From an optimization exercise on the open Yosys and OpenROAD flow, aimed at small area, a short achievable clock period and few clock cycles per item; shortcuts taken in it are not production practice. RTL that was checked went through simulation tests only; none was proved equivalent to the original. Some runs may be left out. An edit can pass the tests and still lose a function that they never use. No functional check of the RTL was part of runs 2 and 3. Power is estimated from default activity; no workload was simulated.

**flow/design.v**
```verilog
`timescale 1ns / 1ps
module PC_gen(clk,br_ctrl,rst,pc_br,pc);
    input clk, rst,br_ctrl;
    input [31:0] pc_br;
    output reg[31:0] pc;
     always @ (posedge clk) begin  
    if(rst)  
      pc <= 0;
    else if(br_ctrl == 1)
      pc <= pc_br;  
    else  
      pc <= pc + 4;  
  end  
endmodule
`timescale 1ns / 1ps
module Read(clk,PC,br_ctrl,rst,ins_dec_in,
            alu_out,alu_reg_w_en,alu_rd,
            wb_val,wb_en,wb_reg,
            alu_in1,alu_in2,alu_in3,ins_dec_out,pc2
            );
    input clk,rst,wb_en,alu_reg_w_en,br_ctrl;
    input [31:0]ins_dec_in,alu_out,wb_val,PC;
    input[4:0] wb_reg,alu_rd;
    output reg[31:0] ins_dec_out,alu_in3,pc2, alu_in1,alu_in2;
    localparam [31:0] nop = 32'h00000033;
    reg[4:0] r1,r2;
    wire[31:0] rso1,rso2;
    regf regfile(clk,rst,wb_en,br_ctrl,
        r1,r2,wb_reg,
        wb_val,
        rso1,rso2);
    reg[31:0] hz1,hz2;
    reg [31:0] imm1,imm2,imm3,imm4,imm5;
    always@(posedge clk) begin
        ins_dec_out <= (rst == 1 || br_ctrl == 1) ? nop : ins_dec_in;
        pc2 <= PC;
        r1 <= ins_dec_in[19:15];
        r2 <= ins_dec_in[24:20];
        imm1 <= {ins_dec_in[31:12],12'b0};  
        imm2 <= {{12{ins_dec_in[31]}},ins_dec_in[19:12],ins_dec_in[20],ins_dec_in[30:21],1'b0};        
        imm3 <= {{20{ins_dec_in[31]}},ins_dec_in[7],ins_dec_in[30:25],ins_dec_in[11:8],1'b0};   
        imm4 <= {{20{ins_dec_in[31]}},ins_dec_in[31:20]};         
        imm5 <= {{20{ins_dec_in[31]}},ins_dec_in[31:25],ins_dec_in[11:7]};          
    end
    always@(*)begin
        casez(ins_dec_out[6:0])
            7'b0110011:begin alu_in3 = 0 ; end    
            7'b0010011:begin alu_in3 = imm4 ; end    
            7'b0000011:begin alu_in3 = imm4 ; end    
            7'b0100011:begin alu_in3 = imm5 ; end  
            7'b0110111:begin alu_in3 = imm1 ;  end   
            7'b0010111:begin alu_in3 = imm1 ;  end   
            7'b1101111:begin alu_in3 = imm2 ;  end 
            7'b1100111:begin alu_in3 = imm4 ; end  
            7'b1100011:begin alu_in3 = imm3 ; end  
            default: begin
                alu_in3 = 0;
            end
        endcase
     hz1  = r1 == 0 ? 0: (wb_en == 1 ? (wb_reg == r1 ? wb_val : rso1) : rso1 );
     hz2  = r2 == 0 ? 0: (wb_en == 1 ? (wb_reg == r2 ? wb_val : rso2) : rso2 );
     if(br_ctrl == 1)begin
        alu_in1=0;
        alu_in2=0;
     end
     else begin
         alu_in1 = r1 == 0 ? 0 :(alu_reg_w_en == 1 ? (alu_rd == r1 ? alu_out : hz1) : hz1 );
         alu_in2 = r2 == 0 ? 0 :(alu_reg_w_en == 1 ? (alu_rd == r2 ? alu_out : hz2) : hz2 );
     end
    end
endmodule
module regf( clk,rst,wen1,br_ctrl,
        rs1,rs2,wr1,
        wval1,
        rso1,rso2);
    input clk,rst,wen1,br_ctrl;
    input[4:0] rs1,rs2,wr1;
    input[31:0] wval1;
    output [31:0] rso1,rso2;
    reg[31:0] mem[0:31];
    integer i;
    always@(posedge clk)begin
        if(rst==1)begin
            for (i = 0; i < 32; i = i + 1)
                mem[i] <= 0;
        end
        else begin
            if(wen1==1)begin
                mem[wr1] <= wr1==0? 0: wval1;
            end
            else begin
                mem[0] <= 0;
            end
        end
    end
    assign rso1 = mem[rs1];
    assign rso2 = mem[rs2];
endmodule
`timescale 1ns / 1ps
module ALU(clk,rst,ins_dec_out,alu_in1,alu_in2,alu_in3,pc2,
        alu_out,alu_reg_w_en,alu_rd,
        f3,d_r_en,d_w_en,d_add,
        br_ctrl,pc_out);
    input[31:0] ins_dec_out,alu_in1, alu_in2,pc2,alu_in3 ;
    input clk,rst;
    output reg [4:0] alu_rd;
    output reg [31:0] alu_out,d_add,pc_out;
    output reg alu_reg_w_en, d_w_en, d_r_en,br_ctrl;
    output reg [2:0] f3;
    reg[31:0] arg1,arg2,ins,pc_in,in1,in2,in3;
    reg[6:0] op,f7;
    reg[4:0] rd;
    reg lr,al;
    wire[31:0] sum,diff,shift_out,xor_out,and_out,or_out;
    wire[31:0] s_comp, us_comp;
    shift    shf   (lr,al,arg1,arg2,shift_out);
    adder    add12 (arg1,arg2,sum,diff);
    compare  comp  (arg1,arg2,s_comp,us_comp);
    gate_l   g1    (arg1,arg2,xor_out,or_out,and_out);
    wire[31:0] pc_sum1,pc_sum2;
    PCadder pca(pc_in,in3,pc_sum1,pc_sum2);
    localparam [31:0] nop = 32'h00000033;
    always@(posedge clk) begin
    if(rst==1 || br_ctrl ==1) begin
            ins <=nop;
        end
        else begin
            ins  <= ins_dec_out;
            in1 <= alu_in1;
            in2 <= alu_in2;
            in3 <= alu_in3;
            pc_in <= pc2;
        end
   end
   always@(*)begin
     f3 = ins[14:12];
     op = ins[6:0];
     rd = ins[11:7];
     f7 = ins[31:25];
       lr = f3==3'b001 ? 1'b1 : 1'b0;
       al = f7==7'b0   ? 1'b0 : 1'b1;
       alu_rd = rd;
       arg1 = in1;
       arg2 = in3;
       d_r_en = 0;
       d_w_en = 0;
       alu_reg_w_en = 0;
       alu_out = 0;
       br_ctrl = 0;
       pc_out = 0;
       d_add = sum;
       casez(op)
            7'b0110011:begin
                arg1 = in1;
                arg2 = in2;
                alu_reg_w_en = 1'b1;
                case(f3)
                    3'b000:begin alu_out = (f7==7'b0)?sum:diff; end         
                    3'b001:begin alu_out=shift_out  ;end            
                    3'b010:begin alu_out=s_comp;end    
                    3'b011:begin alu_out=us_comp; end  
                    3'b100:begin alu_out=xor_out ;end                       
                    3'b101:begin alu_out=shift_out; end                      
                    3'b110:begin alu_out=or_out ;end                        
                    3'b111:begin alu_out=and_out ;end
                    default:begin alu_out=sum;end                       
                endcase
            end
            7'b0010011: begin
                arg1= in1;
                arg2= in3;
                alu_reg_w_en = 1'b1;
                casez(f3)
                    3'b000:begin alu_out = sum; end  
                    3'b010:begin alu_out={31'b0,s_comp[0]};end    
                    3'b011:begin alu_out={31'b0,us_comp[0]}; end  
                    3'b100:begin alu_out=xor_out; end  
                    3'b110:begin alu_out=or_out; end   
                    3'b111:begin alu_out=and_out; end  
                    3'b001:begin alu_out=shift_out;  end  
                    3'b101:begin alu_out=shift_out;  end   
                    default:begin alu_out =sum ; end
                endcase
            end
            7'b0000011:begin
                arg1=in1;
                arg2=in3;
                d_r_en =1'b1;
                d_add = sum;
            end
            7'b0100011:begin
                arg1=in1;
                arg2=in3;
                d_w_en =1'b1;
                d_add = sum;
                alu_out = in2;
            end
            7'b0110111:begin  
                alu_reg_w_en = 1;
                alu_out = in3;
            end
            7'b0010111:begin 
                arg1=pc_in;
                arg2=in3;
                alu_reg_w_en = 1;
                alu_out = sum;
             end
             7'b1101111:begin  
                arg1=pc_in;
                arg2=in3;
                alu_reg_w_en = 1;
                alu_out = pc_sum2; 
                pc_out = sum;
                br_ctrl = 1;
             end
             7'b1100111:begin  
                arg1=in1;
                arg2=in3;
                alu_reg_w_en = 1;
                alu_out = pc_sum2; 
                pc_out = {sum[31:1],1'b0};
                br_ctrl = 1;
             end
             7'b1100011:begin  
                arg1=in1;
                arg2=in2;
                pc_out = pc_sum1;
                case(f3)
                    3'b000:begin
                        br_ctrl = in1 == in2 ? 1: 0;
                    end
                    3'b001:begin
                        br_ctrl = in1 != in2 ? 1: 0;
                    end
                    3'b100:begin
                        br_ctrl = s_comp[0];
                    end
                    3'b101:begin
                        br_ctrl = ~s_comp[0];
                    end
                    3'b110:begin
                        br_ctrl = us_comp[0];
                    end
                    3'b111:begin
                        br_ctrl = ~us_comp[0];
                    end
                    default:begin
                        br_ctrl = 0;
                    end
                endcase
            end
            default:begin
            end
        endcase
    end
endmodule
module adder(arg1,arg2,sum,diff);
    input[31:0] arg1,arg2;
    output[31:0] sum,diff;
    assign sum  = $signed(($signed(arg1) + $signed(arg2)));
    assign diff = $signed(($signed(arg1) - $signed(arg2)));
endmodule
module PCadder(PC,arg,sum1,sum2);
    input[31:0] PC,arg;
    output[31:0] sum1,sum2;
    assign sum1  = $signed(($signed(PC) + $signed(arg)));
    assign sum2 = $signed(($signed(PC) + 4));
endmodule
module shift(lr,al,arg1,arg2,shift_out);
    input lr,al;
    input[31:0] arg1,arg2;
    output[31:0] shift_out;
    wire[31:0] sll,srl,sra;
    assign sll = arg1 << arg2[4:0];
    assign srl = arg1 >> arg2[4:0];
    assign sra = $signed(arg1)>>>arg2[4:0];
    assign shift_out = (lr == 1'b1 ? sll : (al == 1'b0 ? srl : sra ) );
endmodule
module compare(arg1,arg2,s_comp,us_comp);
    input[31:0] arg1,arg2;
    output[31:0] s_comp, us_comp;
    assign s_comp = ($signed(arg1) < $signed(arg2)) ? 1 : 0;
    assign us_comp = (arg1 < arg2) ? 1 : 0;
endmodule
module gate_l(in1,in2,xor_out,or_out,and_out);
    input[31:0] in1,in2;
    output[31:0] xor_out,or_out,and_out;
    assign xor_out = in1 ^ in2;
    assign and_out = in1 & in2;
    assign or_out = in1 | in2;
endmodule
`timescale 1ns / 1ps
module DataMem(clk,rst,d_r_en,d_w_en,f3,d_add,data_in,d_out,ld,
               mem_addr,mem_re,mem_we,mem_wstrb,mem_wdata,mem_rdata);
    input clk,rst,d_w_en,d_r_en;
    input [2:0] f3;
    input [31:0]d_add,data_in;
    output reg[31:0] d_out;
    output reg ld;
    output [31:0] mem_addr,mem_wdata;
    output mem_re,mem_we;
    output reg [3:0] mem_wstrb;
    input [31:0] mem_rdata;
    reg[31:0] d_reg;
    reg[1:0] a_lo;
    assign mem_addr  = d_add;
    assign mem_re    = d_r_en;
    assign mem_we    = d_w_en;
    assign mem_wdata = data_in << {d_add[1:0],3'b000};
    always@(*)begin
        casez(f3[1:0])
            2'b00:   mem_wstrb = 4'b0001 << d_add[1:0];
            2'b01:   mem_wstrb = d_add[1] ? 4'b1100 : 4'b0011;
            default: mem_wstrb = 4'b1111;
        endcase
    end
    always@(posedge clk)begin
        if(rst)begin
             d_reg<=0;
             ld<=0;
             a_lo<=0;
        end
        else begin
            ld<=d_r_en & ~d_w_en;
            a_lo<=d_add[1:0];
            if(d_w_en==1'b1)
                d_reg<=0;
            else
                d_reg<=data_in;
        end
    end
    always@(*)begin
        if(ld)
            d_out = mem_rdata >> {a_lo,3'b000};
        else
            d_out = d_reg;
    end
endmodule
`timescale 1ns / 1ps
module Control(clk,rst,
                alu_rd,d_out,alu_reg_w_en,
                f3_in,d_r_en,d_w_en,ld,
                wb_en,wb_reg,wb_val);
    input [4:0] alu_rd;
    input[2:0] f3_in;
    input [31:0] d_out;
    input rst,clk,d_r_en,d_w_en,alu_reg_w_en,ld;
    reg[2:0]f3;
    output reg wb_en;
    output reg [4:0] wb_reg;
    output reg [31:0] wb_val;
    always@(posedge clk)begin
            wb_reg <= alu_rd;
            wb_en <= rst==1 ? 0 : (d_r_en | alu_reg_w_en) ;
            f3<=f3_in;
    end
   always@(*)begin
        if(ld == 0)
            wb_val = d_out;
        else begin
            casez(f3)
                3'b000:begin
                    wb_val = {{24{d_out[7]}},d_out[7:0]};
                end
                3'b001:begin
                    wb_val = {{16{d_out[15]}},d_out[15:0]};
                end
                3'b010:begin
                   wb_val = d_out ;
                end
                3'b100:begin
                    wb_val = {24'b0,d_out[7:0]};
                end
                3'b101:begin
                    wb_val = {16'b0,d_out[15:0]};
                end
                default: begin
                    wb_val = 0;
                end
            endcase
        end
    end
endmodule
`timescale 1ns / 100ps
module RV32I(
    input         clk,
    input         rst,
    output [31:0] imem_addr,
    input  [31:0] imem_rdata,
    output [31:0] dmem_addr,
    output        dmem_re,
    output        dmem_we,
    output [3:0]  dmem_wstrb,
    output [31:0] dmem_wdata,
    input  [31:0] dmem_rdata,
    output        wb_valid,
    output [4:0]  wb_rd,
    output [31:0] wb_data
    );
    wire[31:0] PC;
    wire [31:0]ins_dec_in,alu_out,alu_in1,alu_in2,alu_in3,ins_dec_out,wb_val,d_add,d_out,pc2,pc_out;
    wire [2:0] f3;
    wire[4:0]wb_reg,alu_rd;
    wire wb_en,alu_reg_w_en,d_r_en,d_w_en,br_ctrl,ld;
    assign imem_addr  = PC;
    assign ins_dec_in = imem_rdata;
    assign wb_valid = wb_en & (wb_reg != 5'd0);
    assign wb_rd    = wb_reg;
    assign wb_data  = wb_val;
    PC_gen pcgen(clk,br_ctrl,rst,pc_out,PC);
    Read r1(clk,PC,br_ctrl,rst,ins_dec_in,
            alu_out,alu_reg_w_en,alu_rd,
            wb_val,wb_en,wb_reg,
            alu_in1,alu_in2,alu_in3,ins_dec_out,pc2
            );
    ALU alu1(clk,rst,ins_dec_out,alu_in1,alu_in2,alu_in3,pc2,
        alu_out,alu_reg_w_en,alu_rd,
        f3,d_r_en,d_w_en,d_add,
        br_ctrl,pc_out);
    DataMem data(clk,rst,d_r_en,d_w_en,f3,d_add,alu_out,d_out,ld,
        dmem_addr,dmem_re,dmem_we,dmem_wstrb,dmem_wdata,dmem_rdata);
    Control ctrl(clk,rst,
                alu_rd,d_out,alu_reg_w_en,
                f3,d_r_en,d_w_en,ld,
                wb_en,wb_reg,wb_val);
endmodule
```
**flow/run.sh**
```bash
#!/bin/bash
# synth_recipe.tcl (not shown) runs the flow's synth.tcl, then flattens the netlist and writes it again
# the make line also repeats each setting of config.mk as NAME=value (left out here)
make -C /OpenROAD-flow-scripts/flow DESIGN_CONFIG=/design/flow/config.mk WORK_HOME=/design/flow/orfs CLKGATE_MAP_FILE= SYNTH_SCRIPT=/design/flow/synth_recipe.tcl finish
```
**flow/config.mk**
```make
export PLATFORM = sky130hd
export DESIGN_NAME = RV32I
export DESIGN_NICKNAME = RV32I
export VERILOG_FILES = /design/flow/design.v
export SDC_FILE = /design/flow/constraint.sdc
export NUM_CORES = 8
export LEC_CHECK = 0
export CAP_MARGIN = 20
export CORE_MARGIN = 2
export CORE_UTILIZATION = 40
export SLEW_MARGIN = 20
```
**flow/constraint.sdc**
```tcl
create_clock -name core_clock -period 11.0 [get_ports {clk}]
set_input_delay 2.2000 -clock core_clock [delete_from_list [all_inputs] [get_ports {clk}]]
set_output_delay 2.2000 -clock core_clock [all_outputs]
set_load 0.01 [all_outputs]
```
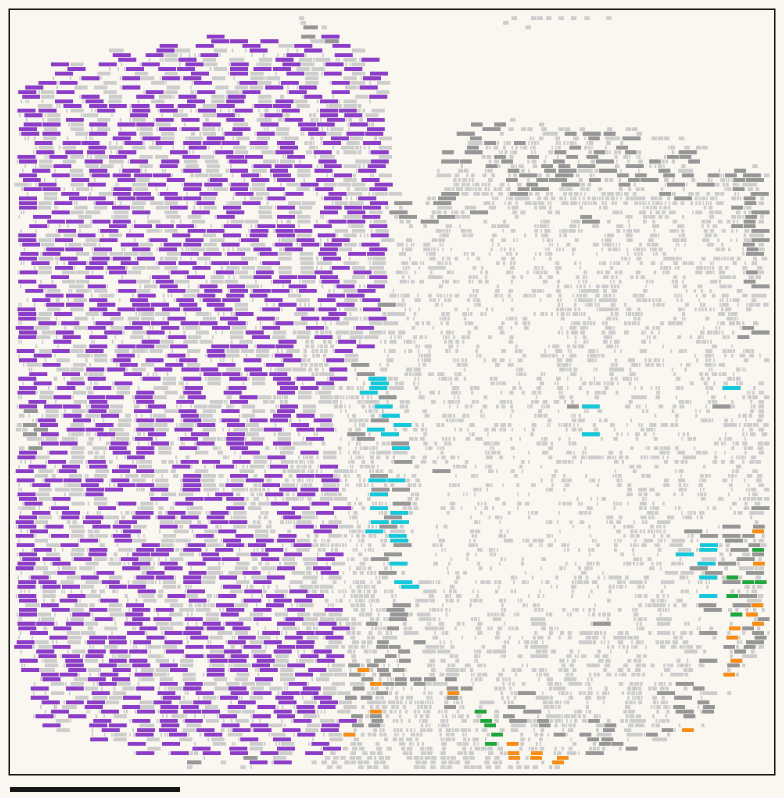
(run_1/ff_map.png)
Bar = 100 um.
Purple marks r1.regfile.mem, placed flops 1024. Orange marks r1.ins_dec_out, placed flops 22. Green marks r1.imm5, placed flops 11. Cyan marks alu1.in2, placed flops 32.
final core occ: 45.4%
P_seq: 5.95 mW
register area: 38200 um^2
Seq/total area: 42.6%

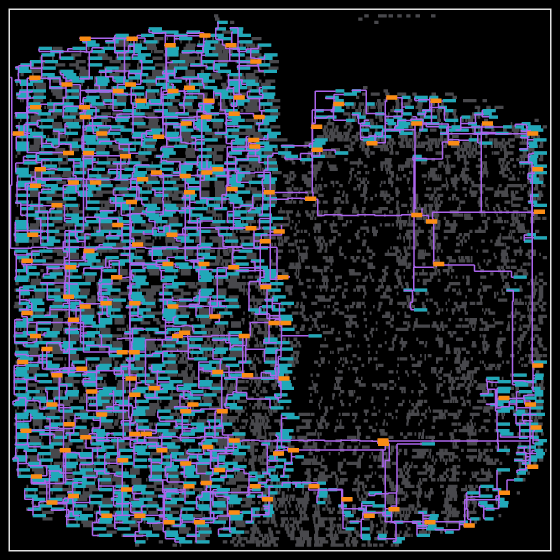
(run_1/clock_wires.png)
Orange marks clock-net drivers, count 149. Cyan marks flip-flops, count 1329. Purple marks clock wires, length 18200 um.
Position of the flops: spread over the die.
Clk Latency, worst-skew pair: 0.85 ns
Worst Skew: 0.113 ns
Clk power: 4.82 mW
clock power share: 32.3%

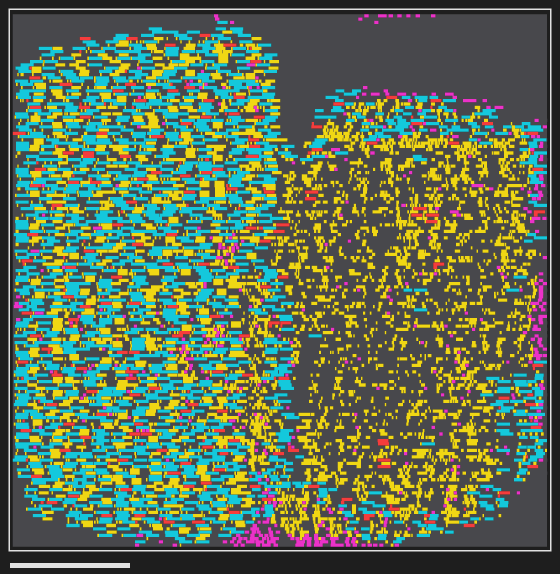
(run_1/class_map.png)
Bar = 100 um. Fill, decap, tap and diode cells in grey.
Yellow marks remaining logic cells, cells 4873. Cyan marks sequential cells, cells 1329. Magenta marks remaining buffers and delay cells, cells 480. Red marks clock drivers and dummy loads, cells 267.
FP Rows: 163
final instance area: 89600 um^2
Core Region: 197000 um^2

==> run 1: worst min-delay path by stage <==
stage                       endpoint         start  slack (ns)  cells after the start
final                      r1.pc2[8]   pcgen.pc[8]        0.37                      0
after global routing      r1.pc2[29]  pcgen.pc[29]        0.39                      0
after CTS                 r1.pc2[29]  pcgen.pc[29]        0.38                      0
after detailed placement   r1.pc2[8]   pcgen.pc[8]        0.37                      0
after global placement     r1.pc2[8]   pcgen.pc[8]        0.37                      0
after floorplan           ctrl.f3[0]  alu1.ins[12]        0.33                      0
==> run 1: worst reg2reg max path: cells and delay by family (launching register included) <==
| kind | cells | cell delay, ns |
|---|---|---|
| flip-flops | 1 | 0.54 |
| buffers and inverters | 5 | 2.49 |
| adder cells (fa/ha/maj) | 1 | 0.56 |
| AND/OR/NAND/NOR | 3 | 1.13 |
| XOR/XNOR | 1 | 0.19 |
| multiplexers | 1 | 0.43 |
| AO/OA/AOI/OAI | 7 | 1.67 |
==> run 1: Yosys cell counts, types with 53 or more instances <==
| cell | count | area (um^2) |
|---|---|---|
| nand3_1 | 107 | 536 |
| and2_1 | 65 | 407 |
| buf_1 | 110 | 413 |
| nand2_1 | 517 | 1940 |
| mux4_2 | 674 | 15200 |
| dfxtp_1 | 177 | 3540 |
| a21oi_1 | 267 | 1340 |
| o211ai_1 | 76 | 571 |
| xnor2_1 | 102 | 893 |
| a22oi_1 | 61 | 458 |
| xor2_1 | 79 | 692 |
| o21ai_0 | 171 | 856 |
| clkbuf_1 | 448 | 1680 |
| a211oi_1 | 72 | 541 |
| nor3_1 | 73 | 365 |
| nor2_1 | 1349 | 5060 |
| mux2i_1 | 156 | 1560 |
| inv_1 | 163 | 612 |
| edfxtp_1 | 1152 | 34600 |
| a21o_1 | 53 | 398 |
| o22ai_1 | 56 | 350 |
| ha_1 | 128 | 1600 |
==> run 1: logic make-up (layout without fill, tap and decap cells) <==
group,after synthesis,count (layout),synth area share [%]
simple gates,2358,2358,12.6
flops,1329,1329,48.0
compound gates,1118,1118,9.57
mux,883,883,21.9
buf+inv,776,917,3.84
xor+xnor,183,183,2.05
fa+ha+maj,129,129,2.04
other cells,1,45,0.00472
==> run 1: power by group through the flow <==
stage          Sequential [mW]  Combinational, mW  Clock, mW
6_report                  5.95               4.13       4.82
5_1_grt                   5.95               4.21       5.04
4_1_cts                   5.93               3.98       4.86
3_5_place_dp              6.04               3.97          0
3_3_place_gp              6.02               3.98          0
2_1_floorplan             5.89               2.16          0
==> run 1: routing by layer <==
metal  vias to the layer above  part of all wire, %
met4                         8                  9.0
met5                         -                0.013
met2                      4601                   45
met1                     32600                   35
met3                      1088                   11
li1                      25700                    -
==> run 1: final cells by class <==
class	instances	area, um^2	share of cell area [%]
multi-input combinational	4703	38600	43.1
inverter	170	644	0.719
clock inverter	73	619	0.692
sequential	1329	38200	42.6
antenna	13	32.5	0.0363
clock buffer	194	3970	4.43
tap	2640	3300	3.69
timing repair buffer	480	4200	4.69
==> run 1: stage by stage <==
| step | cell area, um^2 | hold WS [ns] | instances | power (mW) |
|---|---|---|---|---|
| floorplan | 79500 | 0.329 | 6808 | 8.05 |
| global placement | 84900 | 0.367 | 9322 | 10.0 |
| detailed placement | 84900 | 0.370 | 9322 | 10.0 |
| CTS | 89500 | 0.377 | 9589 | 14.8 |
| global route | 89500 | 0.391 | 9589 | 15.2 |
| finish | 89600 | 0.373 | 9602 | 14.9 |
==> impl_metrics.csv, run 1 <==
group,metric,value,unit
setup_path,rr_worst_depth,18,
setup_path,critical_path.top_delay_family,"simple AND/OR/NAND/NOR gates",
grt,grt_overflow,0,
job,cap_violations,0,
finish,largest_reg_flops,1024,
setup_path,cp_cell_sequence,"and4bb_1 -> nand3_2 -> buf_4 -> mux2i_4 -> ha_1 -> nand3b_1 -> a31oi_1 -> o211ai_2 -> a41o_1 -> nand2_1 -> o21ai_0 -> o21ai_0 -> nand4_1 -> mux2i_1 -> o21ai_0 -> clkdlybuf4s50_1",
floorplan,dieArea,202000,um^2
grt,grt_pass1_wl,513,mm
placement,place.gp.congestion,1.10,
floorplan,pin_count,206,
synth,synth-seq-area-share,48.0,%
drt,drtIter0Drc,9257,
drt,via_count,64000,
clocking,cts.reportedPaths.clkPinSlew,0.05,ns
clocking,hold_buffers,0,
placement,hpwl,258,mm
timing,hold_violations,0,
grt,gr-usage-met3,10.3,%
floorplan,start_util,40.3,%
setup_path,path_buf_inv,2,
clocking,cts_root_buf,"clkbuf_16",
grt,grtUsageTotal,36.7,%
clocking,post_cts_buffers,0,
power_and_ir_drop,netSwitchingFraction,35.0,%
setup_path,r2r_end,"alu1.in3[11]",
power_and_ir_drop,p_switching,5.21,mW
grt,antenna_found_initial,18,
power_and_ir_drop,vdd_drop_max,0.000156,V
synth,synth_cell_type_count,115,
drt,drcViolationCount,0,
setup_path,cp.depth,16,
clocking,cts_buffer_depth,3,
power_and_ir_drop,seqPwrFrac,39.9,%
grt,grtUsageMet2,56.3,%
clocking,cts-buffers-inserted,149,
setup_path,start_kind,"flip-flop",
worst_hold_path,hold_class,"flip-flop to flip-flop",
setup_path,critPathLaunch,"alu1.ins[3]",
floorplan,die_h,450,um
timing,max-slew-margin-rel,8.53,%
setup_path,crit_arrival,8.60,ns
placement,io_buffers,205,
clocking,cts_tree,"done",
synth,async_flop_share,0,%
setup_path,slowest_delay,0.90,ns
timing,finalSetupTns,0,ns
setup_path,r2r_slack,3.67,ns
timing,min_period_over_period,98.2,%
synth,syn_inst,6777,
drt,first_pass_iters,6,
finish,regMostFlops,"r1.regfile.mem",
finish,final_common_cell,"nor2_1",
synth,synthFlopType,"edfxtp_1",
synth,ys_seq_elements,1329,
setup_path,crit_top_cell,"o21ai_0",
setup_path,r2r_start,"alu1.ins[3]",
drt,wl_per_cell,39.4,um
setup_path,setup.worst_path.end_class,"primary output",
power_and_ir_drop,p_leak,31.1,nW
timing,tightest_slew,1.37,ns
clocking,clock-sinks,1329,
timing,setup_viol,0,
synth,ys_warn_count,6,
grt,busiest_layer,"met2",
setup_path,cp.required,8.80,ns
power_and_ir_drop,powerDensity,166,nW/um^2
drt,ant_nets,0,
drt,via_per_inst,6.67,
power_and_ir_drop,combPwrFrac,27.7,%
run_status,outcome,"complete, no violations",
clocking,cts-resized-gates,0,
grt,grt_max_degree,149,
setup_path,crit_type,"flip-flop to primary output",
floorplan,die_w,450,um
placement,place_ws,1.50,ns
timing,fmax,92.6,MHz
finish,n_fill_cell,18100,
drt,wl,378,mm
grt,met1_usage,44.1,%
clocking,ctsHtreeMaxLevel,4,
synth,synth_edf_count,1152,
finish,nets,7028,
finish,final_cell_mix,"1345 x nor2_1, 1152 x edfxtp_1, 674 x mux4_2",
power_and_ir_drop,cellInternalPower,9.69,mW
synth,syn-mean-instance-area,11.7,um^2
synth,syn_area,79400,um^2
setup_path,critPathSlowestCell,"nand4_1",
timing,slew_violations,0,
setup_path,endpoint,"dmem_wdata[16]",
finish,area_growth,12.8,%
grt,grt_pass1_vias,61300,
timing,setup_ws,0.195,ns
timing,finalCriticalPeriod,10.80,ns
setup_path,worstPathMaxFanout,19,
finish,drive_gt1_share,19.2,%
timing,rsz0062_at_grt,"no",
Testbench counts for the RTL of run 1, summed over its fixed seeds: cycles 92,299, instrs 73,713.
==> run 2: a larger rewrite; changed files in full <==
==> flow/design.v <==
`timescale 1ns / 1ps
module RV32I(
    input         clk,
    input         rst,
    output [31:0] imem_addr,
    input  [31:0] imem_rdata,
    output [31:0] dmem_addr,
    output        dmem_re,
    output        dmem_we,
    output [3:0]  dmem_wstrb,
    output [31:0] dmem_wdata,
    input  [31:0] dmem_rdata,
    output        wb_valid,
    output [4:0]  wb_rd,
    output [31:0] wb_data
    );
    reg  [31:0] pc_q, tgt_q;
    reg         redir_q;
    reg  [31:0] ir_d, pc_d;
    reg         v_d;
    reg  [31:0] a_e, b_e, t_e;
    reg  [4:0]  rd_e;
    reg         wen_e, ld_e, st_e, br_e, jmp_e, sub_e;
    reg  [2:0]  f3_e;
    reg         s_add_e, s_lt_e, s_ltu_e, s_xor_e, s_or_e, s_and_e,
                s_sll_e, s_sr_e, s_sra_e, s_t_e;
    reg         fa_m, fa_l, fa_w, fa_r;
    reg         fb_m, fb_l, fb_w, fb_r;
    reg         ft_m, ft_l, ft_w, ft_r;
    reg  [31:0] m_res, m_wdata;
    reg  [4:0]  m_rd;
    reg         m_wen, m_ld, m_re, m_we;
    reg  [3:0]  m_wstrb;
    reg  [2:0]  m_f3;
    reg  [31:0] l_res;
    reg  [4:0]  l_rd;
    reg         l_wen, l_ld;
    reg  [2:0]  l_f3;
    reg  [1:0]  l_alo;
    reg  [31:0] w_data;
    reg  [4:0]  w_rd;
    reg         w_wen;
    reg  [31:0] rf [1:31];
    wire [31:0] pc_f = redir_q ? tgt_q : pc_q;
    assign imem_addr  = pc_f;
    assign dmem_addr  = m_res;
    assign dmem_re    = m_re;
    assign dmem_we    = m_we;
    assign dmem_wstrb = m_wstrb;
    assign dmem_wdata = m_wdata;
    assign wb_valid   = w_wen;
    assign wb_rd      = w_rd;
    assign wb_data    = w_data;
    wire [31:0] opa = ({32{fa_m}} & m_res) | ({32{fa_l}} & l_res) |
                      ({32{fa_w}} & w_data) | ({32{fa_r}} & a_e);
    wire [31:0] opb = ({32{fb_m}} & m_res) | ({32{fb_l}} & l_res) |
                      ({32{fb_w}} & w_data) | ({32{fb_r}} & b_e);
    wire [31:0] opt = ({32{ft_m}} & m_res) | ({32{ft_l}} & l_res) |
                      ({32{ft_w}} & w_data) | ({32{ft_r}} & t_e);
    wire [31:0] sum = opa + (opb ^ {32{sub_e}}) + {31'b0, sub_e};
    wire        ltu = (opa < opb);
    wire        lt  = ltu ^ opa[31] ^ opb[31];
    wire        eq  = (opa == opb);
    reg  [31:0] sh_in, shl;
    integer k;
    always @(*) begin
        for (k = 0; k < 32; k = k + 1)
            sh_in[k] = s_sll_e ? opa[31-k] : opa[k];
    end
    wire [32:0] sh33 = $signed({s_sra_e & opa[31], sh_in}) >>> opb[4:0];
    wire [31:0] shr  = sh33[31:0];
    always @(*) begin
        for (k = 0; k < 32; k = k + 1)
            shl[k] = shr[31-k];
    end
    wire [31:0] res =
          ({32{s_add_e}} & sum)
        | ({32{s_lt_e}}  & {31'b0, lt})
        | ({32{s_ltu_e}} & {31'b0, ltu})
        | ({32{s_xor_e}} & (opa ^ opb))
        | ({32{s_or_e}}  & (opa | opb))
        | ({32{s_and_e}} & (opa & opb))
        | ({32{s_sll_e}} & shl)
        | ({32{s_sr_e}}  & shr)
        | ({32{s_t_e}}   & t_e);
    reg taken;
    always @(*) begin
        case (f3_e)
            3'b000:  taken = eq;
            3'b001:  taken = ~eq;
            3'b100:  taken = lt;
            3'b101:  taken = ~lt;
            3'b110:  taken = ltu;
            default: taken = ~ltu;
        endcase
    end
    wire redirect = jmp_e | (br_e & taken);
    wire [31:0] st_data = f3_e[1] ? opt :
                          f3_e[0] ? {opt[15:0], opt[15:0]} :
                                    {4{opt[7:0]}};
    wire [3:0]  st_strb = f3_e[1] ? 4'b1111 :
                          f3_e[0] ? (sum[1] ? 4'b1100 : 4'b0011) :
                                    (4'b0001 << sum[1:0]);
    reg  [31:0] ld_val;
    wire [31:0] ld_sh = dmem_rdata >> {l_alo, 3'b000};
    always @(*) begin
        case (l_f3)
            3'b000:  ld_val = {{24{ld_sh[7]}},  ld_sh[7:0]};
            3'b001:  ld_val = {{16{ld_sh[15]}}, ld_sh[15:0]};
            3'b100:  ld_val = {24'b0, ld_sh[7:0]};
            3'b101:  ld_val = {16'b0, ld_sh[15:0]};
            default: ld_val = dmem_rdata;
        endcase
    end
    wire [6:0] op  = ir_d[6:0];
    wire [2:0] f3  = ir_d[14:12];
    wire [4:0] rs1 = ir_d[19:15];
    wire [4:0] rs2 = ir_d[24:20];
    wire [4:0] rd  = ir_d[11:7];
    wire d_lui   = (op[6:2] == 5'b01101);
    wire d_auipc = (op[6:2] == 5'b00101);
    wire d_jal   = (op[6:2] == 5'b11011);
    wire d_jalr  = (op[6:2] == 5'b11001);
    wire d_br    = (op[6:2] == 5'b11000);
    wire d_ld    = (op[6:2] == 5'b00000);
    wire d_st    = (op[6:2] == 5'b01000);
    wire d_opi   = (op[6:2] == 5'b00100);
    wire d_op    = (op[6:2] == 5'b01100);
    wire d_alu   = d_op | d_opi;
    wire d_wen   = (d_lui | d_auipc | d_jal | d_jalr | d_ld | d_alu) & (rd != 5'd0);
    wire use1    = ~(d_lui | d_auipc | d_jal);
    wire use2    = d_op | d_br;           
    wire use2t   = d_st;                  
    wire [31:0] imm_i = {{20{ir_d[31]}}, ir_d[31:20]};
    wire [31:0] imm_s = {{20{ir_d[31]}}, ir_d[31:25], ir_d[11:7]};
    wire [31:0] imm_b = {{20{ir_d[31]}}, ir_d[7], ir_d[30:25], ir_d[11:8], 1'b0};
    wire [31:0] imm_u = {ir_d[31:12], 12'b0};
    wire [31:0] imm_j = {{12{ir_d[31]}}, ir_d[19:12], ir_d[20], ir_d[30:21], 1'b0};
    wire [31:0] imm   = d_st ? imm_s :
                        (d_lui | d_auipc) ? imm_u :
                        d_jal ? imm_j : imm_i;
    wire [31:0] rf1 = (rs1 == 5'd0) ? 32'd0 :
                      (w_wen && w_rd == rs1) ? w_data : rf[rs1];
    wire [31:0] rf2 = (rs2 == 5'd0) ? 32'd0 :
                      (w_wen && w_rd == rs2) ? w_data : rf[rs2];
    wire [31:0] pc_add = pc_d + (d_br ? imm_b : 32'd4);
    wire hz1   = use1 & m_ld & m_wen & (m_rd == rs1);
    wire hz2   = (use2 | use2t) & m_ld & m_wen & (m_rd == rs2);
    wire stall = v_d & (hz1 | hz2);
    wire go_e  = v_d & ~redirect & ~stall;
    wire a_m = use1 & wen_e & (rd_e == rs1);
    wire a_l = use1 & m_wen & (m_rd == rs1);
    wire a_w = use1 & l_wen & (l_rd == rs1);
    wire b_m = use2 & wen_e & (rd_e == rs2);
    wire b_l = use2 & m_wen & (m_rd == rs2);
    wire b_w = use2 & l_wen & (l_rd == rs2);
    wire t_m = use2t & wen_e & (rd_e == rs2);
    wire t_l = use2t & m_wen & (m_rd == rs2);
    wire t_w = use2t & l_wen & (l_rd == rs2);
    always @(posedge clk) begin
        if (rst) begin
            pc_q    <= 32'd0;
            redir_q <= 1'b0;
        end else begin
            redir_q <= redirect;
            if (!stall)
                pc_q <= pc_f + 32'd4;
        end
        if (redirect)
            tgt_q <= jmp_e ? {sum[31:1], 1'b0} : t_e;
        if (rst || redirect)
            v_d <= 1'b0;
        else if (!stall)
            v_d <= 1'b1;
        if (!stall) begin
            ir_d <= imem_rdata;
            pc_d <= pc_f;
        end
        if (rst || !go_e) begin
            wen_e <= 1'b0;
            ld_e  <= 1'b0;
            st_e  <= 1'b0;
            br_e  <= 1'b0;
            jmp_e <= 1'b0;
        end else begin
            wen_e <= d_wen;
            ld_e  <= d_ld;
            st_e  <= d_st;
            br_e  <= d_br;
            jmp_e <= d_jal | d_jalr;
        end
        a_e   <= (d_jal | d_auipc) ? pc_d : d_lui ? 32'd0 : rf1;
        b_e   <= use2 ? rf2 : imm;
        t_e   <= d_st ? rf2 : pc_add;
        rd_e  <= rd;
        f3_e  <= f3;
        sub_e <= d_op & (f3 == 3'b000) & ir_d[30];
        s_add_e <= (~d_alu & ~d_jal & ~d_jalr) | (d_alu & (f3 == 3'b000));
        s_lt_e  <= d_alu & (f3 == 3'b010);
        s_ltu_e <= d_alu & (f3 == 3'b011);
        s_xor_e <= d_alu & (f3 == 3'b100);
        s_or_e  <= d_alu & (f3 == 3'b110);
        s_and_e <= d_alu & (f3 == 3'b111);
        s_sll_e <= d_alu & (f3 == 3'b001);
        s_sr_e  <= d_alu & (f3 == 3'b101);
        s_sra_e <= ir_d[30] & (f3 == 3'b101);
        s_t_e   <= d_jal | d_jalr;
        fa_m <= a_m;
        fa_l <= ~a_m & a_l;
        fa_w <= ~a_m & ~a_l & a_w;
        fa_r <= ~a_m & ~a_l & ~a_w;
        fb_m <= b_m;
        fb_l <= ~b_m & b_l;
        fb_w <= ~b_m & ~b_l & b_w;
        fb_r <= ~b_m & ~b_l & ~b_w;
        ft_m <= t_m;
        ft_l <= ~t_m & t_l;
        ft_w <= ~t_m & ~t_l & t_w;
        ft_r <= ~t_m & ~t_l & ~t_w;
        if (rst) begin
            m_wen <= 1'b0;
            m_ld  <= 1'b0;
            m_re  <= 1'b0;
            m_we  <= 1'b0;
        end else begin
            m_wen <= wen_e;
            m_ld  <= ld_e;
            m_re  <= ld_e;
            m_we  <= st_e;
        end
        m_res   <= res;
        m_rd    <= rd_e;
        m_f3    <= f3_e;
        m_wdata <= st_data;
        m_wstrb <= st_strb;
        l_wen <= ~rst & m_wen;
        l_ld  <= m_ld;
        l_res <= m_res;
        l_rd  <= m_rd;
        l_f3  <= m_f3;
        l_alo <= m_res[1:0];
        w_wen  <= ~rst & l_wen;
        w_rd   <= l_rd;
        w_data <= l_ld ? ld_val : l_res;
    end
    integer i;
    always @(posedge clk) begin
        for (i = 1; i < 32; i = i + 1)
            if (rst || (w_wen && w_rd == i[4:0]))
                rf[i] <= rst ? 32'd0 : w_data;
    end
endmodule
==> flow/config.mk <==
export PLATFORM = sky130hd
export DESIGN_NAME = RV32I
export DESIGN_NICKNAME = RV32I
export VERILOG_FILES = /design/flow/design.v
export SDC_FILE = /design/flow/constraint.sdc
export NUM_CORES = 8
export LEC_CHECK = 0
export CAP_MARGIN = 20
export CORE_MARGIN = 2
export CORE_UTILIZATION = 40
export SETUP_SLACK_MARGIN = 5
export SLEW_MARGIN = 20
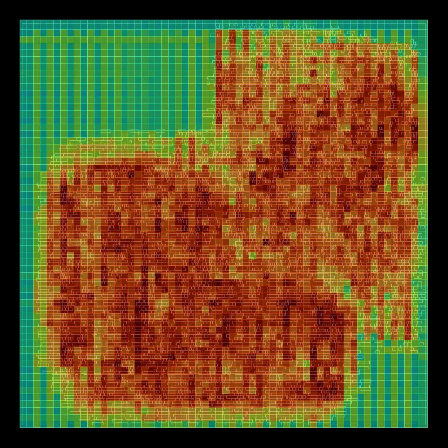
(run_2/congestion_map.png)
gr busiest metal: met2
GRT Total Usage: 39.2%
met2 GRT Util: 54.4%
met1 GRT Util: 47.5%

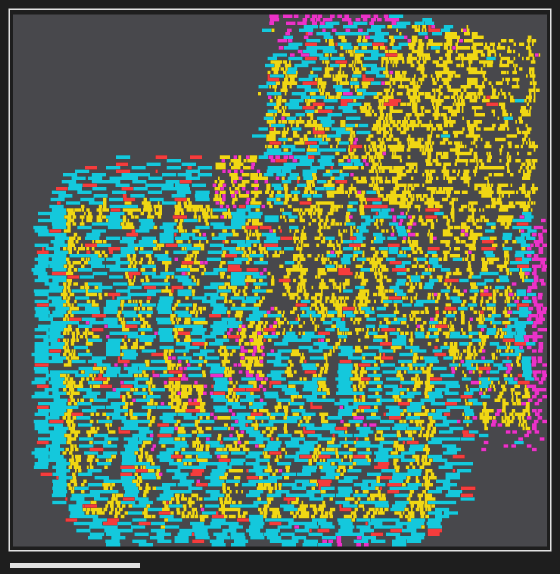
(run_2/class_map.png)
Bar = 100 um. Fill, decap, tap and diode cells in grey.
Yellow marks remaining logic cells, cells 4060. Cyan marks sequential cells, cells 1411. Magenta marks remaining buffers and delay cells, cells 405. Red marks clock drivers and dummy loads, cells 276.
Seq/total area: 49.5%
Core Region: 169000 um^2
FP Rows: 151
final core occ: 46.7%

==> impl_metrics.csv, run 2 <==
group,metric,value,unit
run_status,outcome,"complete, no violations",
synth,ys_seq_elements,1411,
worst_hold_path,hold_depth,0,
finish,regMostFlops,"rf",
setup_path,cp_cell_sequence,"a22oi_1 -> nand2_1 -> buf_4 -> inv_2 -> xnor2_1 -> ha_1 -> and2_1 -> nand2_1 -> a211oi_2 -> nor4_2 -> nor2_2 -> a21oi_1 -> and3_1 -> o21ai_0 -> o2111ai_1",
setup_path,path_buf_inv,2,
clocking,clock_latency,0.87,ns
power_and_ir_drop,powerDensity,213,nW/um^2
synth,synth-seq-area-share,57.4,%
power_and_ir_drop,p_switching,5.73,mW
drt,wl,354,mm
power_and_ir_drop,p_leak,29.3,nW
synth,syn_area,68200,um^2
placement,hpwl,218,mm
synth,ys_warn_count,34,
setup_path,crit_arrival,6.02,ns
synth,syn_inst,5887,
placement,place.gp.congestion,1.06,
setup_path,cp.depth,15,
power_and_ir_drop,vdd_drop_max,0.000160,V
drt,wl_per_cell,42.2,um
drt,ant_nets,0,
synth,async_flop_share,0,%
job,cap_violations,0,
synth,synth.area.top_cells,"edfxtp_1 48%, a22oi_1 11%, dfxtp_1 9.5%",
timing,tightest_slew,1.29,ns
power_and_ir_drop,clock_power_share,32.2,%
finish,n_fill_cell,15300,
grt,grt_pass1_wl,471,mm
finish,nets,6253,
setup_path,cp.required,11.47,ns
drt,first_pass_iters,13,
drt,drcViolationCount,0,
setup_path,slowest_delay,0.81,ns
clocking,cts-resized-gates,0,
setup_path,r2r_end,"m_res[23]",
setup_path,worstPathMaxFanout,41,
clocking,hold_buffers,0,
clocking,cts_root_buf,"clkbuf_16",
clocking,ctsHtreeMaxLevel,4,
grt,grt_pass1_vias,56400,
setup_path,start_kind,"flip-flop",
synth,synth_edf_count,1086,
drt,drtIter0Drc,13800,
grt,grt_overflow,0,
timing,rsz0062_at_grt,"no",
synth,syn-mean-instance-area,11.6,um^2
setup_path,r2r_slack,5.44,ns
clocking,post_cts_buffers,0,
power_and_ir_drop,cellInternalPower,11.1,mW
power_and_ir_drop,combPwrFrac,20.0,%
placement,io_buffers,203,
setup_path,critPathSlowestCell,"dfxtp_1",
synth,synth_common_cells,"1086 x edfxtp_1, 990 x a22oi_1, 468 x nand2_1, 369 x nor2_1, 325 x dfxtp_1",
timing,finalSetupTns,0,ns
clocking,cts_buffer_depth,3,
drt,via_per_inst,7.37,
drt,via_count,61800,
power_and_ir_drop,netSwitchingFraction,34.1,%
setup_path,crit_type,"flip-flop to flip-flop",
synth,synth_cell_type_count,98,
synth,synth.largest_area_cell,"edfxtp_1",
clocking,clock-sinks,1411,
floorplan,die_w,417,um
grt,antenna_found_initial,14,
power_and_ir_drop,seqPwrFrac,47.9,%
timing,finalCriticalPeriod,5.56,ns
timing,min_period_over_period,50.5,%
timing,slew_violations,0,
synth,synthFlopType,"edfxtp_1",
finish,area_growth,15.8,%
grt,grt_max_degree,68,
timing,hold_violations,0,
setup_path,critical_path.top_delay_family,"compound AO/OA/AOI/OAI gates",
setup_path,rr_worst_depth,15,
worst_hold_path,min_from,"m_f3[0]",
finish,final_common_cell,"edfxtp_1",
clocking,cts.reportedPaths.clkPinSlew,0.07,ns
timing,fmax,180,MHz
clocking,cts_tree,"done",
setup_path,setup.worst_path.end_class,"flip-flop",
floorplan,die_h,417,um
worst_hold_path,min_to,"l_f3[0]",
timing,worst_clock_skew,0.105,ns
worst_hold_path,hold_class,"flip-flop to flip-flop",
floorplan,start_util,40.3,%
timing,setup_viol,0,
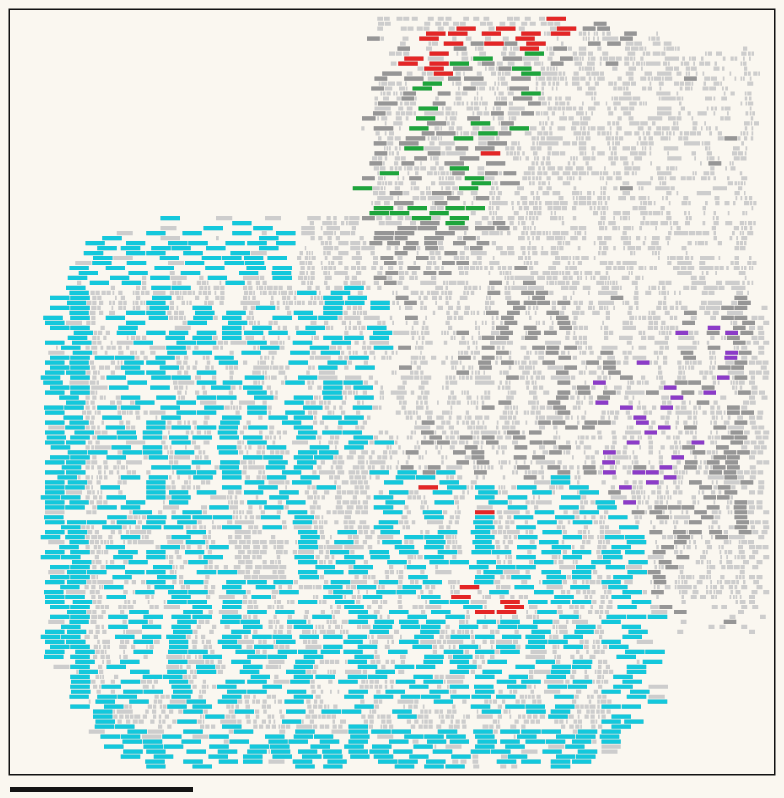
(run_2/ff_map.png)
Bar = 100 um.
Red marks ir_d, placed flops 30. Purple marks l_res, placed flops 31, where middle right. Green marks tgt_q, placed flops 32, where top centre. Cyan marks rf, placed flops 992.
register area: 39100 um^2
P_seq: 8.05 mW

## run 2: cell type report
cell class | count | area (um^2) | share of cell area [%]
Inverter | 127 | 482 | 0.610
Sequential cell | 1411 | 39100 | 49.5
Timing Repair Buffer | 405 | 3590 | 4.54
Clock inverter | 94 | 1280 | 1.62
Clock buffer | 182 | 3940 | 4.99
Tap cell | 2218 | 2780 | 3.51
Multi-Input combinational cell | 3933 | 27700 | 35.1
Antenna cell | 15 | 37.5 | 0.0475
## run 2: worst max-delay path by stage
stage,from,end,slack (ns)
finish,w_data[2],m_res[23],5.44
global route,w_data[2],m_res[23],5.52
CTS,redir_q,imem_addr[8],5.79
detailed placement,w_data[2],m_res[30],5.89
global placement,w_data[2],m_res[30],5.97
floorplan,fb_r,tgt_q[0],5.89
## run 2: cells by family after synthesis
family	after synthesis	synth area share [%]
AOI/OAI and AO/OA	1965	20.8
xor gates and xnor gates	157	2.02
adders and majority gates	159	2.94
buffers and inverters	543	3.23
DFF	1411	57.4
muxes	201	3.56
and+or+nand+nor	1451	10.1
## run 2: power groups by stage
stage | clock network (mW) | logic (mW) | registers [mW]
floorplan | 0 | 1.49 | 7.60
global placement | 0 | 3.11 | 8.03
detailed placement | 0 | 3.14 | 8.04
CTS | 5.39 | 3.15 | 7.94
global route | 5.59 | 3.41 | 8.05
finish | 5.41 | 3.36 | 8.05
## run 2: per-stage QoR
stage	instance area, um^2	setup WS (ns)	std cells
finish	79000	5.44	8385
global placement	73600	5.97	8091
global route	78900	5.52	8371
floorplan	68200	5.89	5887
CTS	78800	5.79	8368
detailed placement	73600	5.89	8092
## run 2: metal layers
| layer | track usage, % | routed length (um) | up-vias |
|---|---|---|---|
| met2 | 54.4 | 141000 | 6663 |
| met4 | 30.6 | 34600 | 14 |
| met3 | 16.8 | 58400 | 1835 |
| li1 | - | - | 23500 |
| met1 | 47.5 | 119000 | 29800 |
| met5 | 0.111 | 109 | - |
==> run 3, diff against run 2 <==
--- a/flow/design.v
+++ b/flow/design.v
@@ -16,9 +16,8 @@
     );
     reg  [31:0] pc_q, tgt_q;
     reg         redir_q;
-    reg  [31:0] ir_d, pc_d;
-    reg         v_d;
     reg  [31:0] a_e, b_e, t_e;
+    reg  [12:0] i_e;
     reg  [4:0]  rd_e;
     reg         wen_e, ld_e, st_e, br_e, jmp_e, sub_e;
     reg  [2:0]  f3_e;
@@ -61,6 +60,7 @@
     wire        ltu = (opa < opb);
     wire        lt  = ltu ^ opa[31] ^ opb[31];
     wire        eq  = (opa == opb);
+    wire [31:0] tadd = t_e + {{19{i_e[12]}}, i_e};
     reg  [31:0] sh_in, shl;
     integer k;
     always @(*) begin
@@ -82,7 +82,7 @@
         | ({32{s_and_e}} & (opa & opb))
         | ({32{s_sll_e}} & shl)
         | ({32{s_sr_e}}  & shr)
-        | ({32{s_t_e}}   & t_e);
+        | ({32{s_t_e}}   & tadd);
     reg taken;
     always @(*) begin
         case (f3_e)
@@ -112,11 +112,12 @@
             default: ld_val = dmem_rdata;
         endcase
     end
-    wire [6:0] op  = ir_d[6:0];
-    wire [2:0] f3  = ir_d[14:12];
-    wire [4:0] rs1 = ir_d[19:15];
-    wire [4:0] rs2 = ir_d[24:20];
-    wire [4:0] rd  = ir_d[11:7];
+    wire [31:0] ins = imem_rdata;
+    wire [6:0] op  = ins[6:0];
+    wire [2:0] f3  = ins[14:12];
+    wire [4:0] rs1 = ins[19:15];
+    wire [4:0] rs2 = ins[24:20];
+    wire [4:0] rd  = ins[11:7];
     wire d_lui   = (op[6:2] == 5'b01101);
     wire d_auipc = (op[6:2] == 5'b00101);
     wire d_jal   = (op[6:2] == 5'b11011);
@@ -131,11 +132,11 @@
     wire use1    = ~(d_lui | d_auipc | d_jal);
     wire use2    = d_op | d_br;           
     wire use2t   = d_st;                  
-    wire [31:0] imm_i = {{20{ir_d[31]}}, ir_d[31:20]};
-    wire [31:0] imm_s = {{20{ir_d[31]}}, ir_d[31:25], ir_d[11:7]};
-    wire [31:0] imm_b = {{20{ir_d[31]}}, ir_d[7], ir_d[30:25], ir_d[11:8], 1'b0};
-    wire [31:0] imm_u = {ir_d[31:12], 12'b0};
-    wire [31:0] imm_j = {{12{ir_d[31]}}, ir_d[19:12], ir_d[20], ir_d[30:21], 1'b0};
+    wire [31:0] imm_i = {{20{ins[31]}}, ins[31:20]};
+    wire [31:0] imm_s = {{20{ins[31]}}, ins[31:25], ins[11:7]};
+    wire [31:0] imm_u = {ins[31:12], 12'b0};
+    wire [31:0] imm_j = {{12{ins[31]}}, ins[19:12], ins[20], ins[30:21], 1'b0};
+    wire [12:0] imm_b = {ins[31], ins[7], ins[30:25], ins[11:8], 1'b0};
     wire [31:0] imm   = d_st ? imm_s :
                         (d_lui | d_auipc) ? imm_u :
                         d_jal ? imm_j : imm_i;
@@ -143,11 +144,10 @@
                       (w_wen && w_rd == rs1) ? w_data : rf[rs1];
     wire [31:0] rf2 = (rs2 == 5'd0) ? 32'd0 :
                       (w_wen && w_rd == rs2) ? w_data : rf[rs2];
-    wire [31:0] pc_add = pc_d + (d_br ? imm_b : 32'd4);
     wire hz1   = use1 & m_ld & m_wen & (m_rd == rs1);
     wire hz2   = (use2 | use2t) & m_ld & m_wen & (m_rd == rs2);
-    wire stall = v_d & (hz1 | hz2);
-    wire go_e  = v_d & ~redirect & ~stall;
+    wire stall = hz1 | hz2;
+    wire go_e  = ~redirect & ~stall;
     wire a_m = use1 & wen_e & (rd_e == rs1);
     wire a_l = use1 & m_wen & (m_rd == rs1);
     wire a_w = use1 & l_wen & (l_rd == rs1);
@@ -163,19 +163,10 @@
             redir_q <= 1'b0;
         end else begin
             redir_q <= redirect;
-            if (!stall)
-                pc_q <= pc_f + 32'd4;
+            pc_q    <= stall ? pc_f : pc_f + 32'd4;
         end
         if (redirect)
-            tgt_q <= jmp_e ? {sum[31:1], 1'b0} : t_e;
-        if (rst || redirect)
-            v_d <= 1'b0;
-        else if (!stall)
-            v_d <= 1'b1;
-        if (!stall) begin
-            ir_d <= imem_rdata;
-            pc_d <= pc_f;
-        end
+            tgt_q <= jmp_e ? {sum[31:1], 1'b0} : tadd;
         if (rst || !go_e) begin
             wen_e <= 1'b0;
             ld_e  <= 1'b0;
@@ -189,12 +180,13 @@
             br_e  <= d_br;
             jmp_e <= d_jal | d_jalr;
         end
-        a_e   <= (d_jal | d_auipc) ? pc_d : d_lui ? 32'd0 : rf1;
+        a_e   <= (d_jal | d_auipc) ? pc_f : d_lui ? 32'd0 : rf1;
         b_e   <= use2 ? rf2 : imm;
-        t_e   <= d_st ? rf2 : pc_add;
+        t_e   <= d_st ? rf2 : pc_f;
+        i_e   <= d_br ? imm_b : 13'd4;
         rd_e  <= rd;
         f3_e  <= f3;
-        sub_e <= d_op & (f3 == 3'b000) & ir_d[30];
+        sub_e <= d_op & (f3 == 3'b000) & ins[30];
         s_add_e <= (~d_alu & ~d_jal & ~d_jalr) | (d_alu & (f3 == 3'b000));
         s_lt_e  <= d_alu & (f3 == 3'b010);
         s_ltu_e <= d_alu & (f3 == 3'b011);
@@ -203,7 +195,7 @@
         s_and_e <= d_alu & (f3 == 3'b111);
         s_sll_e <= d_alu & (f3 == 3'b001);
         s_sr_e  <= d_alu & (f3 == 3'b101);
-        s_sra_e <= ir_d[30] & (f3 == 3'b101);
+        s_sra_e <= ins[30] & (f3 == 3'b101);
         s_t_e   <= d_jal | d_jalr;
         fa_m <= a_m;
         fa_l <= ~a_m & a_l;
==> flow/flow/run.sh (new file) <==
#!/bin/bash
# Layout flow: the standard synthesis, then the standard ORFS steps with
# two changes in how the layout is made:
#   - timing repair aims for a larger setup slack (SETUP_SLACK_MARGIN),
#   - the port buffers are buf_4 cells instead of the default pick.
# Each tool's output goes to a log file of its own in this folder.
set -euo pipefail
W=$(pwd)
MARGIN=${MARGIN:-7}

# standard synthesis, unchanged
bash standard.sh synth > synth.log 2>&1

# remaining steps
make -C "$FLOW_HOME" DESIGN_CONFIG="$FLOW_CONFIG" WORK_HOME="$W/orfs" \
  CLKGATE_MAP_FILE= SYNTH_SCRIPT="$W/synth_recipe.tcl" \
  SETUP_SLACK_MARGIN=$MARGIN \
  "BUFFER_PORTS_ARGS=-buffer_cell sky130_fd_sc_hd__buf_4" \
  finish > layout.log 2>&1

R="$W/orfs/results/$FLOW_PLATFORM/RV32I/base"
: # left out here: write the final layout as DEF
==> flow/standard.sh (new file) <==
#!/bin/bash
# synth_recipe.tcl (not shown) runs the flow's synth.tcl, then flattens the netlist and writes it again
# the make line also repeats each setting of config.mk as NAME=value (left out here)
make -C /OpenROAD-flow-scripts/flow DESIGN_CONFIG=/design/flow/config.mk WORK_HOME=/design/flow/orfs CLKGATE_MAP_FILE= SYNTH_SCRIPT=/design/flow/synth_recipe.tcl "${@:-finish}"
--- a/flow/config.mk
+++ b/flow/config.mk
@@ -8,5 +8,4 @@
 export CAP_MARGIN = 20
 export CORE_MARGIN = 2
 export CORE_UTILIZATION = 40
-export SETUP_SLACK_MARGIN = 5
 export SLEW_MARGIN = 20
removed: flow/run.sh
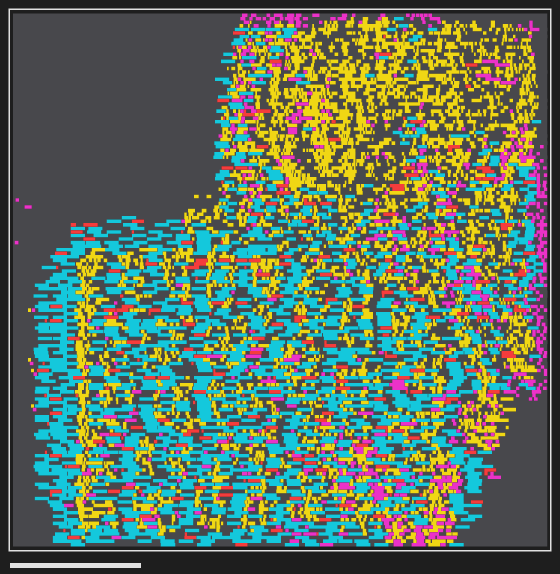
(run_3/class_map.png)
Bar = 100 um. Fill, decap, tap and diode cells in grey.
Yellow marks remaining logic cells, cells 4106. Magenta marks remaining buffers and delay cells, cells 769. Red marks clock drivers and dummy loads, cells 270. Cyan marks sequential cells, cells 1360.
final core occ: 50.7%
Core Region: 167000 um^2

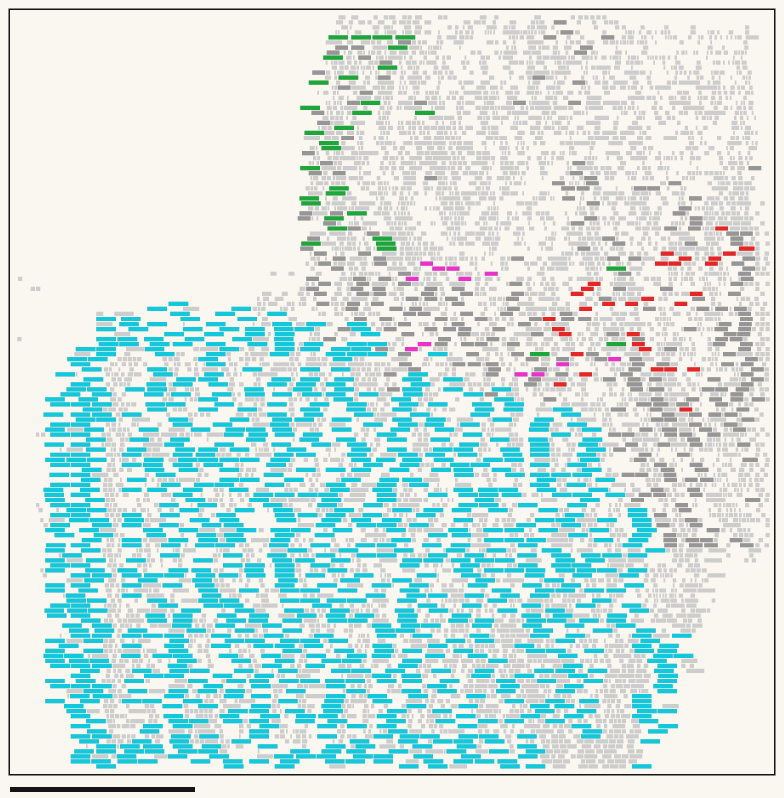
(run_3/ff_map.png)
Bar = 100 um.
Red marks l_res, placed flops 31, where middle right. Cyan marks rf, placed flops 992. Green marks tgt_q, placed flops 32, where top centre. Magenta marks i_e, placed flops 12, where centre.
Another 293 sequential cells are not coloured.
P_seq: 7.76 mW
Seq/total area: 44.4%
register area: 37500 um^2

==> impl_metrics.csv, run 3 <==
group,metric,value,unit
run_status,outcome,"complete, no violations",
setup_path,crit_arrival,2.35,ns
drt,wl_per_cell,44.2,um
synth,synth.largest_area_cell,"edfxtp_1",
timing,finalSetupTns,0,ns
power_and_ir_drop,seqPwrFrac,45.4,%
power_and_ir_drop,p_switching,6.18,mW
grt,grtUsageTotal,43.0,%
setup_path,path_buf_inv,5,
timing,min_period_over_period,41.3,%
floorplan,die_w,413,um
finish,nets,6608,
setup_path,critPathSlowestCell,"dfxtp_4",
drt,drcViolationCount,0,
setup_path,worstPathMaxFanout,5,
synth,synth_edf_count,1024,
timing,rsz0062_at_grt,"yes",
power_and_ir_drop,vdd_drop_max,0.000174,V
floorplan,die_h,413,um
clocking,cts-buffers-inserted,146,
clocking,cts.reportedPaths.clkPinSlew,0.06,ns
finish,final_cells,8739,
drt,wl,386,mm
setup_path,cp.required,8.80,ns
synth,ys_warn_count,34,
setup_path,start_kind,"flip-flop",
timing,tightest_slew,1.20,ns
synth,synthFlopType,"edfxtp_1",
clocking,cts_tree,"done",
grt,grt_max_degree,65,
synth,syn_area,67000,um^2
timing,worst_clock_skew,0.0790,ns
timing,hold_violations,0,
synth,synth_common_cells,"1024 x edfxtp_1, 990 x a22oi_1, 373 x nand2_1, 336 x dfxtp_1, 317 x clkbuf_1",
synth,syn-mean-instance-area,11.4,um^2
clocking,ctsHtreeMaxLevel,4,
finish,final_cell_mix,"1024 x edfxtp_1, 895 x a22oi_1, 543 x buf_4",
clocking,clock-sinks,1360,
synth,async_flop_share,0,%
synth,syn_inst,5884,
floorplan,start_util,40.2,%
clocking,hold_buffers,0,
setup_path,slowest_delay,0.51,ns
synth,synth-seq-area-share,55.9,%
drt,via_per_inst,7.64,
clocking,cts_root_buf,"clkbuf_16",
power_and_ir_drop,clock_power_share,29.6,%
power_and_ir_drop,combPwrFrac,25.0,%
worst_hold_path,hold_class,"flip-flop to flip-flop",
power_and_ir_drop,p_leak,31.2,nW
synth,synth_top_area_share,45.9,%
clocking,cts_buffer_depth,3,
drt,drtIter0Drc,16100,
drt,via_count,66800,
setup_path,critical_path.top_delay_family,"buffers and inverters",
finish,largest_reg_flops,992,
placement,hpwl,220,mm
finish,final_common_cell,"edfxtp_1",
power_and_ir_drop,cellInternalPower,10.9,mW
timing,slew_violations,0,
synth,synth_cell_type_count,104,
power_and_ir_drop,netSwitchingFraction,36.1,%
drt,first_pass_iters,14,
timing,finalCriticalPeriod,4.55,ns
placement,place.gp.congestion,1.09,
placement,dp_cells,8057,
timing,fmax,220,MHz
job,cap_violations,0,
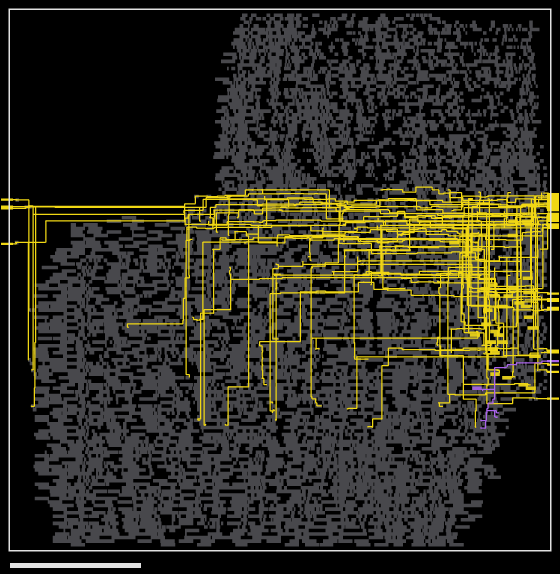
(run_3/port_trees.png)
Bar = 100 um.
Purple marks wb_valid, direction output, end cells 1, buffers 1, wire 138 um. Yellow marks wb_data, direction output, end cells 32, buffers 56, wire 13500 um.
port buffer count: 203
Ports: 206

[run 3: cell types whose count changed after synthesis, moves of 37 or more]
cell      before   now
clkbuf_1     256   317
o22ai_1        5    42
nand3_1      136   174
nand4_1      120   171
nand2_1      468   373
nor2_1       369   298
buf_2         71    31
edfxtp_1    1086  1024
[run 3: layout make-up]
type / count / area [um^2] / area share [%]
sequential: 1360 / 37500 / 44.4
multi-input combinational: 3960 / 30600 / 36.2
timing repair buffer: 769 / 8100 / 9.58
clock buffer: 191 / 3970 / 4.69
tap: 2204 / 2760 / 3.26
clock inverter: 79 / 890 / 1.05
inverter: 145 / 598 / 0.708
antenna: 30 / 75.1 / 0.0888
timing repair inverter: 1 / 8.76 / 0.0104
[run 3: final timing paths]
kind,from,endpoint,slack (ns),cells after the start
max,redir_q,imem_addr[26],6.45,6
min,m_f3[1],l_f3[1],0.34,0
max reg2reg,fb_w,m_res[10],6.60,14
min reg2reg,m_f3[1],l_f3[1],0.34,0
[run 3: cell families (layout without fill, tap and decap cells)]
family	after synthesis	after routing	synth area share, %
buffers and inverters	580	1185	3.65
adders and majority gates	159	159	2.99
xor gates and xnor gates	151	151	1.97
muxes	171	171	3.00
AOI/OAI and AO/OA	2046	2046	22.0
DFF	1360	1360	55.9
other	0	30	0
and+or+nand+nor	1417	1433	10.5
[run 3: metal layers]
metal / global-route usage (%) / routed length (um) / up-vias
met5: 0.678 / 427 / -
met4: 31.9 / 39200 / 28
met3: 22.5 / 75100 / 2267
met2: 56.2 / 144000 / 8114
met1: 53.0 / 128000 / 31900
li1: - / - / 24500
[run 3: per-stage QoR]
| stage | area (um^2) | power [mW] | worst slack (ns) | hold slack [ns] |
|---|---|---|---|---|
| CTS | 81500 | 16.3 | 6.49 | 0.339 |
| detailed placement | 72100 | 11.1 | 4.78 | 0.326 |
| global route | 84500 | 17.2 | 6.46 | 0.342 |
| finish | 84500 | 17.1 | 6.45 | 0.338 |
| global placement | 72100 | 11.1 | 4.77 | 0.315 |
| floorplan | 68500 | 9.00 | 6.48 | 0.310 |
[run 3: power by group through the flow]
| stage | clock [mW] | sequential (mW) | combinational (mW) |
|---|---|---|---|
| after detailed placement | 0 | 7.72 | 3.40 |
| final | 5.06 | 7.76 | 4.27 |
| after floorplan | 0 | 7.36 | 1.64 |
| after global routing | 5.22 | 7.74 | 4.28 |
| after global placement | 0 | 7.70 | 3.38 |
| after CTS | 5.00 | 7.64 | 3.69 |
[run 3: timing repair]
| item | in CTS | in global routing |
|---|---|---|
| gates resized for setup | 509 | 301 |
| pin swaps | 92 | 139 |
| setup endpoints to repair | 305 | 189 |
| buffers inserted | 178 | 157 |
| gates cloned | 36 | 9 |
| hold endpoints to repair | 0 | 0 |
==> run 4, diff against run 3 <==
--- a/flow/design.v
+++ b/flow/design.v
@@ -14,12 +14,12 @@
     output [4:0]  wb_rd,
     output [31:0] wb_data
     );
-    reg  [31:0] pc_q, tgt_q;
-    reg         redir_q;
+    reg  [31:0] pc_f;
+    reg         kill_e;
     reg  [31:0] a_e, b_e, t_e;
     reg  [12:0] i_e;
     reg  [4:0]  rd_e;
-    reg         wen_e, ld_e, st_e, br_e, jmp_e, sub_e;
+    reg         wen_e, ld_e, st_e, br_e, p_e, jmp_e, sub_e;
     reg  [2:0]  f3_e;
     reg         s_add_e, s_lt_e, s_ltu_e, s_xor_e, s_or_e, s_and_e,
                 s_sll_e, s_sr_e, s_sra_e, s_t_e;
@@ -39,8 +39,7 @@
     reg  [31:0] w_data;
     reg  [4:0]  w_rd;
     reg         w_wen;
-    reg  [31:0] rf [1:31];
-    wire [31:0] pc_f = redir_q ? tgt_q : pc_q;
+    reg  [32*32-1:32] rfv;      
     assign imem_addr  = pc_f;
     assign dmem_addr  = m_res;
     assign dmem_re    = m_re;
@@ -94,7 +93,8 @@
             default: taken = ~ltu;
         endcase
     end
-    wire redirect = jmp_e | (br_e & taken);
+    wire redirect = ~kill_e & (jmp_e | (br_e & (taken ^ p_e)));
+    wire [31:0] target = jmp_e ? {sum[31:1], 1'b0} : tadd;
     wire [31:0] st_data = f3_e[1] ? opt :
                           f3_e[0] ? {opt[15:0], opt[15:0]} :
                                     {4{opt[7:0]}};
@@ -112,6 +112,7 @@
             default: ld_val = dmem_rdata;
         endcase
     end
+    wire [31:0] l_val = l_ld ? ld_val : l_res;
     wire [31:0] ins = imem_rdata;
     wire [6:0] op  = ins[6:0];
     wire [2:0] f3  = ins[14:12];
@@ -137,53 +138,63 @@
     wire [31:0] imm_u = {ins[31:12], 12'b0};
     wire [31:0] imm_j = {{12{ins[31]}}, ins[19:12], ins[20], ins[30:21], 1'b0};
     wire [12:0] imm_b = {ins[31], ins[7], ins[30:25], ins[11:8], 1'b0};
+    wire        d_bp  = d_br & ins[31];
+    wire [13:0] bp_lo = {1'b0, pc_f[12:0]} + {1'b0, imm_b};
+    wire [18:0] pc_hm = pc_f[31:13] - 19'd1;
+    wire [31:0] bp_tgt = {bp_lo[13] ? pc_f[31:13] : pc_hm, bp_lo[12:0]};
     wire [31:0] imm   = d_st ? imm_s :
                         (d_lui | d_auipc) ? imm_u :
                         d_jal ? imm_j : imm_i;
-    wire [31:0] rf1 = (rs1 == 5'd0) ? 32'd0 :
-                      (w_wen && w_rd == rs1) ? w_data : rf[rs1];
-    wire [31:0] rf2 = (rs2 == 5'd0) ? 32'd0 :
-                      (w_wen && w_rd == rs2) ? w_data : rf[rs2];
+    reg  [31:0] rf1, rf2;
+    integer j;
+    always @(*) begin
+        rf1 = 32'd0;
+        rf2 = 32'd0;
+        for (j = 1; j < 32; j = j + 1) begin
+            rf1 = rf1 | ({32{rs1 == j[4:0]}} & rfv[32*j +: 32]);
+            rf2 = rf2 | ({32{rs2 == j[4:0]}} & rfv[32*j +: 32]);
+        end
+    end
     wire hz1   = use1 & m_ld & m_wen & (m_rd == rs1);
     wire hz2   = (use2 | use2t) & m_ld & m_wen & (m_rd == rs2);
     wire stall = hz1 | hz2;
-    wire go_e  = ~redirect & ~stall;
-    wire a_m = use1 & wen_e & (rd_e == rs1);
+    wire e_wen = wen_e & ~kill_e;
+    wire a_m = use1 & e_wen & (rd_e == rs1);
     wire a_l = use1 & m_wen & (m_rd == rs1);
     wire a_w = use1 & l_wen & (l_rd == rs1);
-    wire b_m = use2 & wen_e & (rd_e == rs2);
+    wire b_m = use2 & e_wen & (rd_e == rs2);
     wire b_l = use2 & m_wen & (m_rd == rs2);
     wire b_w = use2 & l_wen & (l_rd == rs2);
-    wire t_m = use2t & wen_e & (rd_e == rs2);
+    wire t_m = use2t & e_wen & (rd_e == rs2);
     wire t_l = use2t & m_wen & (m_rd == rs2);
     wire t_w = use2t & l_wen & (l_rd == rs2);
     always @(posedge clk) begin
-        if (rst) begin
-            pc_q    <= 32'd0;
-            redir_q <= 1'b0;
-        end else begin
-            redir_q <= redirect;
-            pc_q    <= stall ? pc_f : pc_f + 32'd4;
-        end
-        if (redirect)
-            tgt_q <= jmp_e ? {sum[31:1], 1'b0} : tadd;
-        if (rst || !go_e) begin
+        if (rst)
+            pc_f <= 32'd0;
+        else if (redirect)
+            pc_f <= target;
+        else if (!stall)
+            pc_f <= d_bp ? bp_tgt : pc_f + 32'd4;
+        kill_e <= ~rst & redirect;
+        if (rst || stall) begin
             wen_e <= 1'b0;
             ld_e  <= 1'b0;
             st_e  <= 1'b0;
             br_e  <= 1'b0;
+            p_e   <= 1'b0;
             jmp_e <= 1'b0;
         end else begin
             wen_e <= d_wen;
             ld_e  <= d_ld;
             st_e  <= d_st;
             br_e  <= d_br;
+            p_e   <= d_bp;
             jmp_e <= d_jal | d_jalr;
         end
         a_e   <= (d_jal | d_auipc) ? pc_f : d_lui ? 32'd0 : rf1;
         b_e   <= use2 ? rf2 : imm;
         t_e   <= d_st ? rf2 : pc_f;
-        i_e   <= d_br ? imm_b : 13'd4;
+        i_e   <= (d_br & ~d_bp) ? imm_b : 13'd4;
         rd_e  <= rd;
         f3_e  <= f3;
         sub_e <= d_op & (f3 == 3'b000) & ins[30];
@@ -215,10 +226,10 @@
             m_re  <= 1'b0;
             m_we  <= 1'b0;
         end else begin
-            m_wen <= wen_e;
-            m_ld  <= ld_e;
-            m_re  <= ld_e;
-            m_we  <= st_e;
+            m_wen <= e_wen;
+            m_ld  <= ld_e & ~kill_e;
+            m_re  <= ld_e & ~kill_e;
+            m_we  <= st_e & ~kill_e;
         end
         m_res   <= res;
         m_rd    <= rd_e;
@@ -233,12 +244,12 @@
         l_alo <= m_res[1:0];
         w_wen  <= ~rst & l_wen;
         w_rd   <= l_rd;
-        w_data <= l_ld ? ld_val : l_res;
+        w_data <= l_val;
     end
     integer i;
     always @(posedge clk) begin
         for (i = 1; i < 32; i = i + 1)
-            if (rst || (w_wen && w_rd == i[4:0]))
-                rf[i] <= rst ? 32'd0 : w_data;
+            if (rst || (l_wen && l_rd == i[4:0]))
+                rfv[32*i +: 32] <= rst ? 32'd0 : l_val;
     end
 endmodule
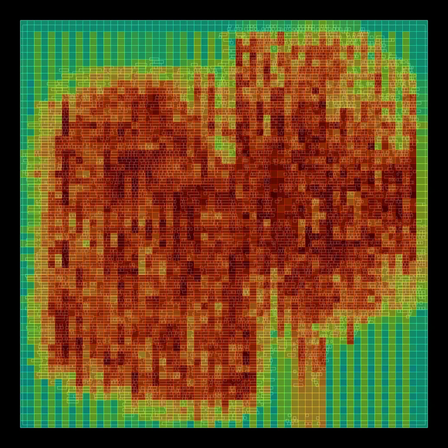
(run_4/congestion_map.png)
GRT Total Usage: 41.7%
GR met3 Demand/Resource: 18.1%
met1 GRT Util: 47.6%

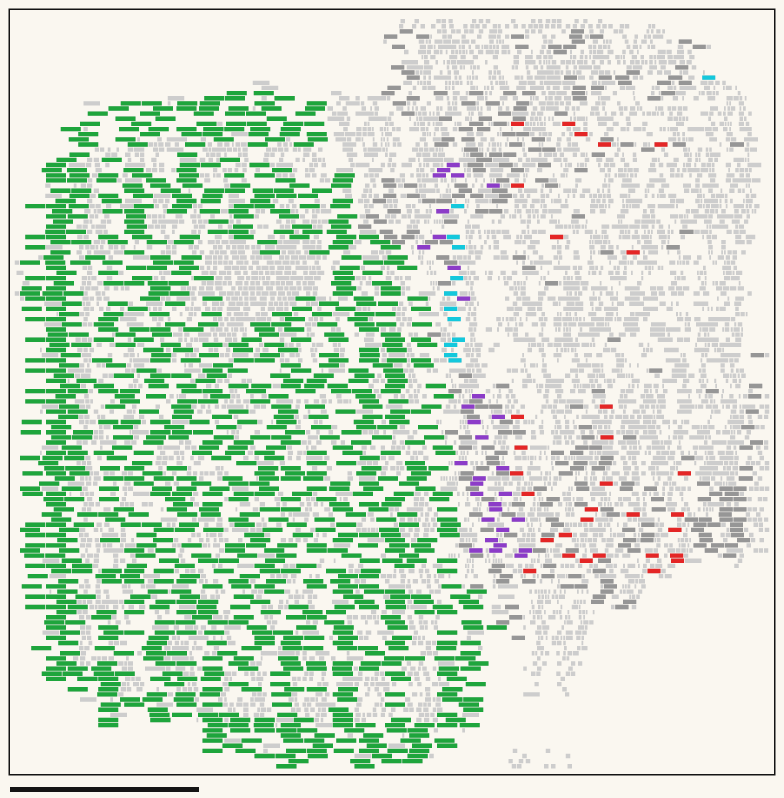
(run_4/ff_map.png)
Bar = 100 um.
Red marks l_res, placed flops 31. Cyan marks i_e, placed flops 12. Green marks rfv, placed flops 992. Purple marks b_e, placed flops 32.
Another 262 sequential cells are not coloured.
Seq/total area: 46.3%
register area: 36600 um^2

==> impl_metrics.csv, run 4 <==
group,metric,value,unit
power_and_ir_drop,combPwrFrac,21.6,%
finish,largest_reg_flops,992,
setup_path,rr_worst_depth,17,
timing,rsz0062_at_grt,"yes",
setup_path,r2r_slack,6.73,ns
floorplan,pin_count,206,
power_and_ir_drop,clock_power_share,32.0,%
clocking,clock_latency,0.85,ns
grt,antenna_found_initial,23,
synth,syn_area,64100,um^2
power_and_ir_drop,cellInternalPower,10.8,mW
timing,hold_violations,0,
timing,worst_clock_skew,0.0578,ns
finish,nets,6140,
synth,synth_cell_type_count,84,
clocking,cts-buffers-inserted,149,
synth,synth.area.top_cells,"edfxtp_1 46%, dfxtp_1 11%, a22oi_1 8.2%",
timing,max-slew-margin-rel,13.3,%
clocking,cts_root_buf,"clkbuf_16",
timing,slew_violations,0,
grt,grt_max_degree,59,
timing,setup_viol,0,
finish,post-route-util,49.8,%
timing,tightest_slew,1.30,ns
placement,hpwl,215,mm
placement,io_buffers,203,
floorplan,start_util,40.4,%
power_and_ir_drop,post-layout-total-power,16.4,mW
synth,ys_seq_elements,1329,
synth,synth_top_area_share,46.5,%
drt,ant_nets,0,
worst_hold_path,hold_class,"flip-flop to flip-flop",
power_and_ir_drop,powerDensity,207,nW/um^2
drt,drtIter0Drc,13200,
setup_path,crit_type,"flip-flop to flip-flop",
job,cap_violations,0,
power_and_ir_drop,netSwitchingFraction,34.2,%
floorplan,fp-row-count,146,
finish,n_fill_cell,13900,
finish,final_cell_mix,"992 x edfxtp_1, 660 x a22oi_1, 502 x buf_4",
run_status,outcome,"complete, no violations",
floorplan,die_w,404,um
synth,synth_common_cells,"992 x edfxtp_1, 701 x a22oi_1, 463 x nand2_1, 337 x dfxtp_1, 326 x clkbuf_1",
timing,finalSetupTns,0,ns
power_and_ir_drop,seqPwrFrac,46.4,%
timing,fmax,234,MHz
Testbench counts for the RTL of run 4, summed over its fixed seeds: cycles 81,095, instrs 73,713.
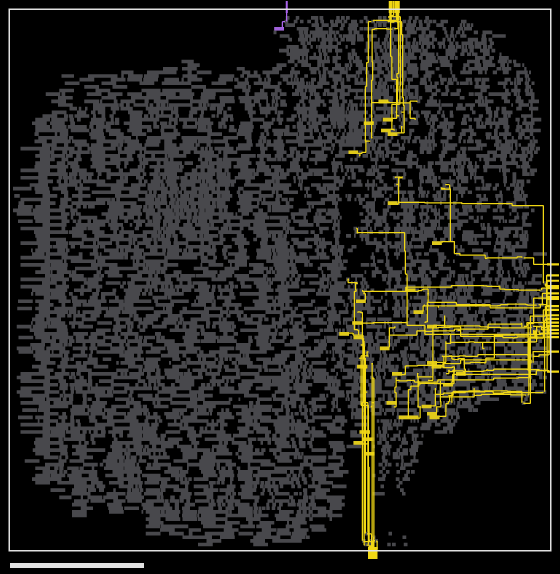
(run_4/port_trees.png)
Bar = 100 um.
Yellow marks wb_data, direction output, end cells 32, buffers 32, wire 4940 um. Purple marks wb_valid, direction output, end cells 1, buffers 1, wire 15.4 um.

run 4: changes by cell type in the layout (fill, tap and decap cells not counted), sizes merged, moves of 28 or more:
cell / change
a21oi: -87
a221oi: +196
a22o: +185
a22oi: -293
and3: -30
buf: -142
edfxtp: -32
mux2i: -50
nand2: +89
nand3: +29
nand4: -68
nor2: -50
nor2b: -28
o22ai: -40
run 4: worst min-delay path by stage:
stage                  from      end  slack [ns]
finish              m_f3[2]  l_f3[2]        0.33
detailed placement  m_f3[1]  l_f3[1]        0.31
global placement    m_f3[0]  l_f3[0]        0.31
global route        m_f3[0]  l_f3[0]        0.33
floorplan           m_f3[0]  l_f3[0]        0.31
CTS                 m_f3[0]  l_f3[0]        0.33
run 4: layer usage:
layer / up-vias / global-route usage (%) / routed length, um
li1: 22900 / - / -
met1: 29000 / 47.6 / 112000
met2: 6326 / 59.5 / 143000
met3: 1993 / 18.1 / 57700
met4: 20 / 36.4 / 40400
met5: - / 0.803 / 281
run 4: power by group through the flow:
stage	registers (mW)	clock network, mW	logic [mW]
detailed placement	7.58	0	2.93
CTS	7.50	5.21	3.22
finish	7.60	5.24	3.54
global route	7.62	5.42	3.63
floorplan	7.20	0	1.48
global placement	7.58	0	2.91
run 4: through the flow:
| stage | area, um^2 | worst slack [ns] | hold slack [ns] | cells |
|---|---|---|---|---|
| 2_1_floorplan | 64600 | 6.52 | 0.310 | 5517 |
| 3_3_place_gp | 68900 | 5.06 | 0.312 | 7559 |
| 3_5_place_dp | 68900 | 5.05 | 0.315 | 7559 |
| 4_1_cts | 77700 | 6.86 | 0.329 | 8023 |
| 5_1_grt | 79000 | 6.71 | 0.332 | 8101 |
| 6_report | 79000 | 6.73 | 0.329 | 8112 |
run 4: layout make-up:
type / instances / area, um^2 / share of cell area (%)
repair inverters: 1 / 5.00 / 0.00633
clock inverters: 97 / 1110 / 1.40
multi-input cells: 3690 / 28600 / 36.2
flip-flops and latches: 1329 / 36600 / 46.3
clock buffers: 179 / 3990 / 5.05
repair buffers: 615 / 5620 / 7.11
diodes: 15 / 37.5 / 0.0475
inverters: 114 / 474 / 0.600
well taps: 2072 / 2590 / 3.28
run 4: repair_timing:
action | 4_1_cts | 5_1_grt
resized for setup | 402 | 155
gates cloned | 19 | 3
pin swaps | 96 | 93
setup buffers | 169 | 71
endpoints found under the setup margin | 1158 | 431
run 4: critical path, cell delays in order, from the launching register on:
cell and delay [ns]:
dfxtp_4 0.42, buf_12 0.18, a22o_4 0.24, or2_4 0.27
ha_4 0.26, nor4_4 0.29, buf_6 0.18, nand4_1 0.10
buf_6 0.17, inv_4 0.05, o41ai_4 0.10, a311o_2 0.56
a2111o_1 0.54, buf_4 0.17, buf_4 0.16, o211ai_4 0.18
nand2_1 0.13, o211a_1 0.15
run 4: logic make-up (layout without fill, tap and decap cells):
| group | after synthesis | count (layout) | synth area share [%] |
|---|---|---|---|
| xor gates and xnor gates | 142 | 142 | 1.94 |
| DFF | 1329 | 1329 | 57.0 |
| muxes | 130 | 130 | 2.69 |
| buffers and inverters | 504 | 1006 | 2.99 |
| other | 1 | 16 | 0.00585 |
| adders and majority gates | 174 | 174 | 3.43 |
| and+or+nand+nor | 1326 | 1326 | 9.80 |
| AOI/OAI and AO/OA | 1911 | 1917 | 22.2 |
==> run 5, diff against run 4 <==
--- a/flow/design.v
+++ b/flow/design.v
@@ -16,6 +16,7 @@
     );
     reg  [31:0] pc_f;
     reg         kill_e;
+    reg         rst_q;      
     reg  [31:0] a_e, b_e, t_e;
     reg  [12:0] i_e;
     reg  [4:0]  rd_e;
@@ -55,8 +56,9 @@
                       ({32{fb_w}} & w_data) | ({32{fb_r}} & b_e);
     wire [31:0] opt = ({32{ft_m}} & m_res) | ({32{ft_l}} & l_res) |
                       ({32{ft_w}} & w_data) | ({32{ft_r}} & t_e);
-    wire [31:0] sum = opa + (opb ^ {32{sub_e}}) + {31'b0, sub_e};
-    wire        ltu = (opa < opb);
+    wire [32:0] sum33 = {1'b0, opa} + {1'b0, opb ^ {32{sub_e}}} + {32'b0, sub_e};
+    wire [31:0] sum = sum33[31:0];
+    wire        ltu = ~sum33[32];
     wire        lt  = ltu ^ opa[31] ^ opb[31];
     wire        eq  = (opa == opb);
     wire [31:0] tadd = t_e + {{19{i_e[12]}}, i_e};
@@ -157,7 +159,7 @@
     end
     wire hz1   = use1 & m_ld & m_wen & (m_rd == rs1);
     wire hz2   = (use2 | use2t) & m_ld & m_wen & (m_rd == rs2);
-    wire stall = hz1 | hz2;
+    wire stall = hz1 | hz2 | rst_q;
     wire e_wen = wen_e & ~kill_e;
     wire a_m = use1 & e_wen & (rd_e == rs1);
     wire a_l = use1 & m_wen & (m_rd == rs1);
@@ -169,6 +171,7 @@
     wire t_l = use2t & m_wen & (m_rd == rs2);
     wire t_w = use2t & l_wen & (l_rd == rs2);
     always @(posedge clk) begin
+        rst_q <= rst;
         if (rst)
             pc_f <= 32'd0;
         else if (redirect)
@@ -197,7 +200,8 @@
         i_e   <= (d_br & ~d_bp) ? imm_b : 13'd4;
         rd_e  <= rd;
         f3_e  <= f3;
-        sub_e <= d_op & (f3 == 3'b000) & ins[30];
+        sub_e <= d_br | (d_alu & (f3 == 3'b010 || f3 == 3'b011)) |
+                 (d_op & (f3 == 3'b000) & ins[30]);
         s_add_e <= (~d_alu & ~d_jal & ~d_jalr) | (d_alu & (f3 == 3'b000));
         s_lt_e  <= d_alu & (f3 == 3'b010);
         s_ltu_e <= d_alu & (f3 == 3'b011);
@@ -249,7 +253,7 @@
     integer i;
     always @(posedge clk) begin
         for (i = 1; i < 32; i = i + 1)
-            if (rst || (l_wen && l_rd == i[4:0]))
-                rfv[32*i +: 32] <= rst ? 32'd0 : l_val;
+            if (rst_q || (l_wen && l_rd == i[4:0]))
+                rfv[32*i +: 32] <= rst_q ? 32'd0 : l_val;
     end
 endmodule
==> flow/flow/run.sh (replaced) <==
#!/bin/bash
# Layout flow: the standard synthesis, then the standard ORFS steps with
# two changes in how the layout is made:
#   - timing repair aims for a larger setup slack (SETUP_SLACK_MARGIN),
#   - the port buffers are buf_2 cells instead of the default pick.
# Each tool's output goes to a log file of its own in this folder.
set -euo pipefail
W=$(pwd)
MARGIN=${MARGIN:-7}

# standard synthesis, unchanged
bash standard.sh synth > synth.log 2>&1

# remaining steps
make -C "$FLOW_HOME" DESIGN_CONFIG="$FLOW_CONFIG" WORK_HOME="$W/orfs" \
  CLKGATE_MAP_FILE= SYNTH_SCRIPT="$W/synth_recipe.tcl" \
  SETUP_SLACK_MARGIN=$MARGIN \
  "BUFFER_PORTS_ARGS=-buffer_cell sky130_fd_sc_hd__buf_2" \
  finish > layout.log 2>&1

R="$W/orfs/results/$FLOW_PLATFORM/RV32I/base"
: # left out here: write the final layout as DEF
--- a/flow/config.mk
+++ b/flow/config.mk
@@ -8,4 +8,5 @@
 export CAP_MARGIN = 20
 export CORE_MARGIN = 2
 export CORE_UTILIZATION = 40
+export CTS_BUF_LIST = sky130_fd_sc_hd__clkbuf_4 sky130_fd_sc_hd__clkbuf_8
 export SLEW_MARGIN = 20
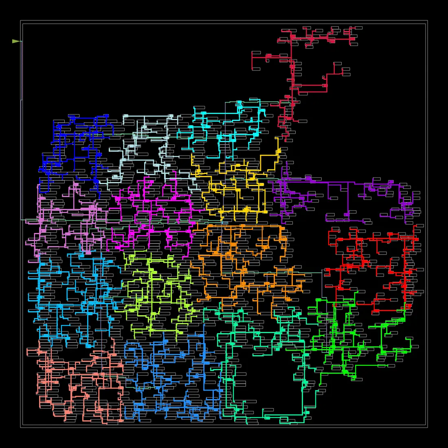
(run_5/cts.png)
Sinks on Clock Net: 1330
CTS root buf: clkbuf_8
Seq cells: 1330
CTS Buf Count: 216
H-tree Lvls: 4

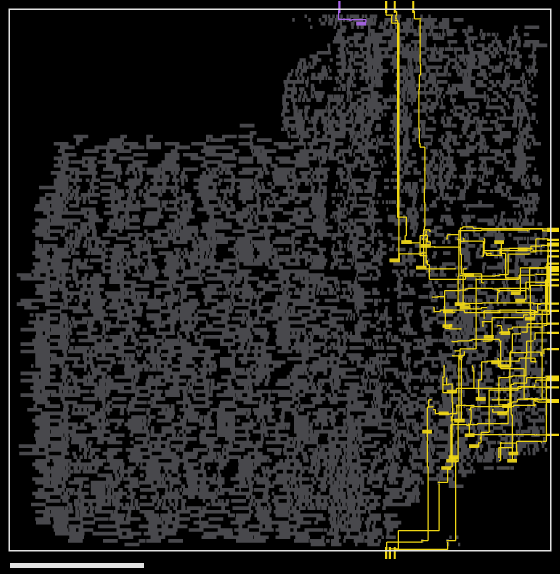
(run_5/port_trees.png)
Bar = 100 um.
Yellow marks wb_data, direction output, end cells 32, buffers 32, wire 4300 um. Purple marks wb_valid, direction output, end cells 1, buffers 1, wire 30.6 um.

==> impl_metrics.csv, run 5 <==
group,metric,value,unit
power_and_ir_drop,powerDensity,205,nW/um^2
synth,ys_warn_count,1,
finish,nets,6007,
placement,hpwl,208,mm
grt,grt_pass1_wl,459,mm
synth,synth.area.top_cells,"edfxtp_1 47%, dfxtp_1 11%, a22oi_1 8.6%",
synth,async_flop_share,0,%
drt,first_pass_iters,12,
grt,grt_pass1_vias,54900,
synth,ys_seq_elements,1330,
synth,synth-seq-area-share,57.4,%
synth,syn_inst,5461,
clocking,cts.reportedPaths.clkPinSlew,0.06,ns
timing,worst_clock_skew,0.0999,ns
synth,syn_area,63700,um^2
drt,drtIter0Drc,12800,
placement,place.gp.congestion,1.09,
finish,largest_reg_flops,992,
synth,synthFlopType,"edfxtp_1",
timing,fmax,217,MHz
setup_path,crit_arrival,5.44,ns
run_status,outcome,"complete, no violations",
synth,synth_most_common_cell,"edfxtp_1",
setup_path,r2r_slack,6.38,ns
drt,via_count,60000,
floorplan,start_util,40.2,%
clocking,hold_buffers,0,
grt,grt_max_degree,54,
setup_path,setup.worst_path.end_class,"flip-flop",
finish,n_fill_cell,14200,
timing,finalCriticalPeriod,4.62,ns
timing,tightest_slew,1.22,ns
synth,synth_top_area_share,46.7,%
setup_path,start_kind,"flip-flop",
timing,setup_viol,0,
clocking,cts_tree,"done",
finish,final_cell_mix,"992 x edfxtp_1, 710 x a22oi_1, 371 x nand2_1",
power_and_ir_drop,vdd_drop_max,0.000165,V
floorplan,fp-row-count,146,
timing,finalSetupTns,0,ns
timing,rsz0062_at_grt,"yes",
finish,multiInputGateArea,27200,um^2
worst_hold_path,hold_class,"flip-flop to flip-flop",
setup_path,worstPathMaxFanout,16,
timing,slew_violations,0,
setup_path,crit_type,"flip-flop to flip-flop",
Testbench counts for the RTL of run 5, summed over its fixed seeds: cycles 81,143, instrs 73,713.
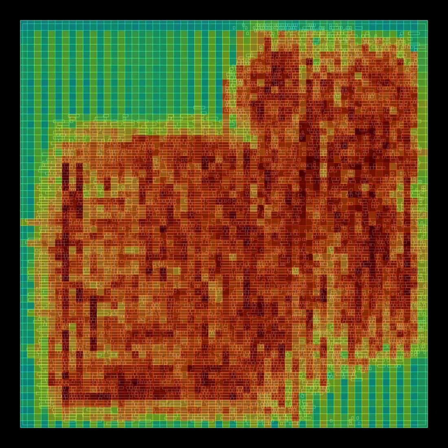
(run_5/congestion_map.png)
GRT Total Usage: 40.9%
met2 GRT Util: 57.3%
final core occ: 47.8%
DR WL/cell: 43.1 um
GR met3 Demand/Resource: 18.4%

-- run 5: changes by cell type in the layout (fill, tap and decap cells not counted), moves of 23 or more --
cell,previous run,this run
buf_4,502,241
clkbuf_8,13,233
buf_2,0,194
clkbuf_16,153,7
clkbuf_4,0,66
a22oi_1,660,710
nor2_1,174,224
o21ai_0,170,133
nand2_1,402,371
dfxtp_1,306,283
-- run 5: cell type report --
class	instances	area share, %
Antenna cell	23	0.0760
Clock buffer	292	4.81
Clock inverter	103	1.14
Inverter	110	0.671
Multi-Input combinational cell	3615	35.9
Sequential cell	1330	48.4
Tap cell	2072	3.42
Timing Repair Buffer	524	5.53
Timing Repair inverter	1	0.0149
-- run 5: stage by stage --
stage          utilization (%)  instance area (um^2)  worst slack (ns)  hold slack, ns  std cells
6_report                  47.8                 75700              6.38           0.326       8070
3_5_place_dp              42.9                 68000              4.89           0.314       7497
3_3_place_gp              42.9                 67900              4.91           0.310       7497
4_1_cts                   46.9                 74200              6.54           0.328       7965
5_1_grt                   47.8                 75700              6.35           0.333       8052
2_1_floorplan                -                 64300              6.49           0.310       5461
-- run 5: critical path, cell delays in order (launching register included) --
cell      delay [ns]
dfxtp_4         0.35
buf_12          0.16
a22oi_2         0.54
nand2_2         0.14
buf_4           0.19
ha_1            0.30
nor4_2          0.45
nand4_1         0.17
nor2_1          0.30
xnor2_1         0.17
or3_1           0.20
o41ai_4         0.10
a311o_2         0.47
buf_6           0.16
or3_4           0.45
nand3_4         0.17
a211oi_2        0.11
-- run 5: timing repair --
item | CTS | global route
endpoints found under the hold margin | 0 | 0
gates resized for setup | 275 | 166
setup buffers | 64 | 74
pin swaps | 58 | 49
gates cloned | 9 | 8
setup endpoints to repair | 483 | 458
-- run 5: kinds of logic after synthesis --
| group | after synthesis | share of synthesized area (%) |
|---|---|---|
| buf+inv | 518 | 3.14 |
| fa+ha+maj | 143 | 2.84 |
| mux | 137 | 2.92 |
| simple gates | 1330 | 9.92 |
| flops | 1330 | 57.4 |
| xor+xnor | 148 | 2.03 |
| other cells | 1 | 0.00588 |
| compound gates | 1854 | 21.8 |
-- run 5: path summary, 6_finish.rpt --
path | from | end | depth (start not counted)
setup / recovery | fa_w | pc_f[29] | 16
hold / removal | m_f3[0] | l_f3[0] | 0
setup reg to reg | fa_w | pc_f[29] | 16
hold reg to reg | m_f3[0] | l_f3[0] | 0
-- run 5: routing by layer --
layer	track usage, %	vias to the layer above	share of wire [%]
met4	32.8	38	10
met2	57.3	6329	40
met3	18.4	1885	16
met1	48.2	29200	33
li1	-	22600	-
met5	1.67	-	0.22
-- run 5: where the power goes --
part / switching (mW) / leakage [nW] / internal [mW]
clock network: 2.20 / 2.40 / 2.41
registers: 0.876 / 12.9 / 6.65
logic: 2.44 / 12.6 / 0.982
==> run 6, diff against run 5 <==
--- a/flow/config.mk
+++ b/flow/config.mk
@@ -8,5 +8,7 @@
 export CAP_MARGIN = 20
 export CORE_MARGIN = 2
 export CORE_UTILIZATION = 40
-export CTS_BUF_LIST = sky130_fd_sc_hd__clkbuf_4 sky130_fd_sc_hd__clkbuf_8
+export CTS_BUF_LIST = sky130_fd_sc_hd__clkbuf_8 sky130_fd_sc_hd__clkbuf_16
+export CTS_CLUSTER_DIAMETER = 100
+export CTS_CLUSTER_SIZE = 24
 export SLEW_MARGIN = 20
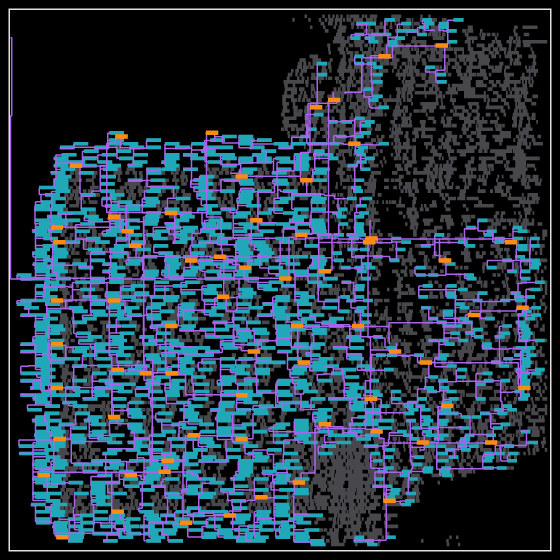
(run_6/clock_wires.png)
Cyan marks flip-flops, count 1330. Purple marks clock wires, length 14600 um. Orange marks clock-net drivers, count 67.
There are 68 routed clock nets.
Clk power: 2.89 mW
Clk Latency, worst-skew pair: 0.75 ns
clock power share: 20.8%
Worst Skew: 0.0633 ns

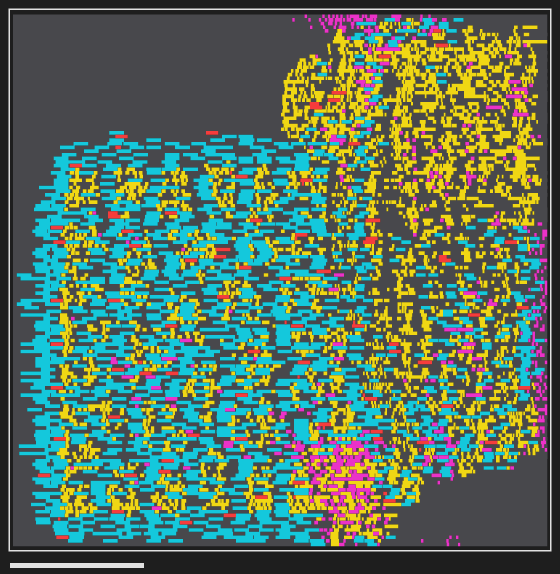
(run_6/class_map.png)
Bar = 100 um. Fill, decap, tap and diode cells in grey.
Yellow marks remaining logic cells, cells 3727. Red marks clock drivers and dummy loads, cells 92. Magenta marks remaining buffers and delay cells, cells 550. Cyan marks sequential cells, cells 1330.
Seq/total area: 49.2%
final core occ: 46.9%
FP Rows: 146
Core Region: 158000 um^2
final instance area: 74300 um^2

==> impl_metrics.csv, run 6 <==
group,metric,value,unit
run_status,outcome,"complete, no violations",
floorplan,pin_count,206,
timing,max-slew-margin-rel,20.7,%
synth,async_flop_share,0,%
timing,min_period_over_period,42.5,%
synth,synth.area.top_cells,"edfxtp_1 47%, dfxtp_1 11%, a22oi_1 8.6%",
timing,tightest_slew,1.19,ns
finish,drive_gt1_share,20.2,%
clocking,cts-buffers-inserted,67,
finish,multiInputGateArea,27700,um^2
clocking,cts_tree,"done",
finish,largest_reg_flops,992,
grt,antenna_found_initial,23,
setup_path,worstPathMaxFanout,16,
job,cap_violations,0,
floorplan,die_h,403,um
grt,grt_pass1_vias,54100,
clocking,hold_buffers,0,
placement,dp_cells,7497,
synth,syn_inst,5461,
clocking,cts_buffer_depth,3,
synth,synth_top_area_share,46.7,%
placement,io_buffers,203,
synth,synthFlopType,"edfxtp_1",
placement,hpwl,208,mm
finish,final_common_cell,"edfxtp_1",
drt,ant_nets,0,
drt,drcViolationCount,0,
floorplan,die_w,403,um
timing,hold_violations,0,
synth,synth_edf_count,992,
power_and_ir_drop,combPwrFrac,25.2,%
setup_path,crit_type,"flip-flop to flip-flop",
synth,syn_area,63700,um^2
clocking,ctsHtreeMaxLevel,3,
power_and_ir_drop,cellInternalPower,8.81,mW
drt,via_count,59200,
finish,area_growth,16.6,%
finish,nets,5885,
synth,synth_common_cells,"992 x edfxtp_1, 734 x a22oi_1, 423 x nand2_1, 347 x clkbuf_1, 338 x dfxtp_1",
finish,regMostFlops,"rfv",
timing,slew_violations,0,
synth,ys_seq_elements,1330,
grt,grt_overflow,0,
power_and_ir_drop,p_switching,5.07,mW
power_and_ir_drop,post-layout-total-power,13.9,mW
finish,final_cell_mix,"992 x edfxtp_1, 710 x a22oi_1, 376 x nand2_1",
power_and_ir_drop,seqPwrFrac,54.0,%
power_and_ir_drop,powerDensity,187,nW/um^2
grt,grt_pass1_wl,458,mm
floorplan,start_util,40.2,%
setup_path,start_kind,"flip-flop",
floorplan,dieArea,163000,um^2
worst_hold_path,hold_class,"flip-flop to flip-flop",
drt,drtIter0Drc,12800,
power_and_ir_drop,netSwitchingFraction,36.5,%
setup_path,cp.required,11.63,ns
drt,wl,347,mm
synth,syn-mean-instance-area,11.7,um^2
clocking,clock-sinks,1330,
finish,final_cells,7799,
synth,synth.largest_area_cell,"edfxtp_1",
finish,n_fill_cell,14200,
worst_hold_path,hold_depth,0,
drt,first_pass_iters,12,
setup_path,setup.worst_path.end_class,"flip-flop",
drt,via_per_inst,7.60,
timing,finalCriticalPeriod,4.68,ns
synth,synth-seq-area-share,57.4,%
timing,rsz0062_at_grt,"yes",
power_and_ir_drop,p_leak,26.9,nW
power_and_ir_drop,vdd_drop_max,0.000125,V
placement,place.gp.congestion,1.09,
clocking,cts.reportedPaths.clkPinSlew,0.10,ns
synth,synth_cell_type_count,93,
drt,wl_per_cell,44.5,um
timing,finalSetupTns,0,ns
synth,ys_warn_count,1,
synth,synth_most_common_cell,"edfxtp_1",
setup_path,rr_worst_depth,17,
timing,whs,0.337,ns
setup_path,crit_arrival,5.31,ns
timing,fmax,214,MHz
timing,setup_viol,0,
finish,ff_latch_area,36600,um^2
clocking,cts_root_buf,"clkbuf_16",
grt,grt_max_degree,54,
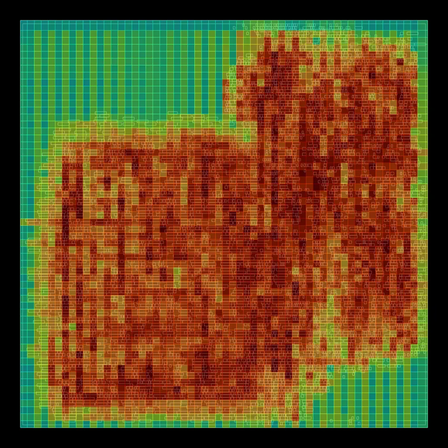
(run_6/congestion_map.png)
met2 GRT Util: 58.2%
GRT Total Usage: 40.8%
met1 GRT Util: 48.0%

## run 6: layer usage
metal	GRT usage, %	vias up	routed length, um
met5	0.268	-	348
met4	32.5	20	37000
met3	17.4	1845	55800
met2	58.2	6278	140000
met1	48.0	28800	114000
li1	-	22300	-
## run 6: cells by family after synthesis
family | count (synthesis) | synth area share, %
fa+ha+maj | 143 | 2.84
flops | 1330 | 57.4
other cells | 1 | 0.00588
mux | 137 | 2.92
simple gates | 1330 | 9.92
buf+inv | 518 | 3.14
xor+xnor | 148 | 2.03
compound gates | 1854 | 21.8
## run 6: critical path: stages, from the launching register on
cell and delay [ns]:
dfxtp_4 0.36, buf_4 0.16, clkbuf_16 0.20, a22oi_1 0.18
nand2_1 0.42, ha_1 0.48, nor4_1 0.42, nand4_1 0.14
nor2_1 0.29, xnor2_1 0.16, or3_1 0.19, o41ai_4 0.11
a311o_2 0.44, buf_6 0.15, o21ai_4 0.23, buf_12 0.15
nand3_4 0.18, o32ai_2 0.29
## run 6: timing repair
item	CTS	global route
setup endpoints to repair	941	674
pin swaps	79	80
gates resized for setup	381	217
setup buffers	114	48
cloned	14	6
## run 6: worst paths after layout
path | from | slack [ns] | endpoint
min reg2reg | m_f3[0] | 0.34 | l_f3[0]
max reg2reg | fb_r | 6.32 | pc_f[28]
max | fb_r | 6.32 | pc_f[28]
min | m_f3[0] | 0.34 | l_f3[0]
## run 6: cell type report
type	count	share of cell area, %
clock buffer	67	2.26
timing repair buffer	550	6.65
clock inverter	25	0.377
sequential	1330	49.2
inverter	110	0.675
antenna	28	0.0942
tap	2072	3.49
multi-input combinational	3617	37.2
## run 6: power groups by stage
stage,Sequential (mW),Clock (mW),Combinational (mW)
2_1_floorplan,7.20,0,1.45
3_3_place_gp,7.52,0,2.90
3_5_place_dp,7.53,0,2.91
4_1_cts,7.42,2.86,3.14
5_1_grt,7.53,3.03,3.54
6_report,7.50,2.89,3.49
## run 6: through the flow
step | setup slack [ns] | util, % | area [um^2]
finish | 6.32 | 46.9 | 74300
detailed placement | 4.89 | 42.9 | 68000
global placement | 4.91 | 42.9 | 67900
floorplan | 6.49 | - | 64300
CTS | 6.49 | 46.0 | 72900
global route | 6.31 | 46.9 | 74300
==> run 7, diff against run 6 <==
--- a/flow/design.v
+++ b/flow/design.v
@@ -18,7 +18,6 @@
     reg         kill_e;
     reg         rst_q;      
     reg  [31:0] a_e, b_e, t_e;
-    reg  [12:0] i_e;
     reg  [4:0]  rd_e;
     reg         wen_e, ld_e, st_e, br_e, p_e, jmp_e, sub_e;
     reg  [2:0]  f3_e;
@@ -56,12 +55,10 @@
                       ({32{fb_w}} & w_data) | ({32{fb_r}} & b_e);
     wire [31:0] opt = ({32{ft_m}} & m_res) | ({32{ft_l}} & l_res) |
                       ({32{ft_w}} & w_data) | ({32{ft_r}} & t_e);
-    wire [32:0] sum33 = {1'b0, opa} + {1'b0, opb ^ {32{sub_e}}} + {32'b0, sub_e};
-    wire [31:0] sum = sum33[31:0];
-    wire        ltu = ~sum33[32];
+    wire [31:0] sum = opa + (opb ^ {32{sub_e}}) + {31'b0, sub_e};
+    wire        ltu = (opa < opb);
     wire        lt  = ltu ^ opa[31] ^ opb[31];
     wire        eq  = (opa == opb);
-    wire [31:0] tadd = t_e + {{19{i_e[12]}}, i_e};
     reg  [31:0] sh_in, shl;
     integer k;
     always @(*) begin
@@ -83,7 +80,7 @@
         | ({32{s_and_e}} & (opa & opb))
         | ({32{s_sll_e}} & shl)
         | ({32{s_sr_e}}  & shr)
-        | ({32{s_t_e}}   & tadd);
+        | ({32{s_t_e}}   & t_e);
     reg taken;
     always @(*) begin
         case (f3_e)
@@ -96,7 +93,7 @@
         endcase
     end
     wire redirect = ~kill_e & (jmp_e | (br_e & (taken ^ p_e)));
-    wire [31:0] target = jmp_e ? {sum[31:1], 1'b0} : tadd;
+    wire [31:0] target = jmp_e ? {sum[31:1], 1'b0} : t_e;
     wire [31:0] st_data = f3_e[1] ? opt :
                           f3_e[0] ? {opt[15:0], opt[15:0]} :
                                     {4{opt[7:0]}};
@@ -140,10 +137,14 @@
     wire [31:0] imm_u = {ins[31:12], 12'b0};
     wire [31:0] imm_j = {{12{ins[31]}}, ins[19:12], ins[20], ins[30:21], 1'b0};
     wire [12:0] imm_b = {ins[31], ins[7], ins[30:25], ins[11:8], 1'b0};
+    wire [13:0] bt_lo = {1'b0, pc_f[12:0]} + {1'b0, imm_b};
+    wire [18:0] pc_hp = pc_f[31:13] + 19'd1;
+    wire [18:0] pc_hm = pc_f[31:13] - 19'd1;
+    wire [31:0] br_tgt = {imm_b[12] ? (bt_lo[13] ? pc_f[31:13] : pc_hm)
+                                    : (bt_lo[13] ? pc_hp : pc_f[31:13]),
+                          bt_lo[12:0]};
+    wire [31:0] pc4 = pc_f + 32'd4;
     wire        d_bp  = d_br & ins[31];
-    wire [13:0] bp_lo = {1'b0, pc_f[12:0]} + {1'b0, imm_b};
-    wire [18:0] pc_hm = pc_f[31:13] - 19'd1;
-    wire [31:0] bp_tgt = {bp_lo[13] ? pc_f[31:13] : pc_hm, bp_lo[12:0]};
     wire [31:0] imm   = d_st ? imm_s :
                         (d_lui | d_auipc) ? imm_u :
                         d_jal ? imm_j : imm_i;
@@ -177,7 +178,7 @@
         else if (redirect)
             pc_f <= target;
         else if (!stall)
-            pc_f <= d_bp ? bp_tgt : pc_f + 32'd4;
+            pc_f <= d_bp ? br_tgt : pc4;
         kill_e <= ~rst & redirect;
         if (rst || stall) begin
             wen_e <= 1'b0;
@@ -196,12 +197,10 @@
         end
         a_e   <= (d_jal | d_auipc) ? pc_f : d_lui ? 32'd0 : rf1;
         b_e   <= use2 ? rf2 : imm;
-        t_e   <= d_st ? rf2 : pc_f;
-        i_e   <= (d_br & ~d_bp) ? imm_b : 13'd4;
+        t_e   <= d_st ? rf2 : (d_br & ~d_bp) ? br_tgt : pc4;
         rd_e  <= rd;
         f3_e  <= f3;
-        sub_e <= d_br | (d_alu & (f3 == 3'b010 || f3 == 3'b011)) |
-                 (d_op & (f3 == 3'b000) & ins[30]);
+        sub_e <= d_op & (f3 == 3'b000) & ins[30];
         s_add_e <= (~d_alu & ~d_jal & ~d_jalr) | (d_alu & (f3 == 3'b000));
         s_lt_e  <= d_alu & (f3 == 3'b010);
         s_ltu_e <= d_alu & (f3 == 3'b011);
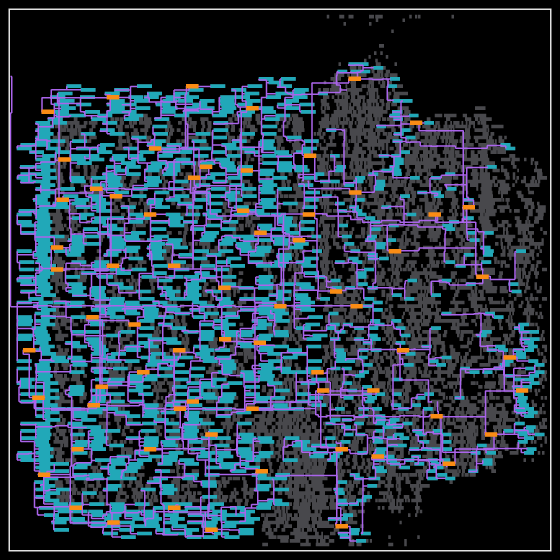
(run_7/clock_wires.png)
Cyan marks flip-flops, count 1318. Orange marks clock-net drivers, count 67. Purple marks clock wires, length 15400 um.
Position of the flops: spread over the die.
Worst Skew: 0.0477 ns
clock power share: 21.1%

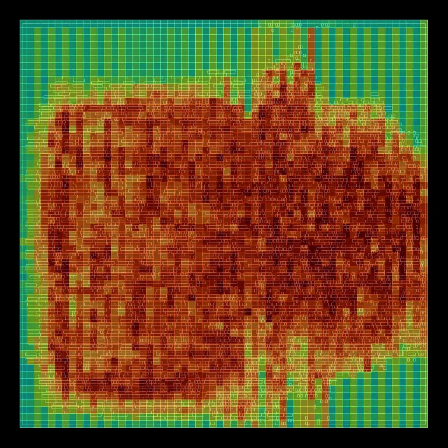
(run_7/congestion_map.png)
GRT Total Usage: 41.6%
final core occ: 48.3%
met2 GRT Util: 58.1%

==> impl_metrics.csv, run 7 <==
group,metric,value,unit
run_status,outcome,"complete, no violations",
clocking,clock_latency,0.77,ns
clocking,cts_buffer_depth,3,
timing,hold_violations,0,
setup_path,endpoint,"pc_f[3]",
power_and_ir_drop,powerDensity,185,nW/um^2
power_and_ir_drop,cellInternalPower,8.91,mW
floorplan,pin_count,206,
placement,hpwl,196,mm
drt,wl,349,mm
power_and_ir_drop,seqPwrFrac,53.7,%
setup_path,r2r_end,"pc_f[3]",
power_and_ir_drop,post-layout-total-power,14.0,mW
timing,finalSetupTns,0,ns
setup_path,critical_path.top_delay_family,"compound AO/OA/AOI/OAI gates",
timing,fmax,233,MHz
timing,slew_violations,0,
floorplan,dieArea,160000,um^2
floorplan,die_w,401,um
setup_path,critPathLaunch,"fb_m",
power_and_ir_drop,vdd_drop_max,0.000132,V
drt,ant_nets,0,
drt,drtIter0Drc,12700,
floorplan,die_h,401,um
setup_path,rr_worst_depth,19,
timing,setup_viol,0,
grt,grt_max_degree,52,
synth,syn_area,62900,um^2
grt,grt_overflow,0,
setup_path,cp.required,11.62,ns
drt,wl_per_cell,45.4,um
drt,via_count,59300,
synth,synth.largest_area_cell,"edfxtp_1",
synth,synth-seq-area-share,57.7,%
timing,rsz0062_at_grt,"yes",
synth,synth.area.top_cells,"edfxtp_1 47%, dfxtp_1 10%, a22oi_1 8.8%",
synth,synth_top_area_share,47.3,%
placement,dp_cells,7352,
finish,area_growth,19.8,%
timing,tightest_slew,1.24,ns
setup_path,r2r_start,"fb_m",
power_and_ir_drop,p_leak,26.9,nW
power_and_ir_drop,p_switching,5.07,mW
finish,n_fill_cell,13800,
finish,nets,5805,
finish,final_cell_mix,"992 x edfxtp_1, 703 x a22oi_1, 314 x nand2_1",
clocking,hold_buffers,0,
job,cap_violations,0,
clocking,cts_tree,"done",
setup_path,start_kind,"flip-flop",
synth,ys_seq_elements,1318,
floorplan,fp-row-count,145,
power_and_ir_drop,netSwitchingFraction,36.2,%
finish,final_common_cell,"edfxtp_1",
placement,io_buffers,203,
setup_path,critPathSlowestCell,"or3b_4",
synth,syn-mean-instance-area,11.8,um^2
setup_path,cp.depth,19,
setup_path,worstPathMaxFanout,8,
synth,syn_inst,5340,
Testbench counts for the RTL of run 7, summed over its fixed seeds: cycles 81,143, instrs 73,713.
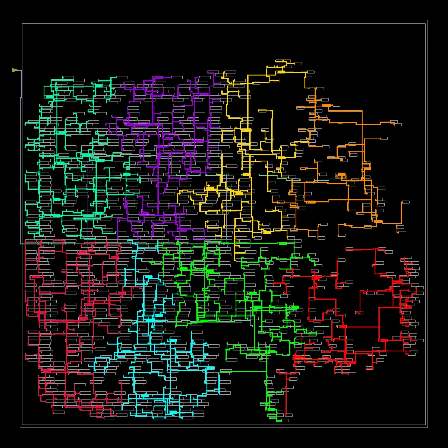
(run_7/cts.png)
H-tree Lvls: 3
CTS Buf Count: 67
Sinks on Clock Net: 1318
CTS root buf: clkbuf_16
Seq cells: 1318

-- run 7: cell type report --
cell class              count  area share [%]
diodes                     19          0.0631
clock buffers              69            2.28
clock inverters            25           0.352
inverters                 101           0.589
multi-input cells        3510            37.7
flip-flops and latches   1318            48.2
well taps                2058            3.42
repair buffers            597            7.39
repair inverters            1          0.0149
-- run 7: kinds of logic after synthesis --
family          share of synthesized area (%)
compound gates                           22.1
flops                                    57.7
simple gates                             9.50
buf+inv                                  3.13
xor+xnor                                 2.04
fa+ha+maj                                2.87
mux                                      2.68
-- run 7: power groups by stage --
stage | clock, mW | combinational, mW | sequential [mW]
after floorplan | 0 | 1.44 | 7.16
after global placement | 0 | 2.73 | 7.49
after detailed placement | 0 | 2.76 | 7.50
after CTS | 2.90 | 3.08 | 7.40
after global routing | 3.08 | 3.57 | 7.53
final | 2.96 | 3.52 | 7.51
-- run 7: how the worst min path moves through the flow --
stage	start	endpoint	slack (ns)	cells past startpoint
floorplan	m_f3[0]	l_f3[0]	0.31	0
global placement	m_f3[0]	l_f3[0]	0.31	0
detailed placement	m_f3[2]	l_f3[2]	0.31	0
CTS	m_f3[0]	l_f3[0]	0.34	0
global route	m_f3[0]	l_f3[0]	0.34	0
finish	m_f3[2]	l_f3[2]	0.34	0
-- run 7: metal layers --
layer / global-route usage [%] / part of all wire, % / vias up
met5: 1.22 / 0.13 / -
met4: 33.8 / 11 / 25
met3: 20.5 / 17 / 2107
met2: 58.1 / 40 / 6558
met1: 47.9 / 32 / 28700
li1: - / - / 21900
-- run 7: what timing repair did --
| action | in CTS | in global routing |
|---|---|---|
| pin swaps | 99 | 146 |
| setup buffers | 131 | 76 |
| gates resized for setup | 490 | 328 |
| gates cloned | 19 | 7 |
| setup endpoints to repair | 604 | 872 |
-- run 7: stage by stage --
step	cell area, um^2	setup slack, ns	util (%)
detailed placement	67300	4.96	43.1
floorplan	63900	6.53	-
finish	75400	6.71	48.3
global placement	67300	4.96	43.1
global route	75300	6.67	48.2
CTS	73100	6.76	46.8
==> run 8, diff against run 7 <==
--- a/flow/config.mk
+++ b/flow/config.mk
@@ -9,6 +9,6 @@
 export CORE_MARGIN = 2
 export CORE_UTILIZATION = 40
 export CTS_BUF_LIST = sky130_fd_sc_hd__clkbuf_8 sky130_fd_sc_hd__clkbuf_16
-export CTS_CLUSTER_DIAMETER = 100
-export CTS_CLUSTER_SIZE = 24
+export CTS_CLUSTER_DIAMETER = 80
+export CTS_CLUSTER_SIZE = 20
 export SLEW_MARGIN = 20
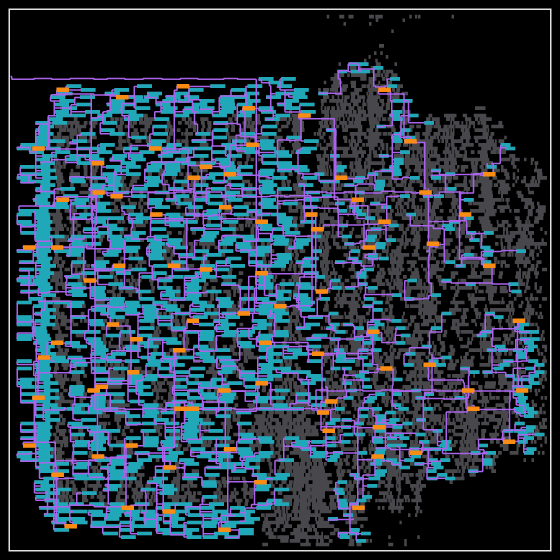
(run_8/clock_wires.png)
Purple marks clock wires, length 15300 um. Orange marks clock-net drivers, count 83. Cyan marks flip-flops, count 1318.
There are 84 routed clock nets. Position of the flops: spread over the die.
Clk power: 3.30 mW
clock power share: 23.1%
Worst Skew: 0.0636 ns
Clk Latency, worst-skew pair: 0.78 ns

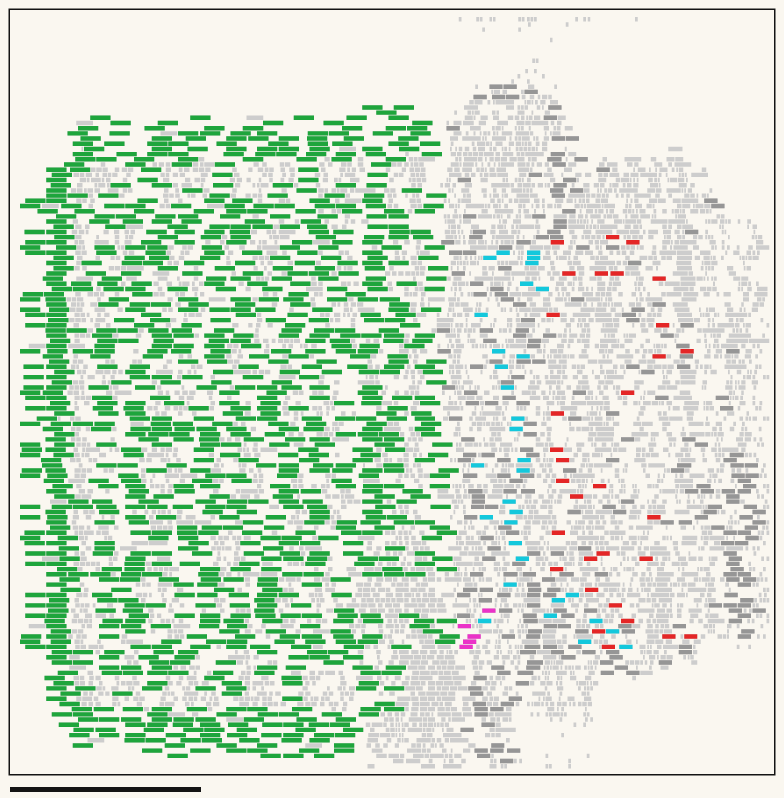
(run_8/ff_map.png)
Bar = 100 um.
Red marks l_res, placed flops 31. Magenta marks rd_e, placed flops 5, where bottom centre. Cyan marks b_e, placed flops 32. Green marks rfv, placed flops 992.
final core occ: 48.3%
Seq/total area: 48.2%
register area: 36400 um^2
P_seq: 7.51 mW

==> impl_metrics.csv, run 8 <==
group,metric,value,unit
run_status,outcome,"complete, no violations",
synth,synth_cell_type_count,92,
synth,async_flop_share,0,%
worst_hold_path,hold_class,"flip-flop to flip-flop",
setup_path,setup.worst_path.end_class,"flip-flop",
setup_path,critical_path.top_delay_family,"compound AO/OA/AOI/OAI gates",
synth,synth_top_area_share,47.3,%
setup_path,crit_arrival,5.00,ns
power_and_ir_drop,vdd_drop_max,0.000176,V
power_and_ir_drop,post-layout-total-power,14.3,mW
timing,setup_viol,0,
setup_path,path_buf_inv,1,
worst_hold_path,min_to,"l_f3[0]",
setup_path,r2r_slack,6.68,ns
timing,rsz0062_at_grt,"yes",
synth,ys_warn_count,1,
finish,final_common_cell,"edfxtp_1",
floorplan,fp-row-count,145,
power_and_ir_drop,powerDensity,189,nW/um^2
setup_path,rr_worst_depth,21,
clocking,cts_root_buf,"clkbuf_16",
floorplan,start_util,40.3,%
grt,grt_max_degree,52,
drt,wl,349,mm
drt,via_per_inst,7.67,
setup_path,start_kind,"input pin",
floorplan,die_w,401,um
finish,area_growth,19.9,%
clocking,ctsHtreeMaxLevel,3,
floorplan,die_h,401,um
finish,final_cell_mix,"992 x edfxtp_1, 709 x a22oi_1, 317 x nand2_1",
job,cap_violations,0,
power_and_ir_drop,seqPwrFrac,52.6,%
synth,synth-seq-area-share,57.7,%
timing,finalSetupTns,0,ns
timing,max-slew-margin-rel,17.1,%
finish,nets,5800,
setup_path,cp_cell_sequence,"buf_2 -> ha_2 -> o21a_2 -> o21ai_4 -> a21o_4 -> a21o_4 -> nor3b_4 -> a32oi_2 -> o21ai_4 -> xnor2_1 -> o21ai_1",
clocking,cts.reportedPaths.clkPinSlew,0.09,ns
synth,syn-mean-instance-area,11.8,um^2
floorplan,dieArea,160000,um^2
drt,drcViolationCount,0,
timing,min_period_over_period,39.6,%
setup_path,crit_type,"input pin to flip-flop",
grt,antenna_found_initial,35,
clocking,cts_tree,"done",
setup_path,cp.required,11.64,ns
drt,ant_nets,0,
timing,fmax,229,MHz
grt,grt_pass1_wl,462,mm
power_and_ir_drop,p_leak,26.9,nW
timing,slew_violations,0,
clocking,cts_buffer_depth,3,
setup_path,r2r_end,"pc_f[2]",
setup_path,worstPathMaxFanout,6,
power_and_ir_drop,p_switching,5.15,mW
synth,syn_area,62900,um^2
floorplan,pin_count,206,
worst_hold_path,hold_depth,0,
grt,grt_overflow,0,
setup_path,r2r_start,"fb_w",
synth,synth_most_common_cell,"edfxtp_1",
setup_path,critPathSlowestCell,"o21ai_4",
setup_path,slowest_delay,0.67,ns
timing,hold_violations,0,
synth,syn_inst,5340,
grt,grtUsageTotal,41.6,%
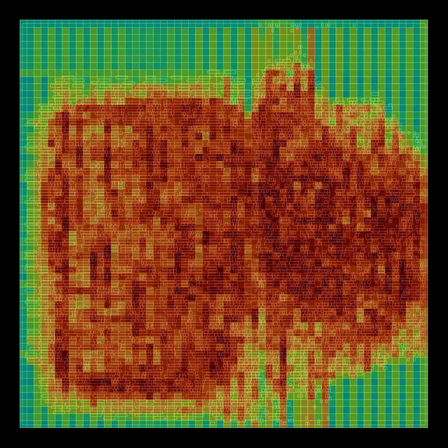
(run_8/congestion_map.png)
met1 GRT Util: 47.8%
DR WL/cell: 45.3 um

==> run 8: changes by cell type in the layout (fill, tap and decap cells not counted), moves of 7 or more <==
cell | previous run | this run
a21oi_2 | 26 | 37
and2_4 | 16 | 9
buf_4 | 243 | 235
buf_6 | 64 | 57
clkbuf_16 | 74 | 87
==> run 8: how the worst max path moves through the flow <==
stage / startpoint / endpoint / cells after the start
after global routing: fb_m / pc_f[29] / 22
after floorplan: imem_rdata[8] / t_e[25] / 15
final: imem_rdata[11] / t_e[23] / 11
after global placement: fb_w / pc_f[2] / 18
after detailed placement: fb_m / pc_f[2] / 18
after CTS: fb_w / m_res[31] / 18
==> run 8: area by class of cell <==
type	instances	area, um^2
timing repair buffer	576	5290
fill	13800	80800
clock inverter	35	397
inverter	101	444
multi-input combinational	3510	28200
sequential	1318	36400
antenna	23	57.6
timing repair inverter	1	11.3
tap	2058	2570
clock buffer	84	2090
==> run 8: cells by family (layout without fill, tap and decap cells) <==
family / count (synthesis) / in the layout / synth area share [%]
other: 0 / 23 / 0
AND/OR/NAND/NOR: 1253 / 1254 / 9.50
multiplexers: 127 / 127 / 2.68
adder cells (fa/ha/maj): 143 / 143 / 2.87
AO/OA/AOI/OAI: 1839 / 1840 / 22.1
XOR/XNOR: 146 / 146 / 2.04
buffers and inverters: 514 / 797 / 3.13
flip-flops: 1318 / 1318 / 57.7
==> run 8: repair_timing <==
item / 4_1_cts / 5_1_grt
gates resized for setup: 525 / 246
setup buffers: 130 / 61
gates cloned: 15 / 6
setup endpoints to repair: 605 / 837
pin swaps: 122 / 102
==> run 8: metal layers <==
layer  track usage, %  vias up  share of wire, %
met1             47.8    28600                32
met5            0.803        -              0.11
li1                 -    21900                 -
met2             58.3     6563                40
met4             33.0       40                10
met3             20.8     1992                17
==> run 8: worst register-to-register path, cell delays in order, from the launching register on <==
cell and delay, ns:
dfxtp_4 0.38, buf_12 0.16, buf_4 0.16, a22oi_2 0.19, nand2_4 0.13, ha_4 0.27
buf_4 0.14, nor4_4 0.26, buf_4 0.19, and3_4 0.23, a21oi_4 0.07, a41oi_4 0.32
buf_4 0.18, nor4b_4 0.05, a211oi_4 0.24, buf_12 0.17, xnor2_4 0.08, a31o_4 0.24
buf_12 0.14, buf_16 0.15, a2111oi_4 0.35, a311oi_1 0.07
==> run 8: power groups by stage <==
stage / sequential [mW] / clock [mW] / combinational, mW
3_5_place_dp: 7.50 / 0 / 2.76
5_1_grt: 7.53 / 3.44 / 3.53
6_report: 7.51 / 3.30 / 3.48
4_1_cts: 7.41 / 3.26 / 3.10
3_3_place_gp: 7.49 / 0 / 2.73
2_1_floorplan: 7.16 / 0 / 1.44
==> run 8: stage by stage <==
stage / area (um^2) / std cells / util (%)
4_1_cts: 73700 / 7616 / 47.2
6_report: 75400 / 7706 / 48.3
3_5_place_dp: 67300 / 7352 / 43.1
3_3_place_gp: 67300 / 7352 / 43.1
2_1_floorplan: 63900 / 5340 / -
5_1_grt: 75400 / 7683 / 48.3

==> screenshots <==
Cell classes on the final placement.
Bar = 100 um. Fill, decap, tap and diode cells in grey.
shot_01.png
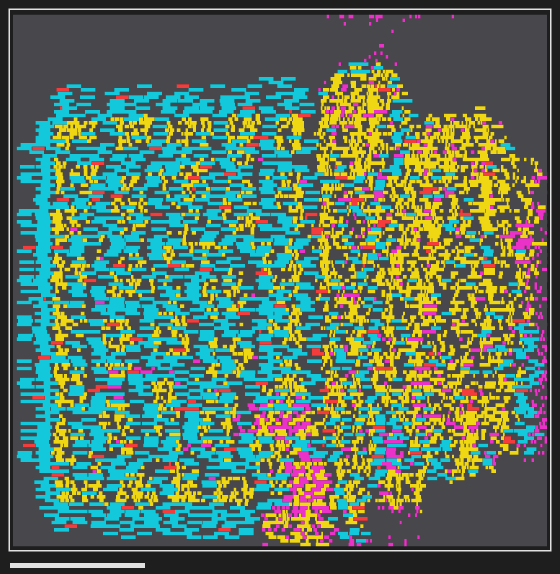
shot_02.png
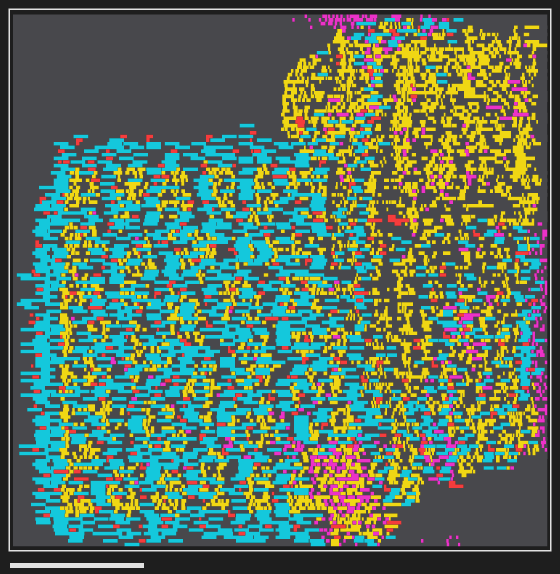
shot_03.png
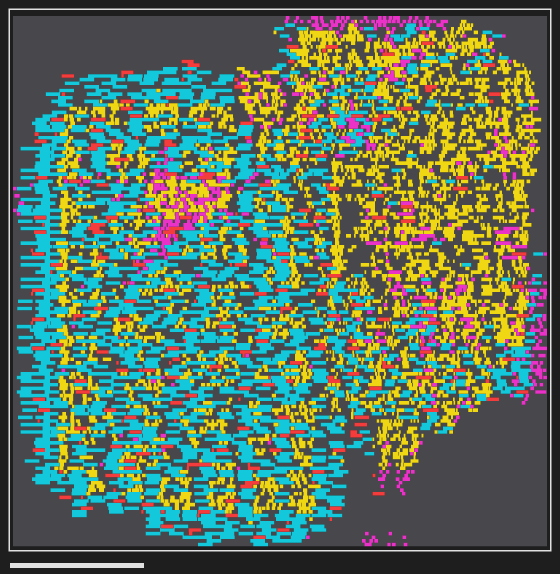
For run 4, see shot_03.png.
For run 8, see shot_01.png.
For run 5, see shot_02.png.

Key to shot_03.png:
Magenta marks remaining buffers and delay cells, cells 615. Red marks clock drivers and dummy loads, cells 276. Cyan marks sequential cells, cells 1329. Yellow marks remaining logic cells, cells 3805.


## Gallery

Clock distribution.
picture 1
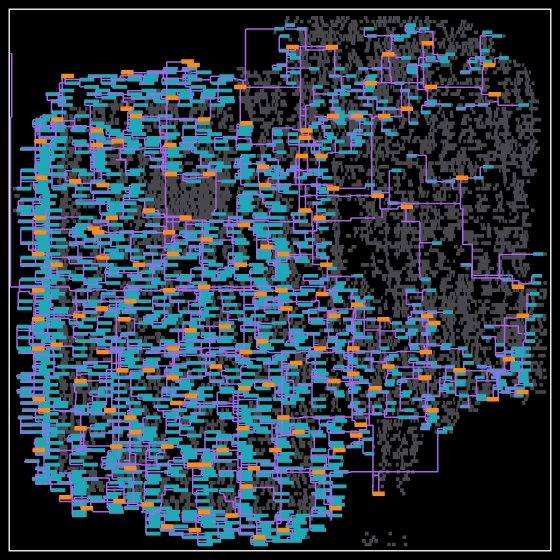
picture 2
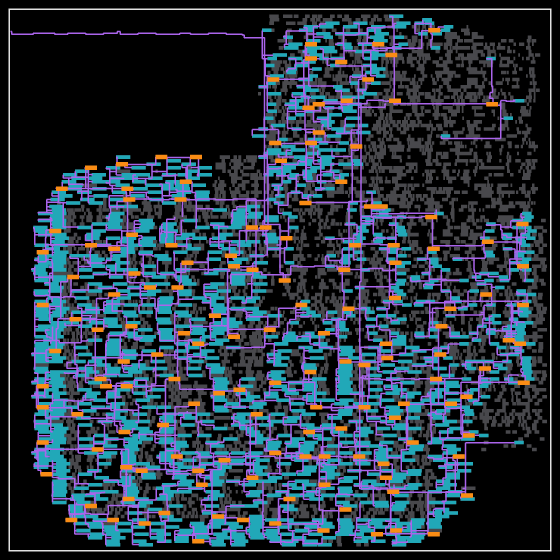
picture 3
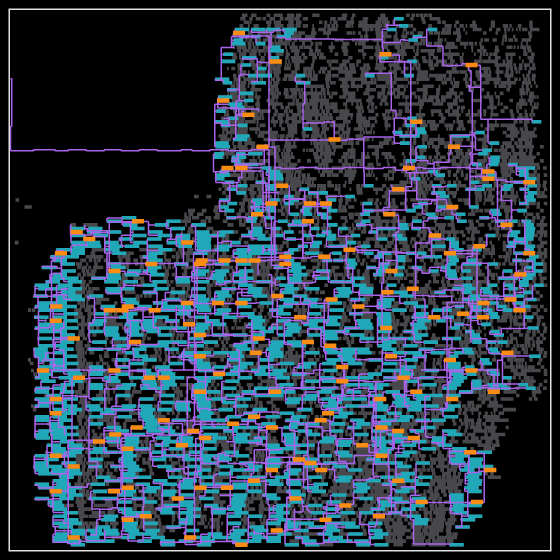
picture 1: run 4
picture 3: run 3
picture 2: run 2

Key to picture 1:
Orange marks clock-net drivers, count 149. Cyan marks flip-flops, count 1329. Purple marks clock wires, length 17100 um.
There are 150 routed clock nets.

-- static timing again, ports no longer ideal --
How much do the figures lean on ideal ports? The routed layouts below were timed once more, with nothing changed but the port constraints.
Step 1 (the two cells are an assumption about what drives the block):
set clk [get_ports {clk}]
set_driving_cell -lib_cell sky130_fd_sc_hd__clkbuf_16 $clk
set_driving_cell -lib_cell sky130_fd_sc_hd__buf_2 [delete_from_list [all_inputs] $clk]
Step 2 moves the port delays by t, midway between the first and last clock arrival at a register: inputs arrive t later, outputs are due t later. That takes back most of the time a late clock gives input paths.
Three values: ideal ports, drivers, drivers and shift; two values: the first two.
run	t (ns)	setup slack, ns	worst hold slack (ns)
run 1	0.879	0.195 / 0.112 / 0.990	0.373 / 0.373 / 0.373
run 2	0.900	5.445 / 5.445 / 5.445	0.330 / 0.330 / 0.330
run 3	0.891	6.452 / 6.377 / 5.849	0.338 / 0.338 / 0.338
run 4	0.901	6.727 / 6.727 / 5.948	0.329 / 0.329 / 0.329
run 5	1.080	6.383 / 6.383 / 5.456	0.326 / 0.326 / 0.326
run 6	0.801	6.324 / 6.324 / 5.668	0.337 / 0.337 / 0.337
run 7	0.828	6.706 / 6.563 / 5.735	0.336 / 0.336 / 0.336
run 8	0.832	6.641 / 6.482 / 5.651	0.334 / 0.334 / 0.334
After both steps setup and hold are still met in every run listed. The setup slack of run 8, which loses most, moves by -0.159 ns with the drivers and by -0.990 ns with both steps.
